Context: an optimization exercise on an open-source flow, tuned for small area. The choices shown serve that exercise and are no tape-out recipe. RTL that was checked went through simulation tests only; none was proved equivalent to the original. Not every run is shown, and edits may drop behaviour that the tests do not exercise. The RTL of run 4 was laid out without a check of its function. Power is estimated from default activity; no workload was simulated.

## flow/design.v in outline (module list and top-level ports)
// module ha2n: 4 lines
// module fa3: 4 lines
// module ha2: 4 lines
// module conv1_layer: 3573 lines
module conv1_layer (
  input clk,
  input rst_n,
  input [7:0] data_in,
  output [11:0] conv_out_1, conv_out_2, conv_out_3,
  output valid_out_conv
);
  // ...
==> flow/flow/run.sh <==
#!/bin/bash
# Standard ORFS layout, with one extra step after synthesis: the combinational
# logic of the standard netlist is re-mapped by ABC for area (registers and
# adder cells are kept as synthesized), then the standard flow continues.
set -euo pipefail
R=orfs/results/$FLOW_PLATFORM/conv1_layer/base
LOGD=orfs/logs/$FLOW_PLATFORM/conv1_layer/base
bash standard.sh synth > 1_standard_synth.log 2>&1
python3 flow/clean.py $R/1_2_yosys.v pre.v > 2_clean.log 2>&1
LIB=$FLOW_HOME/platforms/sky130hd/lib/sky130_fd_sc_hd__tt_025C_1v80.lib
DU=$(grep "^abc -script" $LOGD/1_2_yosys.log | grep -o "\-dont_use [^ ]*" | tr '\n' ' ')
KEEP=$(grep -o "sky130_fd_sc_hd__\(df\|fa_\|ha_\|conb\|dl\|sdf\|edf\)[a-z0-9_]*" $R/1_2_yosys.v | sort -u | tr '\n' ' ')
sed -e "s|@LIB@|$LIB|g" -e "s|@DU@|$DU|g" -e "s|@KEEP@|$KEEP|g" -e "s|@ABCSCRIPT@|flow/abc_min.script|g" flow/post.ys.in > post.ys
yosys -s post.ys > 3_post_yosys.log 2>&1
cp $R/1_2_yosys.v 1_2_yosys.standard.v
cp post.v $R/1_2_yosys.v
rm -f $R/1_synth.odb $R/1_synth.sdc
if [[ -f flow/cts_args.txt ]]; then export CTS_ARGS="$(cat flow/cts_args.txt)"; fi
bash standard.sh finish > 4_standard_finish.log 2>&1
==> flow/flow/abc_min.script <==
strash
dch -f
map -a
topo
dnsize -c
==> flow/flow/clean.py <==
import re,sys
# Replace half adders whose SUM output is unused by plain AND gates.
src=open(sys.argv[1]).read()
cells=list(re.finditer(r'(sky130_fd_sc_hd__ha_1)\s+(\S+)\s*\((.*?)\);',src,re.S))
# count net references
refs={}
for m in re.finditer(r'\.(\w+)\(([^()]*)\)',src):
    n=m.group(2).strip(); refs[n]=refs.get(n,0)+1
out=[];last=0;nrep=0
for m in cells:
    pins=dict((p,n.strip()+' ') for p,n in re.findall(r'\.(\w+)\(([^()]*)\)',m.group(3)))
    s=pins.get('SUM','').strip()
    if s=='' or refs.get(s,0)<=1:
        out.append(src[last:m.start()])
        out.append(f"sky130_fd_sc_hd__and2_1 {m.group(2)} (\n    .A({pins['A']}),\n    .B({pins['B']}),\n    .X({pins['COUT']})\n  );")
        last=m.end(); nrep+=1
out.append(src[last:])
open(sys.argv[2],'w').write(''.join(out))
print('replaced',nrep,'half adders',file=sys.stderr)
==> flow/flow/cts_args.txt <==
-sink_clustering_enable -repair_clock_nets -dont_use_dummy_load -buf_list sky130_fd_sc_hd__clkbuf_4 -sink_clustering_size 10 -sink_clustering_max_diameter 45
==> flow/flow/post.ys.in <==
# Re-map the combinational logic of the standard synthesis netlist with ABC's
# area script. Registers, full adders and half adders stay as they are.
read_liberty -ignore_miss_func @LIB@
read_verilog pre.v
hierarchy -top conv1_layer
setattr -mod -set keep_hierarchy 1 @KEEP@
flatten
select conv1_layer
opt_clean -purge
abc -script @ABCSCRIPT@ -liberty @LIB@ @DU@ -D 10000
opt_clean -purge
splitnets
opt_clean -purge
hilomap -singleton -hicell sky130_fd_sc_hd__conb_1 HI -locell sky130_fd_sc_hd__conb_1 LO
insbuf -buf sky130_fd_sc_hd__buf_4 A X
opt_clean -purge
select -clear
select conv1_layer
stat -liberty @LIB@
check
write_verilog -noattr -nohex -nodec -selected post.v
==> flow/standard.sh <==
#!/bin/bash
# synth_recipe.tcl (not shown) runs the flow's synth.tcl, then flattens the netlist and writes it again
# the make line also repeats each setting of config.mk as NAME=value (left out here)
make -C /OpenROAD-flow-scripts/flow DESIGN_CONFIG=/design/flow/config.mk WORK_HOME=/design/flow/orfs CLKGATE_MAP_FILE= SYNTH_SCRIPT=/design/flow/synth_recipe.tcl "${@:-finish}"
==> flow/config.mk <==
export PLATFORM = sky130hd
export DESIGN_NAME = conv1_layer
export DESIGN_NICKNAME = conv1_layer
export VERILOG_FILES = /design/flow/design.v
export SDC_FILE = /design/flow/constraint.sdc
export NUM_CORES = 4
export LEC_CHECK = 0
export ABC_AREA = 1
export CAP_MARGIN = 20
export CORE_MARGIN = 2
export CORE_UTILIZATION = 40
export GPL_TIMING_DRIVEN = 0
export SLEW_MARGIN = 20
export SYNTH_HIERARCHICAL = 1
==> flow/constraint.sdc <==
create_clock -name core_clock -period 15.0 [get_ports {clk}]
set_input_delay 3.0000 -clock core_clock [delete_from_list [all_inputs] [get_ports {clk}]]
set_output_delay 3.0000 -clock core_clock [all_outputs]
set_load 0.01 [all_outputs]
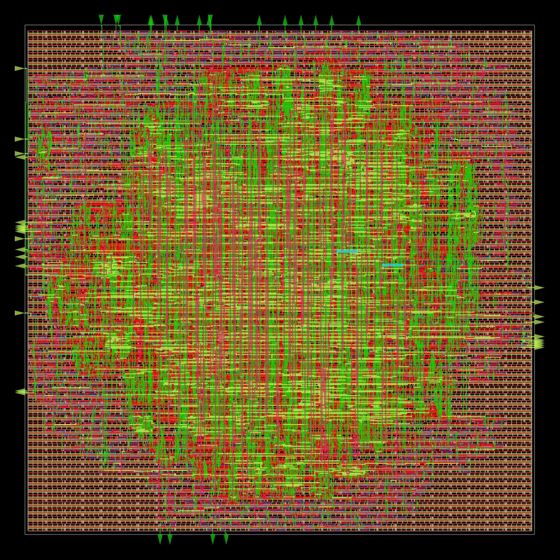
*Routing view, run 1*
metal2 WL: 86900 um
Vias: 39800
routed length on met3: 22500 um
global router's overall resource usage: 0.294
length of routed wiring on met1: 87100 um

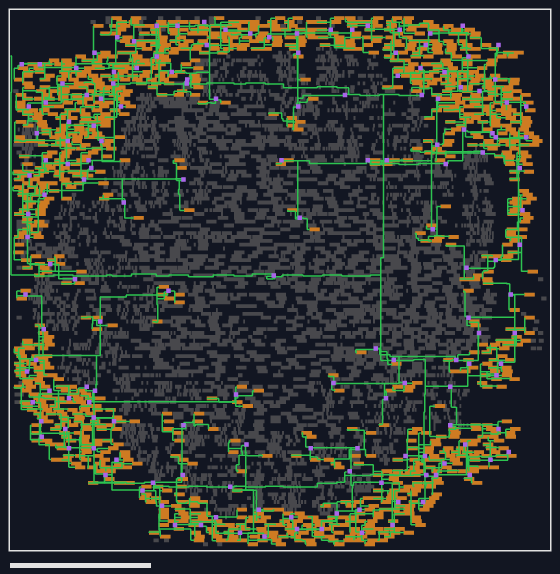
*Clock wires, drivers and flops, run 1*
The bar under the picture is 100 um long.
[clock drivers] purple | count: 160
[flip-flops] orange | count: 1164
[clock wires] green | length: 13100 um
flops lie: spread over the die
routed clock nets: 161
Clock net power: 1430 uW
source-to-sink clock delay at the later pin of the worst-skew pair: 1240 ps
final worst clock skew: 154 ps

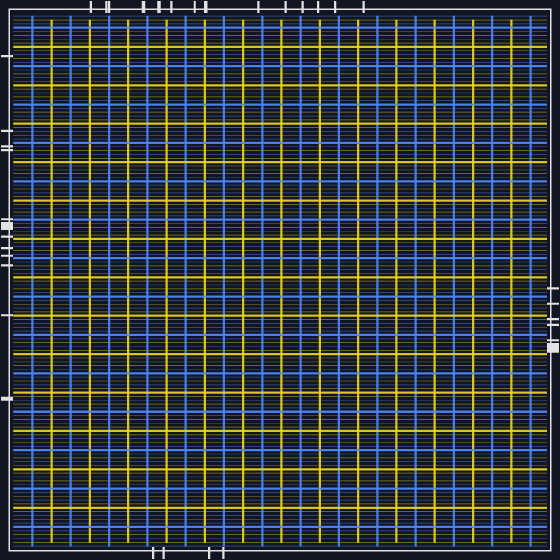
*Power grid, run 1*
Pins as bars on the die edge.
| net | color |
|---|---|
| VDD | yellow |
| VSS | blue |
met5 straps: 27
signal pins: 47
VDD IR max: 0.000132 V
Die Wd: 382 um
die extent in y: 382 um
total core area: 142000 um^2

==> results.toml, run 1 <==
[setup_path]
cp_num_buf_inv = 4
depth_of_the_critical_timing_path_with_buffers_and_inverters_included = 27
cp_data_required_time_ps = 16050
critical_path.endpoint_type = "flop"
cp_slowest_cell = "sky130_fd_sc_hd__dfxtp_1"
timing.reg2reg.setup_slack_ps = 2450
r2r.worst_path.cells = 27
worst_path_largest_cell_delay_ps = 1070
start_kind = "flop"
worstPathMaxFanout = 10
critPathKind = "flop to flop"
critical_path.most_common_cell = "sky130_fd_sc_hd__fa_1"
critPathTopFamily = "adder cells"
worst-endpoint-arrival_ps = 13590

[power_and_ir_drop]
comb_power_share = 0.335
totalPowerFinal_uw = 7090
sequentialPowerShare = 0.464
comb-power_uw = 2380
cell_pwr_density_nw_per_um2 = 115
share_clk_of_total_power = 0.201
powerSeq_uw = 3290
top_power_group = "sequential cells"
sw_frac_of_total = 0.341
power.static_leakage_uw = 0.0244
netSwitchingPower_uw = 2420
p_int_uw = 4680

[placed_design]
postPlaceCellArea_um2 = 60200
dpl.cell_count = 7069
place_congestion = 1.11
number_of_i_o_port_buffers = 46
hpwl_after_detailed_placement_um = 181000
dp_slack_ps = 2570

[global_route]
met3_usage = 0.0887
initial_antenna_violation_count = 14
first_global_vias = 39100
grt_start_max_net_pins = 17
global_route_hottest_layer = "met2"
globalRoute.totalOverflow = 0
global_route.usage.met2 = 0.408
global_route.usage.met1 = 0.398
grt_pass1_wl_um = 295000

[final_layout]
seq_cell_count = 1164
mostFrequentLayoutCells = "sky130_fd_sc_hd__dfxtp_1, sky130_fd_sc_hd__fa_1, sky130_fd_sc_hd__nor2_1, sky130_fd_sc_hd__clkinv_1, sky130_fd_sc_hd__a21oi_1"
multi_input_comb_area_um2 = 31600
layout.non_clock_inverters = 660
layout.area.seq_um2 = 23300
area.share.sequential = 0.379
fill_cells = 13500
final_core_utilization = 0.433
signal_buffers = 58
signal_buffer_area_fraction = 0.00861
drive_above_1_share = 0.0348
clockNetworkAreaShare = 0.0195
clkbuf_count = 160
instances_no_fill = 7241
largest_register_ff_count = 1120
post-route-cell-area_um2 = 61500
multi_input_area_share = 0.513
nNetsFinal = 6420
layout.area.top_class = "multi-input gates"
num_antenna_cells = 12
area.growth.synth_to_final_pct = 7.27
comb.multi_input.count = 3297
layout_commonest_cell = "sky130_fd_sc_hd__dfxtp_1"

[drt]
post_drt_via_cell_ratio = 5.50
drt_pass1_iterations = 6
dr.first_iter.drc_count = 4946
detail_route.wl_per_cell_um = 29.3
drc_errors = 0
wirelength_um = 212000
antenna_left = 0
highest_signal_layer = "met5"

[timing]
timing_hold_violations_final = 0
final_period_utilization = 0.836
tightest_slew_ps = 1270
number_of_pins_exceeding_their_max_slew_limit_in_the_final_report = 0
holdWs_ps = 248
totalNegativeSetupSlack_ps = 0
finalCriticalPeriod_ps = 12550
unrepaired_setup_endpoints_after_global_routing = "no"
max_clk_rate_mhz = 79.7
setup_violations = 0
timing.slew.headroom = 0.143
final_critical_path_setup_slack_ps = 2450

[clocking]
cts_setup_buffers = 0
numCtsBuffers = 160
clock_path_buffers = 3
clkTransAtPathRegs_ps = 110
clock_tree.htree_level_count = 4
tritoncts = "done"
cts_hold_buffers = 0
cts-root-buf = "sky130_fd_sc_hd__clkbuf_4"
cts_resized = 0
cts.sink_count = 1164

[job]
maxCapViolCount = 0

[min_path]
timing.hold.worst_path_depth = 0
holdCritPathClass = "flop to flop"

[die]
io_pins = 47
die-area_um2 = 146000
effective_utilization_at_floorplan = 0.404
n_tap_cell = 1890
row_count = 138

[outcome]
run_status = "timing/DRC/antenna clean"

[logic_synthesis]
avgSynthCellArea_um2 = 11.2
number_of_standard_cells_after_synthesis = 5120
yosys_warnings = 7
post_synth_instance_area_um2 = 57300
### Placed cells, one color a class, run 1

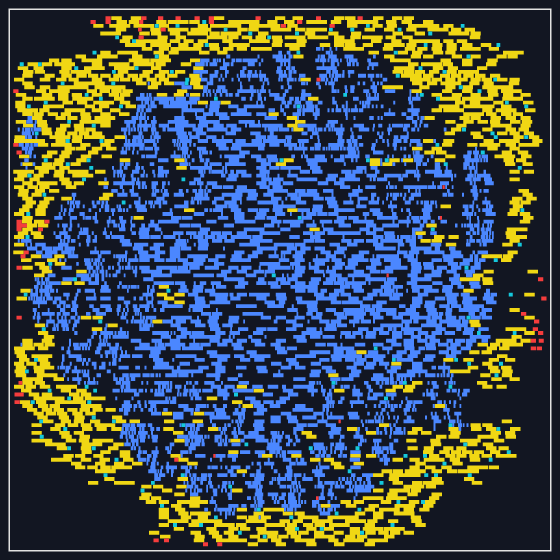

--- run 2 (diff from run 1) ---
--- a/flow/config.mk
+++ b/flow/config.mk
@@ -9,5 +9,5 @@
 export CAP_MARGIN = 20
 export CORE_MARGIN = 2
-export CORE_UTILIZATION = 40
+export CORE_UTILIZATION = 55
 export GPL_TIMING_DRIVEN = 0
 export SLEW_MARGIN = 20
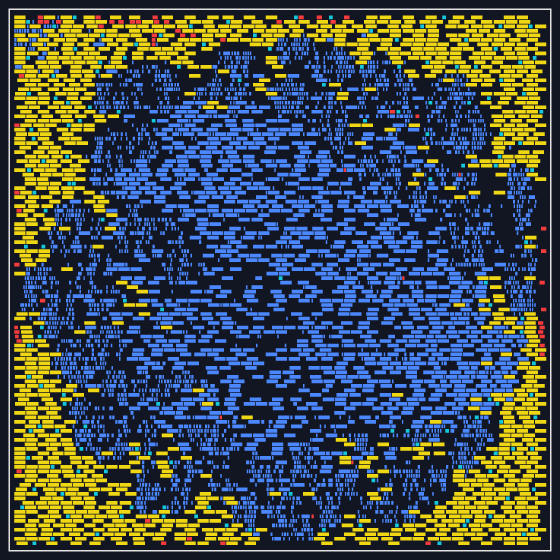
*Placed cells, one color a class, run 2*
| class | color | cells | share of their area |
|---|---|---|---|
| other buffers and delay cells | red | 59 | 0.92% |
| combinational and other logic | blue | 3957 | 58% |
| flops | yellow | 1164 | 40% |
| clock drivers | cyan | 149 | 1.9% |
Final Util: 0.587
register fraction of the total cell area: 0.384
number of standard-cell rows in the floorplan: 118
total core area: 103000 um^2

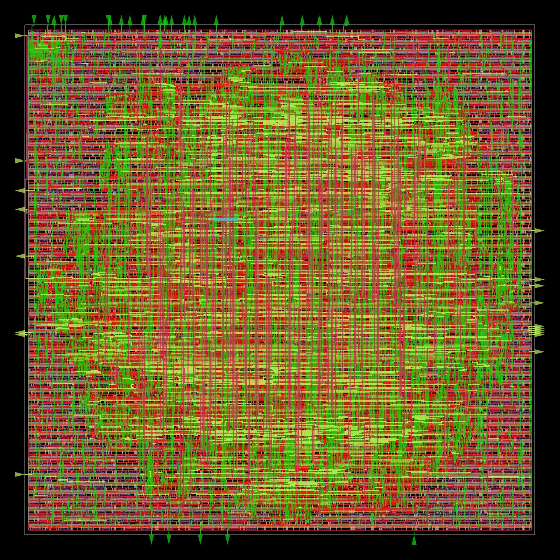
*Routing view, run 2*
routed length on met3: 26400 um
detailed-route wire length per cell: 30.9 um

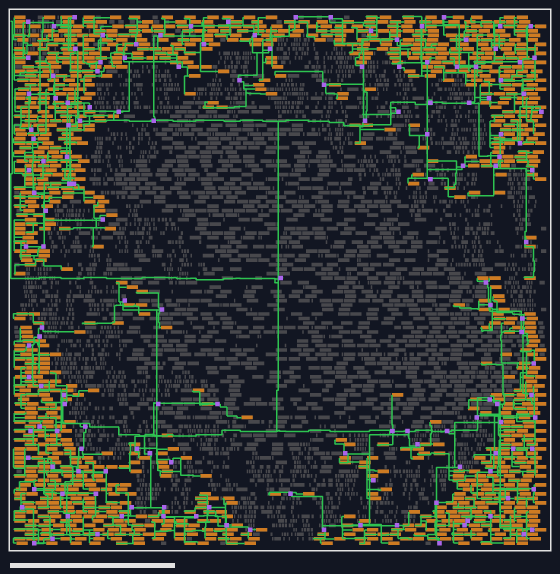
*Clock wires, drivers and flops, run 2*
The bar under the picture is 100 um long.
[clock drivers] purple | count: 149
[flip-flops] orange | count: 1164
[clock wires] green | length: 11700 um
flops lie: spread over the die
routed clock nets: 150
final worst clock skew: 117 ps
source-to-sink clock delay at the later pin of the worst-skew pair: 1110 ps
Clock net power: 1370 uW
fraction of power consumed by the clock network: 0.196

==> results.toml, run 2 <==
[outcome]
run_status = "timing/DRC/antenna clean"

[global_route]
grt_start_max_net_pins = 17
global_route.usage.met2 = 0.547
first_global_vias = 39700
grt_usage = 0.398
initial_antenna_violation_count = 10
met3_usage = 0.146
grt_pass1_wl_um = 292000
global_route_hottest_layer = "met2"
global_route.usage.met1 = 0.528
globalRoute.totalOverflow = 0

[final_layout]
largest_register_ff_count = 1120
layout.area.top_class = "multi-input gates"
layout_commonest_cell = "sky130_fd_sc_hd__dfxtp_1"
clockNetworkAreaShare = 0.0184
signal_buffers = 59
post-route-cell-area_um2 = 60700
area.growth.synth_to_final_pct = 5.99
seq_cell_count = 1164
multi_input_area_share = 0.519
comb.multi_input.count = 3297
clkbuf_count = 149
layout.non_clock_inverters = 660
fill_cells = 8641
instances_no_fill = 6716
nNetsFinal = 6410
signal_buffer_area_fraction = 0.00892
drive_above_1_share = 0.0327
mostFrequentLayoutCells = "sky130_fd_sc_hd__dfxtp_1, sky130_fd_sc_hd__fa_1, sky130_fd_sc_hd__nor2_1, sky130_fd_sc_hd__clkinv_1, sky130_fd_sc_hd__a21oi_1"
layout.area.seq_um2 = 23300

[setup_path]
worst_path_largest_cell_delay_ps = 1030
critical_path.endpoint_type = "flop"
cp_num_buf_inv = 1
critPathKind = "flop to flop"
timing.reg2reg.setup_slack_ps = 2850
depth_of_the_critical_timing_path_with_buffers_and_inverters_included = 23
start_kind = "flop"
worstPathMaxFanout = 10
cp_data_required_time_ps = 15920
critical_path.most_common_cell = "sky130_fd_sc_hd__fa_1"
cp_slowest_cell = "sky130_fd_sc_hd__dfxtp_1"
r2r.worst_path.cells = 23
worst-endpoint-arrival_ps = 13070
critPathTopFamily = "adder cells"

[logic_synthesis]
yosys_warnings = 7
post_synth_instance_area_um2 = 57300
number_of_standard_cells_after_synthesis = 5120
avgSynthCellArea_um2 = 11.2

[clocking]
clock_tree.htree_level_count = 4
cts_resized = 0
cts-root-buf = "sky130_fd_sc_hd__clkbuf_4"
cts.sink_count = 1164
cts_setup_buffers = 0
tritoncts = "done"
clock_path_buffers = 3
clkTransAtPathRegs_ps = 90
cts_hold_buffers = 0
numCtsBuffers = 149

[drt]
post_drt_via_cell_ratio = 5.93
route.layer.met1.wl_um = 80000
vias = 39800
drc_errors = 0
drt_pass1_iterations = 9
metal2_wl_um = 84300
dr.first_iter.drc_count = 4490
antenna_left = 0
wirelength_um = 208000

[power_and_ir_drop]
ir_drop_v = 0.000150
netSwitchingPower_uw = 2360
sequentialPowerShare = 0.470
p_int_uw = 4650
comb_power_share = 0.334
power.static_leakage_uw = 0.0244
totalPowerFinal_uw = 7000
sw_frac_of_total = 0.336
comb-power_uw = 2340
cell_pwr_density_nw_per_um2 = 115

[die]
fp.dieH_um = 327
effective_utilization_at_floorplan = 0.554
io_pins = 47
n_tap_cell = 1380
die-area_um2 = 107000
fp.dieW_um = 327

[timing]
holdWs_ps = 256
finalCriticalPeriod_ps = 12150
max_clk_rate_mhz = 82.3
timing.slew.headroom = 0.191
tightest_slew_ps = 1200
timing_hold_violations_final = 0
number_of_pins_exceeding_their_max_slew_limit_in_the_final_report = 0
final_period_utilization = 0.810
unrepaired_setup_endpoints_after_global_routing = "no"
final_critical_path_setup_slack_ps = 2850
setup_violations = 0

[placed_design]
dpl.cell_count = 6560
number_of_i_o_port_buffers = 46
place_congestion = 1.13
dp_slack_ps = 2950
postPlaceCellArea_um2 = 59600
hpwl_after_detailed_placement_um = 177000

[min_path]
timing.hold.worst_path_depth = 0
holdCritPathClass = "flop to flop"

[job]
maxCapViolCount = 0
### Metal layers overlaid, run 2

Only two layers are drawn.
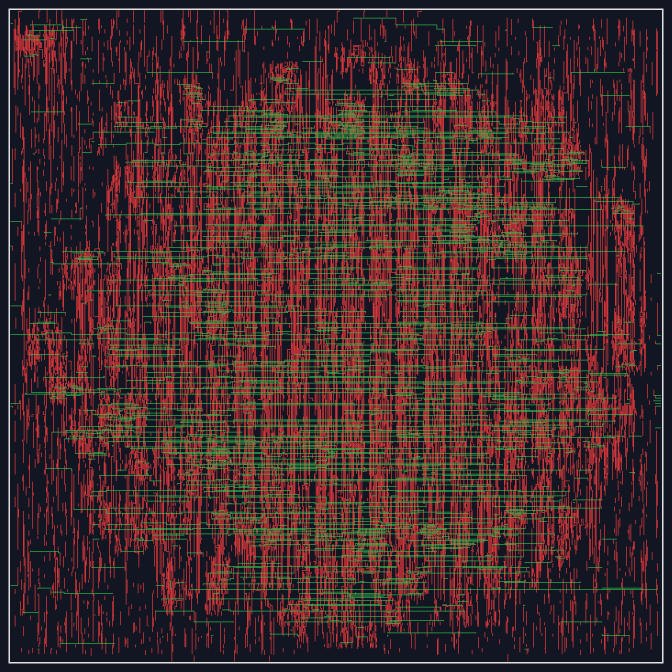

--- run 3 (diff from run 2) ---
==> flow/flow/cts_args.txt (replaced) <==
-sink_clustering_enable -repair_clock_nets -dont_use_dummy_load -buf_list sky130_fd_sc_hd__clkbuf_8 -sink_clustering_size 20 -sink_clustering_max_diameter 90
--- a/flow/config.mk
+++ b/flow/config.mk
@@ -9,5 +9,5 @@
 export CAP_MARGIN = 20
 export CORE_MARGIN = 2
-export CORE_UTILIZATION = 55
+export CORE_UTILIZATION = 40
 export GPL_TIMING_DRIVEN = 0
 export SLEW_MARGIN = 20
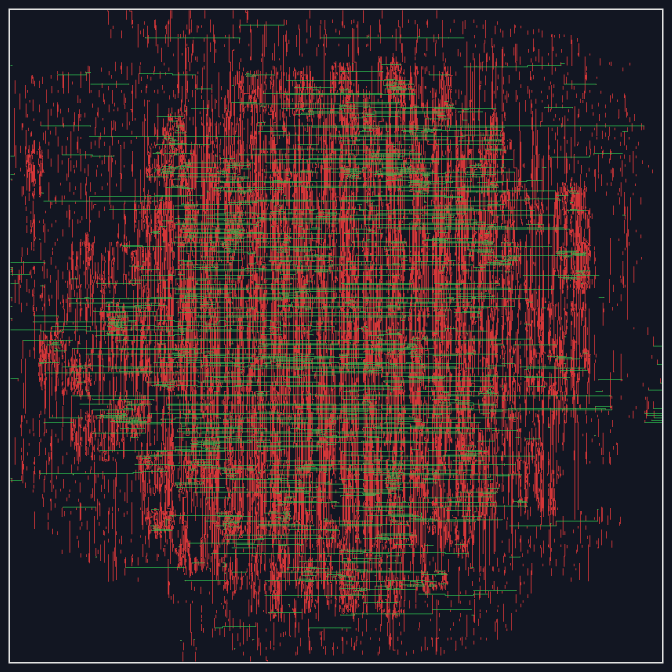
*Metal layers overlaid, run 3*
Only two layers are drawn.
| layer | color | wire length |
|---|---|---|
| metal 3 | green | 23.3 mm |
| metal 2 | red | 85.4 mm |
global router's overall resource usage: 0.292
Vias: 39300
DRT Wirelength: 212000 um
detailed-route wire length per cell: 29.6 um

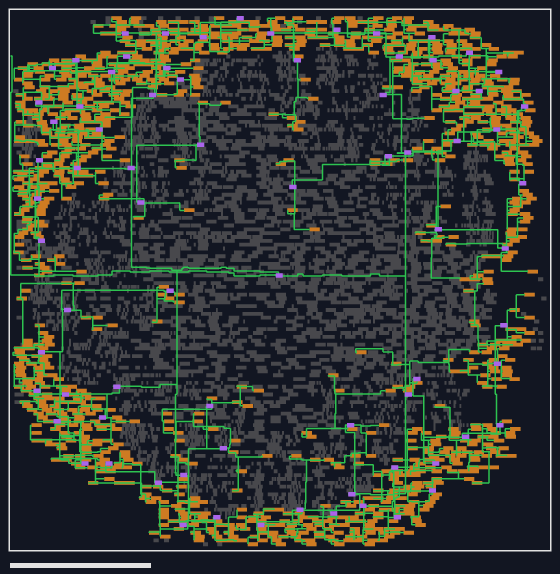
*Clock wires, drivers and flops, run 3*
The bar under the picture is 100 um long.
[clock drivers] purple | count: 76
[flip-flops] orange | count: 1164
[clock wires] green | length: 12700 um
flops lie: spread over the die
routed clock nets: 77
final worst clock skew: 97.9 ps
source-to-sink clock delay at the later pin of the worst-skew pair: 870 ps
fraction of power consumed by the clock network: 0.195

==> results.toml, run 3 <==
[outcome]
run_status = "timing/DRC/antenna clean"

[placed_design]
hpwl_after_detailed_placement_um = 181000
dp_slack_ps = 2570
dpl.cell_count = 7069
place_congestion = 1.11
number_of_i_o_port_buffers = 46
postPlaceCellArea_um2 = 60200

[timing]
finalCriticalPeriod_ps = 12410
holdWs_ps = 268
final_critical_path_setup_slack_ps = 2590
unrepaired_setup_endpoints_after_global_routing = "no"
timing.slew.headroom = 0.0648
max_clk_rate_mhz = 80.6
setup_violations = 0
final_period_utilization = 0.827
totalNegativeSetupSlack_ps = 0
number_of_pins_exceeding_their_max_slew_limit_in_the_final_report = 0
tightest_slew_ps = 1390
timing_hold_violations_final = 0

[die]
n_tap_cell = 1890
fp.dieH_um = 382
effective_utilization_at_floorplan = 0.404
fp.dieW_um = 382
io_pins = 47
die-area_um2 = 146000

[setup_path]
worst-endpoint-arrival_ps = 13120
cp_slowest_cell = "sky130_fd_sc_hd__dfxtp_1"
timing.reg2reg.setup_slack_ps = 2590
critPathKind = "flop to flop"
critical_path.most_common_cell = "sky130_fd_sc_hd__fa_1"
r2r.worst_path.cells = 27
cp_num_buf_inv = 4
critPathTopFamily = "adder cells"
start_kind = "flop"
cp_data_required_time_ps = 15710
worstPathMaxFanout = 10
worst_path_largest_cell_delay_ps = 1080
critical_path.endpoint_type = "flop"
depth_of_the_critical_timing_path_with_buffers_and_inverters_included = 27

[power_and_ir_drop]
pwr.group.clock_uw = 1370
sw_frac_of_total = 0.340
netSwitchingPower_uw = 2390
powerSeq_uw = 3290
cell_pwr_density_nw_per_um2 = 115
p_int_uw = 4640
power.static_leakage_uw = 0.0242
top_power_group = "sequential cells"
totalPowerFinal_uw = 7030
ir_drop_v = 0.000135
comb-power_uw = 2370
sequentialPowerShare = 0.468
comb_power_share = 0.337

[clocking]
clock_path_buffers = 3
cts_setup_buffers = 0
cts_resized = 0
tritoncts = "done"
clkTransAtPathRegs_ps = 110
clock_tree.htree_level_count = 3
numCtsBuffers = 76
cts.sink_count = 1164
cts_hold_buffers = 0
cts-root-buf = "sky130_fd_sc_hd__clkbuf_8"

[logic_synthesis]
post_synth_instance_area_um2 = 57300
avgSynthCellArea_um2 = 11.2
yosys_warnings = 7
number_of_standard_cells_after_synthesis = 5120

[drt]
drc_errors = 0
drt_pass1_iterations = 6
highest_signal_layer = "met5"
routed-wl-met3_um = 23300
antenna_left = 0
dr.first_iter.drc_count = 5043
route.layer.met1.wl_um = 86200
post_drt_via_cell_ratio = 5.49
metal2_wl_um = 85400

[global_route]
initial_antenna_violation_count = 11
global_route_hottest_layer = "met2"
first_global_vias = 38300
global_route.usage.met2 = 0.404
met3_usage = 0.0798
globalRoute.totalOverflow = 0
grt_pass1_wl_um = 294000
grt_start_max_net_pins = 21
global_route.usage.met1 = 0.399

[final_layout]
clkbuf_count = 76
seq_cell_count = 1164
multi_input_area_share = 0.515
layout.area.top_class = "multi-input gates"
layout.non_clock_inverters = 660
multi_input_comb_area_um2 = 31500
comb.multi_input.count = 3297
signal_buffer_area_fraction = 0.00864
fill_cells = 13500
num_antenna_cells = 8
signal_buffers = 58
drive_above_1_share = 0.0192
clockNetworkAreaShare = 0.0171
mostFrequentLayoutCells = "sky130_fd_sc_hd__dfxtp_1, sky130_fd_sc_hd__fa_1, sky130_fd_sc_hd__nor2_1, sky130_fd_sc_hd__clkinv_1, sky130_fd_sc_hd__a21oi_1"
instances_no_fill = 7153
final_core_utilization = 0.432
largest_register_ff_count = 1120
layout_commonest_cell = "sky130_fd_sc_hd__dfxtp_1"
nNetsFinal = 6336
area.growth.synth_to_final_pct = 6.97
layout.area.seq_um2 = 23300

[min_path]
holdCritPathClass = "flop to flop"
timing.hold.worst_path_depth = 0

[job]
maxCapViolCount = 0
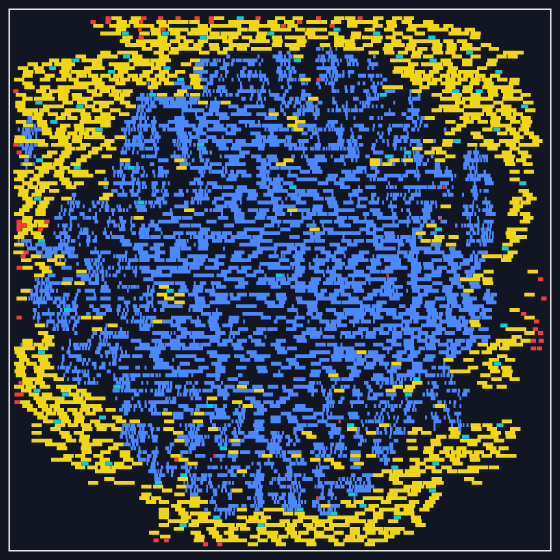
*Placed cells, one color a class, run 3*
| class | color | cells | share of their area |
|---|---|---|---|
| clock drivers | cyan | 76 | 1.8% |
| other buffers and delay cells | red | 58 | 0.90% |
| combinational and other logic | blue | 3957 | 58% |
| flops | yellow | 1164 | 40% |
number of standard-cell rows in the floorplan: 138
total core area: 142000 um^2
post-route cell area: 61300 um^2
register fraction of the total cell area: 0.380

### Routing view, run 3

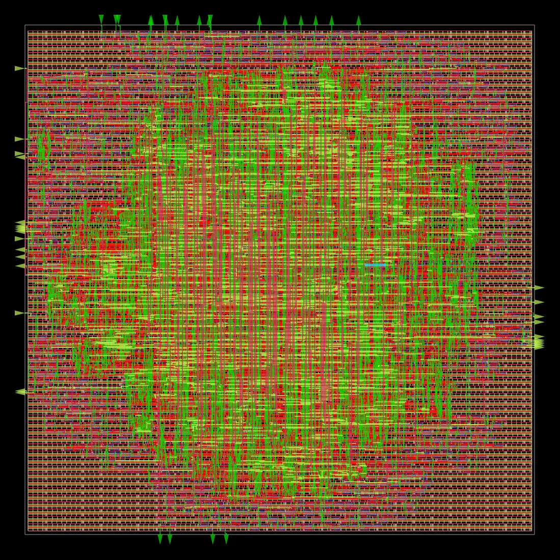

--- run 4 (diff from run 3) ---
--- a/flow/design.v
+++ b/flow/design.v
@@ -18,6 +18,6 @@
   output valid_out_conv
 );
-  reg [8*140-1:0] sr;
-  always @(posedge clk) sr <= {sr[8*139-1:0], data_in};
+  reg [8*141-1:0] sr;
+  always @(posedge clk) sr <= {sr[8*140-1:0], data_in};
   reg [4:0] col, row;
   always @(posedge clk) begin
@@ -26,29 +26,29 @@
     else col <= col + 5'd1;
   end
-  wire [7:0] t00 = sr[1119:1112];
-  wire [7:0] t01 = sr[1111:1104];
-  wire [7:0] t02 = sr[1103:1096];
-  wire [7:0] t03 = sr[1095:1088];
-  wire [7:0] t04 = sr[1087:1080];
-  wire [7:0] t10 = sr[895:888];
-  wire [7:0] t11 = sr[887:880];
-  wire [7:0] t12 = sr[879:872];
-  wire [7:0] t13 = sr[871:864];
-  wire [7:0] t14 = sr[863:856];
-  wire [7:0] t20 = sr[671:664];
-  wire [7:0] t21 = sr[663:656];
-  wire [7:0] t22 = sr[655:648];
-  wire [7:0] t23 = sr[647:640];
-  wire [7:0] t24 = sr[639:632];
-  wire [7:0] t30 = sr[447:440];
-  wire [7:0] t31 = sr[439:432];
-  wire [7:0] t32 = sr[431:424];
-  wire [7:0] t33 = sr[423:416];
-  wire [7:0] t34 = sr[415:408];
-  wire [7:0] t40 = sr[223:216];
-  wire [7:0] t41 = sr[215:208];
-  wire [7:0] t42 = sr[207:200];
-  wire [7:0] t43 = sr[199:192];
-  wire [7:0] t44 = sr[191:184];
+  wire [7:0] t00 = sr[1127:1120];
+  wire [7:0] t01 = sr[1119:1112];
+  wire [7:0] t02 = sr[1111:1104];
+  wire [7:0] t03 = sr[1103:1096];
+  wire [7:0] t04 = sr[1095:1088];
+  wire [7:0] t10 = sr[903:896];
+  wire [7:0] t11 = sr[895:888];
+  wire [7:0] t12 = sr[887:880];
+  wire [7:0] t13 = sr[879:872];
+  wire [7:0] t14 = sr[871:864];
+  wire [7:0] t20 = sr[679:672];
+  wire [7:0] t21 = sr[671:664];
+  wire [7:0] t22 = sr[663:656];
+  wire [7:0] t23 = sr[655:648];
+  wire [7:0] t24 = sr[647:640];
+  wire [7:0] t30 = sr[455:448];
+  wire [7:0] t31 = sr[447:440];
+  wire [7:0] t32 = sr[439:432];
+  wire [7:0] t33 = sr[431:424];
+  wire [7:0] t34 = sr[423:416];
+  wire [7:0] t40 = sr[231:224];
+  wire [7:0] t41 = sr[223:216];
+  wire [7:0] t42 = sr[215:208];
+  wire [7:0] t43 = sr[207:200];
+  wire [7:0] t44 = sr[199:192];
   wire s1, c2;
   fa3 us1(t00[0], t10[0], t20[0], s1, c2);
@@ -3579,7 +3579,5 @@
   wire [11:0] res2 = {~c3524, s3523, s3521, s3519, s3517, s3515, s3513, s3511, s3509, s3507, s3505, s3503};
   wire valid_c = (col < 5'd24) && (row >= 5'd6) && (row <= 5'd29);
-  reg [11:0] o1,o2,o3;
-  always @(posedge clk) begin o1<=res0; o2<=res1; o3<=res2; end
-  assign conv_out_1=o1; assign conv_out_2=o2; assign conv_out_3=o3;
+  assign conv_out_1=res0; assign conv_out_2=res1; assign conv_out_3=res2;
   assign valid_out_conv = valid_c;
 endmodule
==> flow/flow/cts_args.txt (replaced) <==
-sink_clustering_enable -repair_clock_nets -dont_use_dummy_load -buf_list sky130_fd_sc_hd__clkbuf_8 -sink_clustering_size 20 -sink_clustering_max_diameter 60
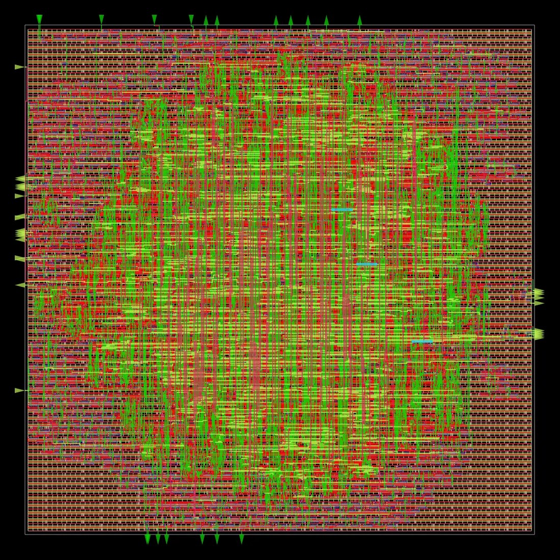
*Routing view, run 4*
metal2 WL: 88200 um
routed length on met3: 22600 um

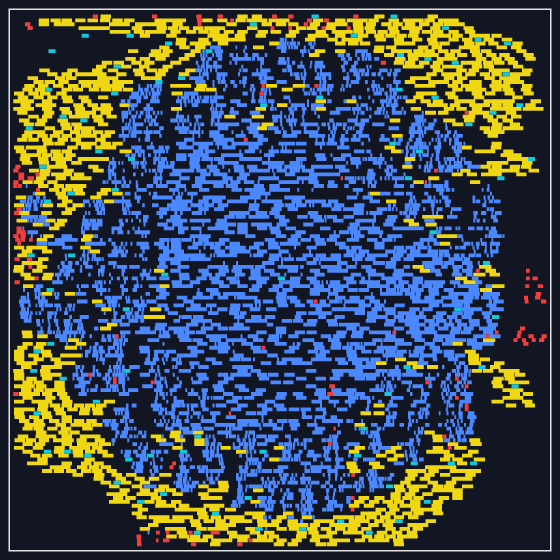
*Placed cells, one color a class, run 4*
| class | color | cells | share of their area |
|---|---|---|---|
| combinational and other logic | blue | 3922 | 58% |
| flops | yellow | 1138 | 39% |
| clock drivers | cyan | 89 | 2.1% |
| other buffers and delay cells | red | 117 | 1.7% |
Final Util: 0.438
register fraction of the total cell area: 0.371
post-route cell area: 61900 um^2

==> results.toml, run 4 <==
[timing]
tightest_slew_ps = 1310
number_of_pins_exceeding_their_max_slew_limit_in_the_final_report = 0
unrepaired_setup_endpoints_after_global_routing = "yes"
holdWs_ps = 262
timing_hold_violations_final = 0
timing.slew.headroom = 0.125
totalNegativeSetupSlack_ps = -35.6
max_clk_rate_mhz = 66.5
setup_violations = 1
finalCriticalPeriod_ps = 15040
finalClockSkew_ps = 123
final_period_utilization = 1.00
final_critical_path_setup_slack_ps = -35.6

[die]
n_tap_cell = 1890
effective_utilization_at_floorplan = 0.403
die-area_um2 = 145000
core-area_um2 = 141000
io_pins = 47
fp.dieW_um = 381
row_count = 138
fp.dieH_um = 381

[drt]
dr.first_iter.drc_count = 4956
wirelength_um = 215000
drc_errors = 0
route.layer.met1.wl_um = 88600
highest_signal_layer = "met5"
post_drt_via_cell_ratio = 5.48
vias = 39200
drt_pass1_iterations = 5
antenna_left = 0
detail_route.wl_per_cell_um = 30.0

[final_layout]
multi_input_area_share = 0.517
signal_buffers = 117
mostFrequentLayoutCells = "sky130_fd_sc_hd__dfxtp_1, sky130_fd_sc_hd__fa_1, sky130_fd_sc_hd__nor2_1, sky130_fd_sc_hd__clkinv_1, sky130_fd_sc_hd__a21oi_1"
clkbuf_count = 89
num_antenna_cells = 5
layout.area.seq_um2 = 22900
clockNetworkAreaShare = 0.0198
nNetsFinal = 6348
layout.non_clock_inverters = 626
area.growth.synth_to_final_pct = 8.69
fill_cells = 13400
largest_register_ff_count = 1128
instances_no_fill = 7161
multi_input_comb_area_um2 = 32000
drive_above_1_share = 0.0644
seq_cell_count = 1138
layout.area.top_class = "multi-input gates"
comb.multi_input.count = 3296
signal_buffer_area_fraction = 0.0160
layout_commonest_cell = "sky130_fd_sc_hd__dfxtp_1"

[setup_path]
start_kind = "flop"
critPathKind = "flop to primary output"
critical_path.most_common_cell = "sky130_fd_sc_hd__fa_1"
worstPathMaxFanout = 11
r2r.worst_path.cells = 8
cp_num_buf_inv = 4
cp_slowest_cell = "sky130_fd_sc_hd__a2111oi_4"
critPathTopFamily = "adder cells"
timing.reg2reg.setup_slack_ps = 13050
depth_of_the_critical_timing_path_with_buffers_and_inverters_included = 27
critical_path.endpoint_type = "primary output"
cp_data_required_time_ps = 12000
worst-endpoint-arrival_ps = 12040
worst_path_largest_cell_delay_ps = 700

[placed_design]
postPlaceCellArea_um2 = 59900
dpl.cell_count = 7040
hpwl_after_detailed_placement_um = 182000
number_of_i_o_port_buffers = 46
place_congestion = 1.11
dp_slack_ps = -879

[power_and_ir_drop]
totalPowerFinal_uw = 8440
sw_frac_of_total = 0.334
ir_drop_v = 0.000348
comb_power_share = 0.461
netSwitchingPower_uw = 2820
sequentialPowerShare = 0.370
power.static_leakage_uw = 0.0245
top_power_group = "combinational logic"
cell_pwr_density_nw_per_um2 = 136
powerSeq_uw = 3120
p_int_uw = 5620
share_clk_of_total_power = 0.169
comb-power_uw = 3890

[clocking]
cts_resized = 144
numCtsBuffers = 89
tritoncts = "done"
cts.sink_count = 1138
cts_hold_buffers = 0
clock_tree.htree_level_count = 3
cts-root-buf = "sky130_fd_sc_hd__clkbuf_8"
cts_setup_buffers = 16
clkTransAtPathRegs_ps = 110
clock_path_buffers = 3

[job]
maxCapViolCount = 0

[global_route]
grt_usage = 0.296
global_route.usage.met1 = 0.409
grt_pass1_wl_um = 296000
met3_usage = 0.0774
global_route_hottest_layer = "met2"
global_route.usage.met2 = 0.417
grt_start_max_net_pins = 21
globalRoute.totalOverflow = 0
initial_antenna_violation_count = 11
first_global_vias = 38300

[logic_synthesis]
number_of_standard_cells_after_synthesis = 5087
post_synth_instance_area_um2 = 56900
yosys_warnings = 7
avgSynthCellArea_um2 = 11.2

[outcome]
run_status = "failed layout checks"
set_of_violated_layout_checks = "setup timing"

[min_path]
holdCritPathClass = "flop to flop"
timing.hold.worst_path_depth = 0
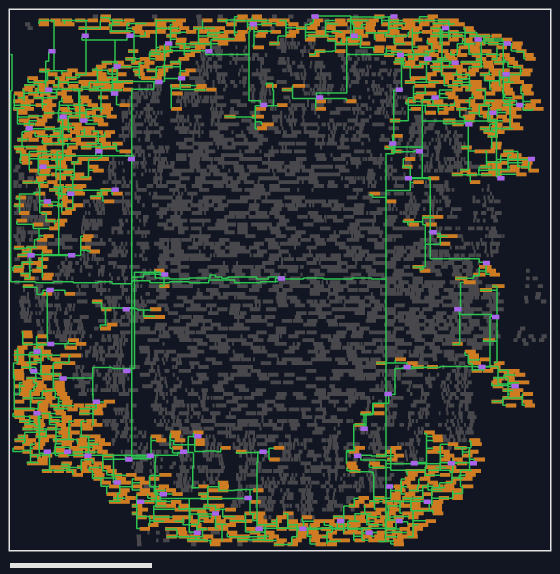
*Clock wires, drivers and flops, run 4*
The bar under the picture is 100 um long.
[flip-flops] orange | count: 1138
[clock wires] green | length: 12000 um
[clock drivers] purple | count: 89
flops lie: spread over the die
routed clock nets: 90
source-to-sink clock delay at the later pin of the worst-skew pair: 850 ps
Clock net power: 1420 uW

### Metal layers overlaid, run 4

Only two layers are drawn.
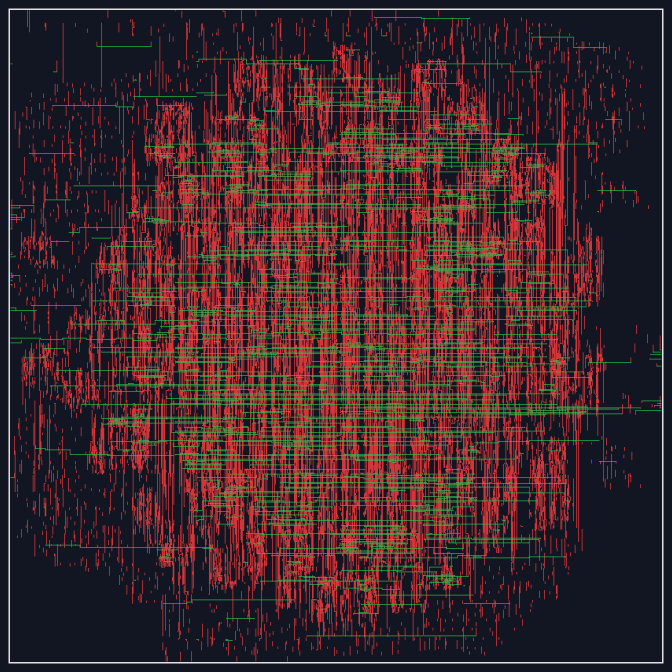

==> run 5: too many edits to list; what changed since run 4 <==
flow/design.v: 3583 -> 3585 lines; modules unchanged: 3
  conv1_layer: edited, 3571 -> 3573 lines
==> flow/flow/clean.py (replaced) <==
import re,sys
# Turn half adders that are not between adder cells into plain gates, so that
# the ABC run that follows can merge them into the logic around them.
src=open(sys.argv[1]).read()
refs={}; drv={}
for typ,name,body in re.findall(r'(sky130_fd_sc_hd__\w+)\s+(\S+)\s*\((.*?)\);',src,re.S):
    for p,v in re.findall(r'\.(\w+)\(([^()]*)\)',body):
        v=v.strip(); refs[v]=refs.get(v,0)+1
        if p in ('X','Y','SUM','COUT','Q','HI','LO'): drv[v]=typ
out=[];last=0;na=0;nx=0;kept=0
for m in re.finditer(r'(sky130_fd_sc_hd__ha_1)\s+(\S+)\s*\((.*?)\);',src,re.S):
    pins=dict((p,v.strip()+' ') for p,v in re.findall(r'\.(\w+)\(([^()]*)\)',m.group(3)))
    s=pins.get('SUM','').strip()
    ins=[drv.get(pins[p].strip(),'') for p in 'AB']
    nm=m.group(2).rstrip()
    if s=='' or refs.get(s,0)<=1:
        rep=f"sky130_fd_sc_hd__and2_1 {nm} (.A({pins['A']}), .B({pins['B']}), .X({pins['COUT']}));"; na+=1
    elif all(d.endswith(('fa_1','ha_1')) for d in ins):
        kept+=1; continue
    else:
        rep=(f"sky130_fd_sc_hd__xor2_1 {nm}_x (.A({pins['A']}), .B({pins['B']}), .X({pins['SUM']}));\n"
             f"  sky130_fd_sc_hd__and2_1 {nm}_a (.A({pins['A']}), .B({pins['B']}), .X({pins['COUT']}));"); nx+=1
    out.append(src[last:m.start()]); out.append(rep); last=m.end()
out.append(src[last:])
open(sys.argv[2],'w').write(''.join(out))
print('half adders: %d to and2, %d to xor2+and2, %d kept'%(na,nx,kept),file=sys.stderr)
==> flow/flow/cts_args.txt (replaced) <==
-sink_clustering_enable -repair_clock_nets -dont_use_dummy_load -buf_list sky130_fd_sc_hd__clkbuf_4 -sink_clustering_size 10 -sink_clustering_max_diameter 45
--- a/flow/config.mk
+++ b/flow/config.mk
@@ -9,5 +9,5 @@
 export CAP_MARGIN = 20
 export CORE_MARGIN = 2
-export CORE_UTILIZATION = 40
+export CORE_UTILIZATION = 65
 export GPL_TIMING_DRIVEN = 0
 export SLEW_MARGIN = 20
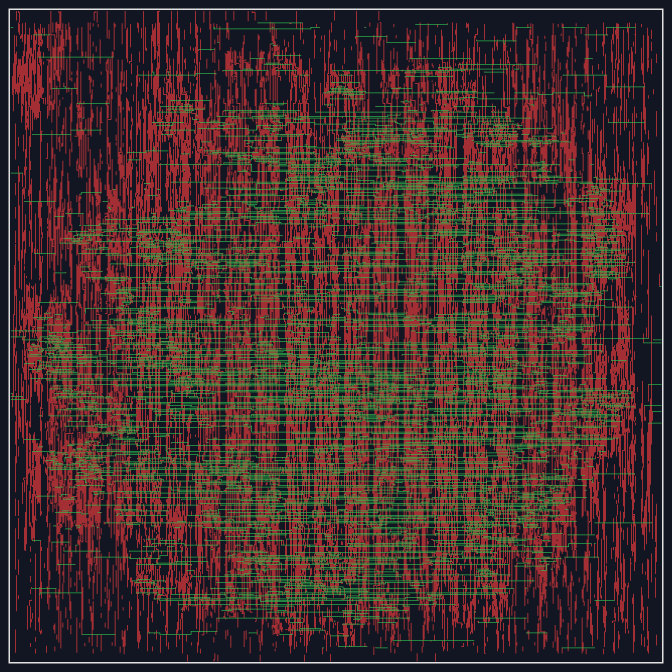
*Metal layers overlaid, run 5*
Only two layers are drawn.
| layer | color | wire length |
|---|---|---|
| metal 2 | red | 80.9 mm |
| metal 3 | green | 31.3 mm |
global router's overall resource usage: 0.459
Vias: 40800
detailed-route wire length per cell: 30.9 um

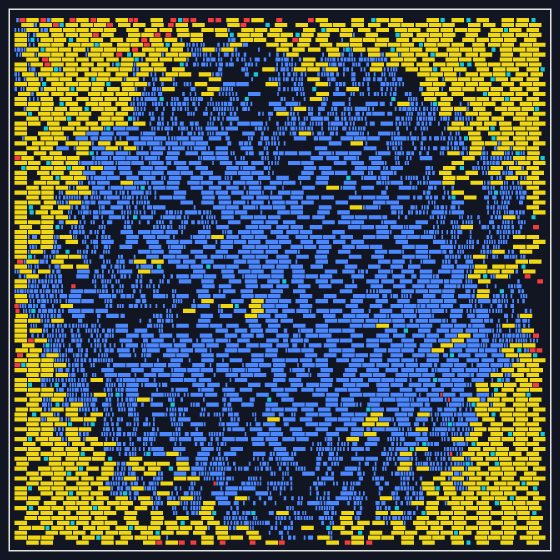
*Placed cells, one color a class, run 5*
| class | color | cells | share of their area |
|---|---|---|---|
| other buffers and delay cells | red | 55 | 0.89% |
| clock drivers | cyan | 148 | 1.9% |
| combinational and other logic | blue | 3924 | 57% |
| flops | yellow | 1164 | 40% |
register fraction of the total cell area: 0.393
total core area: 85400 um^2
number of standard-cell rows in the floorplan: 107
Final Util: 0.694
post-route cell area: 59300 um^2

==> results.toml, run 5 <==
[final_layout]
num_antenna_cells = 8
nNetsFinal = 6256
seq_cell_count = 1164
instances_no_fill = 6443
clockNetworkAreaShare = 0.0187
largest_register_ff_count = 1120
layout.non_clock_inverters = 617
area.growth.synth_to_final_pct = 5.49
layout_commonest_cell = "sky130_fd_sc_hd__dfxtp_1"

[setup_path]
critPathTopFamily = "adder cells"
timing.reg2reg.setup_slack_ps = 3050
critPathKind = "flop to flop"
critical_path.endpoint_type = "flop"
worst-endpoint-arrival_ps = 12990
cp_num_buf_inv = 6
worstPathMaxFanout = 8
depth_of_the_critical_timing_path_with_buffers_and_inverters_included = 28
worst_path_largest_cell_delay_ps = 950
critical_path.most_common_cell = "sky130_fd_sc_hd__fa_1"

[logic_synthesis]
yosys_warnings = 7
avgSynthCellArea_um2 = 11.0
post_synth_instance_area_um2 = 56200
number_of_standard_cells_after_synthesis = 5085

[global_route]
grt_pass1_wl_um = 282000
global_route_hottest_layer = "met2"
grt_start_max_net_pins = 20
first_global_vias = 40800
initial_antenna_violation_count = 9
global_route.usage.met1 = 0.571

[min_path]
holdCritPathClass = "flop to flop"
timing.hold.worst_path_depth = 0

[die]
n_tap_cell = 1144
io_pins = 47
die-area_um2 = 88800

[placed_design]
dpl.cell_count = 6287
place_congestion = 1.20
dp_slack_ps = 3280
hpwl_after_detailed_placement_um = 167000

[power_and_ir_drop]
comb-power_uw = 2970
p_int_uw = 4900
ir_drop_v = 0.000272
powerSeq_uw = 3300
sw_frac_of_total = 0.361
sequentialPowerShare = 0.430
comb_power_share = 0.387
top_power_group = "sequential cells"
totalPowerFinal_uw = 7670

[clocking]
numCtsBuffers = 148
clock_path_buffers = 3
worst_skew_pair.late_latency_ps = 1190
cts_setup_buffers = 0
clkTransAtPathRegs_ps = 120
cts.sink_count = 1164
cts_resized = 0
clock_tree.htree_level_count = 4
cts_hold_buffers = 0

[timing]
holdWs_ps = 261
timing.slew.headroom = 0.116
tightest_slew_ps = 1310
final_period_utilization = 0.797
setup_violations = 0
number_of_pins_exceeding_their_max_slew_limit_in_the_final_report = 0
timing_hold_violations_final = 0
finalClockSkew_ps = 83.1
max_clk_rate_mhz = 83.7
finalCriticalPeriod_ps = 11950

[drt]
wirelength_um = 199000
route.layer.met1.wl_um = 68400
metal2_wl_um = 80900
drt_pass1_iterations = 7
dr.first_iter.drc_count = 5973
post_drt_via_cell_ratio = 6.33
routed-wl-met3_um = 31300

[outcome]
run_status = "timing/DRC/antenna clean"
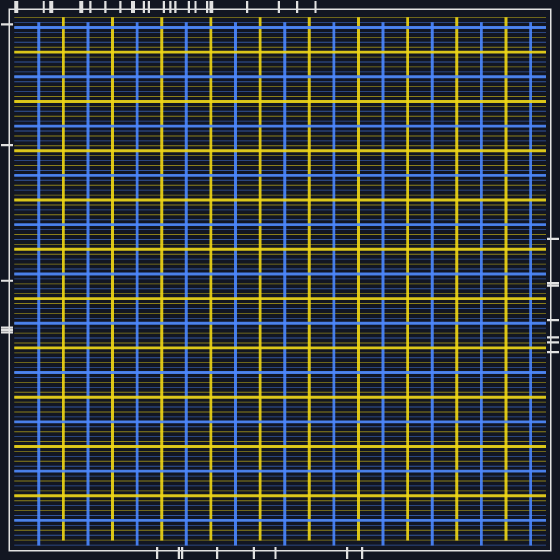
*Power grid, run 5*
Pins as bars on the die edge.
| net | color |
|---|---|
| VSS | blue |
| VDD | yellow |
met4 straps: 21
met5 straps: 21
signal pins: 47
rows: 107
met1 rails: 108
Die Wd: 298 um
die extent in y: 298 um

### Routing view, run 5

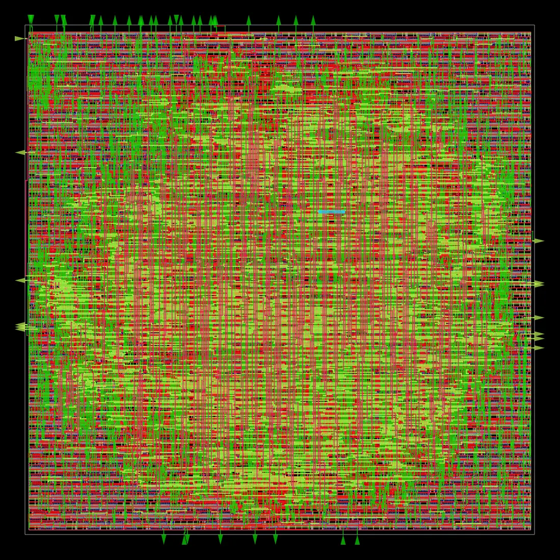

--- run 6 (diff from run 5) ---
--- a/flow/config.mk
+++ b/flow/config.mk
@@ -9,5 +9,5 @@
 export CAP_MARGIN = 20
 export CORE_MARGIN = 2
-export CORE_UTILIZATION = 65
+export CORE_UTILIZATION = 55
 export GPL_TIMING_DRIVEN = 0
 export SLEW_MARGIN = 20
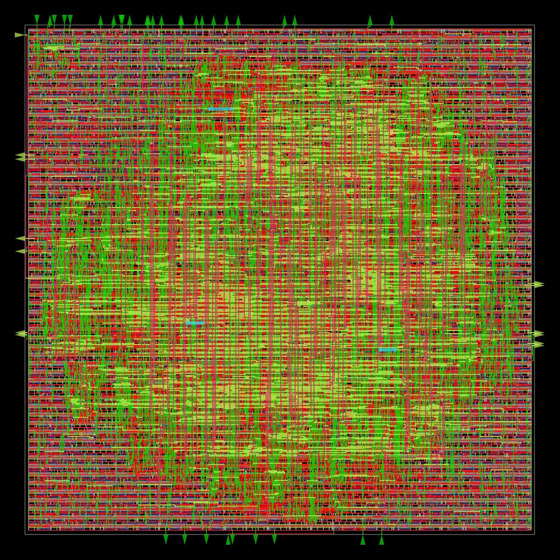
*Routing view, run 6*
detailed-route wire length per cell: 29.4 um
global router's overall resource usage: 0.385

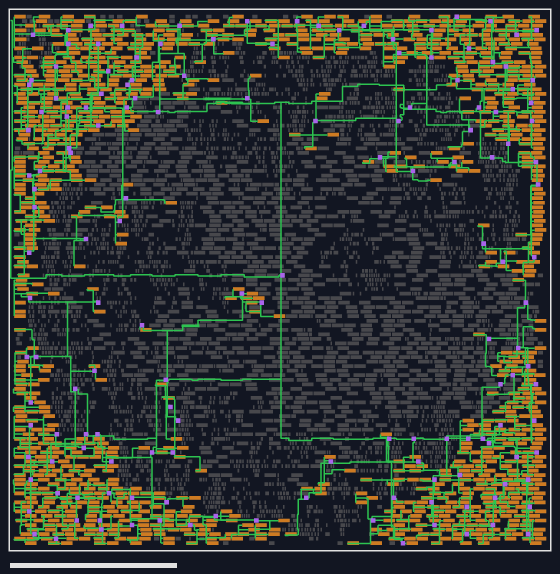
*Clock wires, drivers and flops, run 6*
The bar under the picture is 100 um long.
[clock wires] green | length: 11800 um
[clock drivers] purple | count: 153
[flip-flops] orange | count: 1164
flops lie: spread over the die
routed clock nets: 154
final worst clock skew: 109 ps
source-to-sink clock delay at the later pin of the worst-skew pair: 1100 ps
Clock net power: 1380 uW
fraction of power consumed by the clock network: 0.182

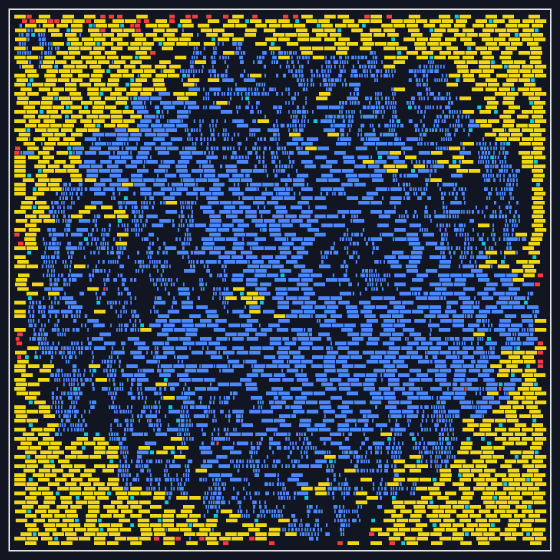
*Placed cells, one color a class, run 6*
| class | color | cells | share of their area |
|---|---|---|---|
| flops | yellow | 1164 | 40% |
| clock drivers | cyan | 153 | 2.0% |
| combinational and other logic | blue | 3924 | 57% |
| other buffers and delay cells | red | 54 | 0.88% |
post-route cell area: 59600 um^2
number of standard-cell rows in the floorplan: 117
register fraction of the total cell area: 0.391
Final Util: 0.586

==> results.toml, run 6 <==
[global_route]
global_route.usage.met1 = 0.502
met3_usage = 0.155
grt_pass1_wl_um = 275000
initial_antenna_violation_count = 9
first_global_vias = 38200
globalRoute.totalOverflow = 0
global_route_hottest_layer = "met2"
grt_start_max_net_pins = 20
global_route.usage.met2 = 0.535

[final_layout]
layout.non_clock_inverters = 617
signal_buffers = 54
seq_cell_count = 1164
multi_input_area_share = 0.513
instances_no_fill = 6671
signal_buffer_area_fraction = 0.00851
fill_cells = 8673
multi_input_comb_area_um2 = 30600
clkbuf_count = 153
comb.multi_input.count = 3307
num_antenna_cells = 8
layout.area.seq_um2 = 23300
nNetsFinal = 6260
layout_commonest_cell = "sky130_fd_sc_hd__dfxtp_1"
largest_register_ff_count = 1120
drive_above_1_share = 0.0321
area.growth.synth_to_final_pct = 6.05
clockNetworkAreaShare = 0.0193
layout.area.top_class = "multi-input gates"
mostFrequentLayoutCells = "sky130_fd_sc_hd__dfxtp_1, sky130_fd_sc_hd__fa_1, sky130_fd_sc_hd__nor2_1, sky130_fd_sc_hd__clkinv_1, sky130_fd_sc_hd__nand2_1"

[setup_path]
critPathTopFamily = "adder cells"
depth_of_the_critical_timing_path_with_buffers_and_inverters_included = 28
critPathKind = "flop to flop"
critical_path.most_common_cell = "sky130_fd_sc_hd__fa_1"
start_kind = "flop"
worst_path_largest_cell_delay_ps = 800
cp_slowest_cell = "sky130_fd_sc_hd__dfxtp_1"
r2r.worst_path.cells = 28
cp_data_required_time_ps = 15910
cp_num_buf_inv = 6
timing.reg2reg.setup_slack_ps = 3130
worst-endpoint-arrival_ps = 12780
critical_path.endpoint_type = "flop"
worstPathMaxFanout = 8

[placed_design]
hpwl_after_detailed_placement_um = 166000
postPlaceCellArea_um2 = 58400
number_of_i_o_port_buffers = 46
place_congestion = 1.17
dpl.cell_count = 6510
dp_slack_ps = 3380

[timing]
finalCriticalPeriod_ps = 11870
holdWs_ps = 264
final_period_utilization = 0.791
setup_violations = 0
timing.slew.headroom = 0.155
max_clk_rate_mhz = 84.3
totalNegativeSetupSlack_ps = 0
unrepaired_setup_endpoints_after_global_routing = "no"
final_critical_path_setup_slack_ps = 3130
timing_hold_violations_final = 0
number_of_pins_exceeding_their_max_slew_limit_in_the_final_report = 0
tightest_slew_ps = 1260

[min_path]
timing.hold.worst_path_depth = 0
holdCritPathClass = "flop to flop"

[power_and_ir_drop]
comb-power_uw = 2910
cell_pwr_density_nw_per_um2 = 127
netSwitchingPower_uw = 2690
sequentialPowerShare = 0.434
powerSeq_uw = 3300
totalPowerFinal_uw = 7590
comb_power_share = 0.384
p_int_uw = 4900
top_power_group = "sequential cells"
ir_drop_v = 0.000174
sw_frac_of_total = 0.355
power.static_leakage_uw = 0.0232

[job]
maxCapViolCount = 0

[drt]
vias = 39200
highest_signal_layer = "met5"
drc_errors = 0
wirelength_um = 196000
routed-wl-met3_um = 26200
antenna_left = 0
metal2_wl_um = 80200
post_drt_via_cell_ratio = 5.88
route.layer.met1.wl_um = 74600
dr.first_iter.drc_count = 4561
drt_pass1_iterations = 12

[clocking]
tritoncts = "done"
clock_path_buffers = 3
cts.sink_count = 1164
cts_resized = 0
clock_tree.htree_level_count = 4
clkTransAtPathRegs_ps = 100
numCtsBuffers = 153
cts-root-buf = "sky130_fd_sc_hd__clkbuf_4"
cts_hold_buffers = 0
cts_setup_buffers = 0

[die]
n_tap_cell = 1368
io_pins = 47
core-area_um2 = 102000
fp.dieW_um = 324
fp.dieH_um = 324
effective_utilization_at_floorplan = 0.553
die-area_um2 = 105000

[outcome]
run_status = "timing/DRC/antenna clean"

[logic_synthesis]
post_synth_instance_area_um2 = 56200
avgSynthCellArea_um2 = 11.0
number_of_standard_cells_after_synthesis = 5085
yosys_warnings = 7
### Metal layers overlaid, run 6

Only two layers are drawn.
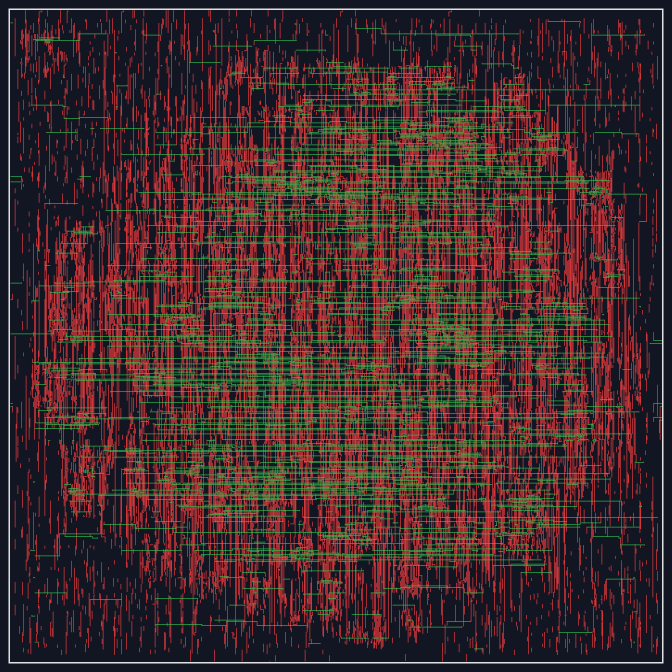

--- run 7 (diff from run 6) ---
--- a/flow/flow/run.sh
+++ b/flow/flow/run.sh
@@ -16,4 +16,5 @@
 cp post.v $R/1_2_yosys.v
 rm -f $R/1_synth.odb $R/1_synth.sdc
+if [[ -f flow/buffer_ports_args.txt ]]; then export BUFFER_PORTS_ARGS="$(cat flow/buffer_ports_args.txt)"; fi
 if [[ -f flow/cts_args.txt ]]; then export CTS_ARGS="$(cat flow/cts_args.txt)"; fi
 bash standard.sh finish > 4_standard_finish.log 2>&1
==> flow/flow/buffer_ports_args.txt (new file) <==
-buffer_cell sky130_fd_sc_hd__buf_1
--- a/flow/config.mk
+++ b/flow/config.mk
@@ -9,5 +9,5 @@
 export CAP_MARGIN = 20
 export CORE_MARGIN = 2
-export CORE_UTILIZATION = 55
+export CORE_UTILIZATION = 65
 export GPL_TIMING_DRIVEN = 0
 export SLEW_MARGIN = 20
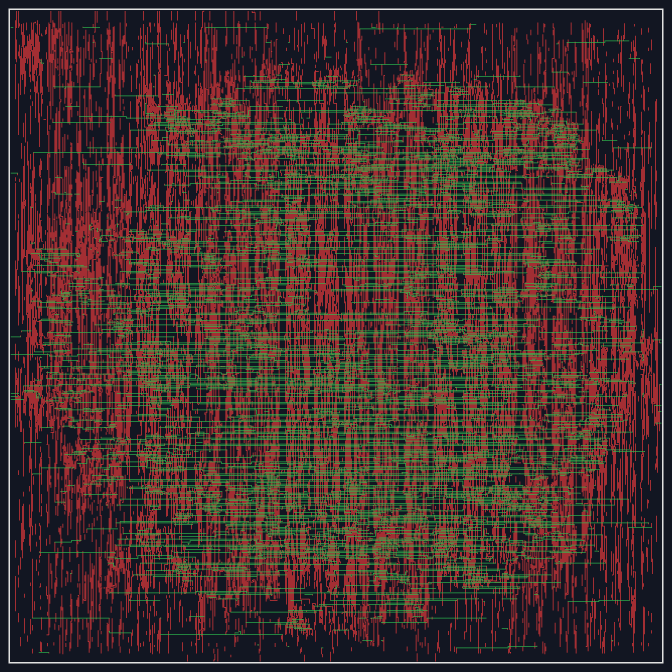
*Metal layers overlaid, run 7*
Only two layers are drawn.
| layer | color | wire length |
|---|---|---|
| metal 2 | red | 79.6 mm |
| metal 3 | green | 32.6 mm |
global router's overall resource usage: 0.461
DRT Wirelength: 199000 um
Vias: 40800
detailed-route wire length per cell: 30.9 um

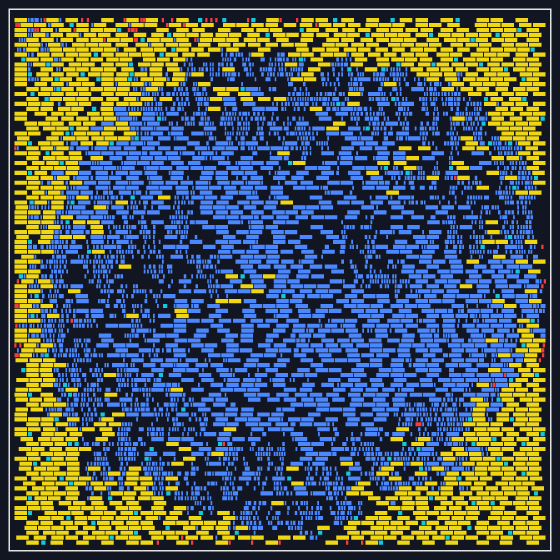
*Placed cells, one color a class, run 7*
register fraction of the total cell area: 0.395
Final Util: 0.691

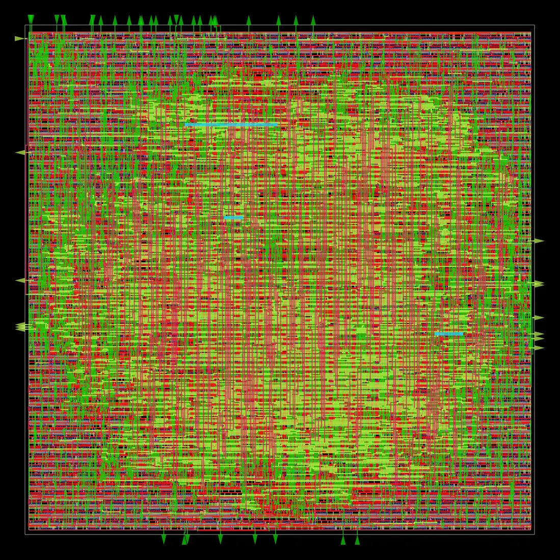
*Routing view, run 7*
metal2 WL: 79600 um
length of routed wiring on met1: 68100 um

==> results.toml, run 7 <==
[drt]
highest_signal_layer = "met5"
routed-wl-met3_um = 32600
dr.first_iter.drc_count = 5529
antenna_left = 0
post_drt_via_cell_ratio = 6.34
drt_pass1_iterations = 7

[clocking]
cts_hold_buffers = 0
numCtsBuffers = 149
clkTransAtPathRegs_ps = 100
cts_resized = 0
clock_path_buffers = 3
cts.sink_count = 1164
tritoncts = "done"
cts-root-buf = "sky130_fd_sc_hd__clkbuf_4"
cts_setup_buffers = 0
clock_tree.htree_level_count = 4

[final_layout]
comb.multi_input.count = 3307
nNetsFinal = 6258
post-route-cell-area_um2 = 59000
seq_cell_count = 1164
signal_buffers = 56
instances_no_fill = 6443
multi_input_area_share = 0.518
clockNetworkAreaShare = 0.0190
layout.area.seq_um2 = 23300
multi_input_comb_area_um2 = 30600
largest_register_ff_count = 1120
fill_cells = 6419
mostFrequentLayoutCells = "sky130_fd_sc_hd__dfxtp_1, sky130_fd_sc_hd__fa_1, sky130_fd_sc_hd__nor2_1, sky130_fd_sc_hd__clkinv_1, sky130_fd_sc_hd__nand2_1"
drive_above_1_share = 0.0319
area.growth.synth_to_final_pct = 5.00
num_antenna_cells = 6
layout_commonest_cell = "sky130_fd_sc_hd__dfxtp_1"
layout.area.top_class = "multi-input gates"

[timing]
tightest_slew_ps = 1360
totalNegativeSetupSlack_ps = 0
finalCriticalPeriod_ps = 12140
holdWs_ps = 245
unrepaired_setup_endpoints_after_global_routing = "no"
setup_violations = 0
finalClockSkew_ps = 115
timing.slew.headroom = 0.0842
number_of_pins_exceeding_their_max_slew_limit_in_the_final_report = 0
final_critical_path_setup_slack_ps = 2860
max_clk_rate_mhz = 82.3

[power_and_ir_drop]
totalPowerFinal_uw = 7550
powerSeq_uw = 3300
ir_drop_v = 0.000183
comb-power_uw = 2860
cell_pwr_density_nw_per_um2 = 128
netSwitchingPower_uw = 2710
share_clk_of_total_power = 0.184
p_int_uw = 4840
pwr.group.clock_uw = 1390
power.static_leakage_uw = 0.0230
top_power_group = "sequential cells"
sequentialPowerShare = 0.437

[placed_design]
number_of_i_o_port_buffers = 46
dpl.cell_count = 6287
place_congestion = 1.19
dp_slack_ps = 3170
hpwl_after_detailed_placement_um = 167000
postPlaceCellArea_um2 = 57800

[min_path]
timing.hold.worst_path_depth = 0
holdCritPathClass = "flop to flop"

[global_route]
global_route.usage.met1 = 0.571
global_route_hottest_layer = "met2"
grt_start_max_net_pins = 20
initial_antenna_violation_count = 6
grt_pass1_wl_um = 283000
globalRoute.totalOverflow = 0
global_route.usage.met2 = 0.625
first_global_vias = 40800
met3_usage = 0.225

[die]
effective_utilization_at_floorplan = 0.658
io_pins = 47
n_tap_cell = 1144
fp.dieH_um = 298
row_count = 107
fp.dieW_um = 298
core-area_um2 = 85400
die-area_um2 = 88800

[setup_path]
cp_num_buf_inv = 6
depth_of_the_critical_timing_path_with_buffers_and_inverters_included = 28
critPathTopFamily = "adder cells"
cp_data_required_time_ps = 15990
critical_path.endpoint_type = "flop"
r2r.worst_path.cells = 28
worstPathMaxFanout = 8
timing.reg2reg.setup_slack_ps = 2860
worst-endpoint-arrival_ps = 13140
cp_slowest_cell = "sky130_fd_sc_hd__dfxtp_1"
critPathKind = "flop to flop"
worst_path_largest_cell_delay_ps = 1000
start_kind = "flop"
critical_path.most_common_cell = "sky130_fd_sc_hd__fa_1"

[logic_synthesis]
avgSynthCellArea_um2 = 11.0
yosys_warnings = 7
number_of_standard_cells_after_synthesis = 5085

[job]
maxCapViolCount = 0

[outcome]
run_status = "timing/DRC/antenna clean"

==> notes/layouts.md <==
Pictures saved along the way, in no particular order.

Power grid.
Pins as bars on the die edge.
image #1
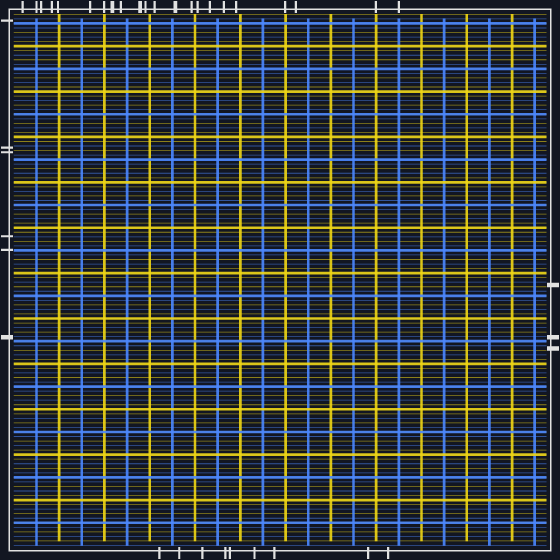
image #2
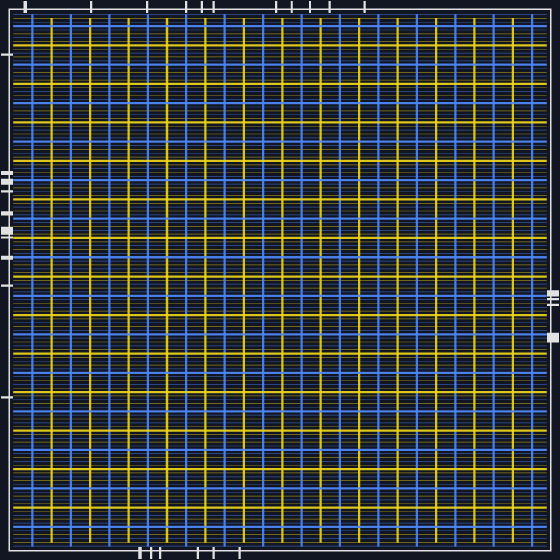
image #1: run 6
image #2: run 4

Key to image #1:
| net | color |
|---|---|
| VDD | yellow |
| VSS | blue |
rows: 117
met1 rails: 118

-- separate check: timing with driven ports --
The results above use ideal ports. As a check the final layouts listed here were re-extracted and re-timed, cells and wires unchanged.
Step 1: set_driving_cell puts a clkbuf_16 on clk and a buf_2 on each other input, an assumption about the parent block.
Step 2 moves the port delays by t, midway between the first and last clock arrival at a register: inputs arrive t later, outputs are due t later. That takes back most of the time a late clock gives input paths.
a / b / c = ideal ports / drivers / drivers and shift; a / b = the first two.
run	shift t [ns]	setup slack, ns	worst setup path at the end	latest minus earliest clock arrival (ns)	worst slew at a driven data input, ns
run 1	1.214	2.454 / 2.454 / 2.454	register to register	0.185 / 0.185	0.04
run 2	1.131	2.849 / 2.849 / 2.849	register to register	0.135 / 0.135	0.05
run 3	0.892	2.590 / 2.590 / 2.590	register to register	0.099 / 0.099	0.04
run 4	0.866	-0.036 / -0.110 / 0.756	register to output	0.124 / 0.124	0.03
run 5	1.225	3.050 / 3.050 / 3.050	register to register	0.088 / 0.088	0.05
run 6	1.119	3.135 / 3.135 / 3.135	register to register	0.113 / 0.113	0.05
run 7	1.220	2.856 / 2.856 / 2.856	register to register	0.118 / 0.118	0.04
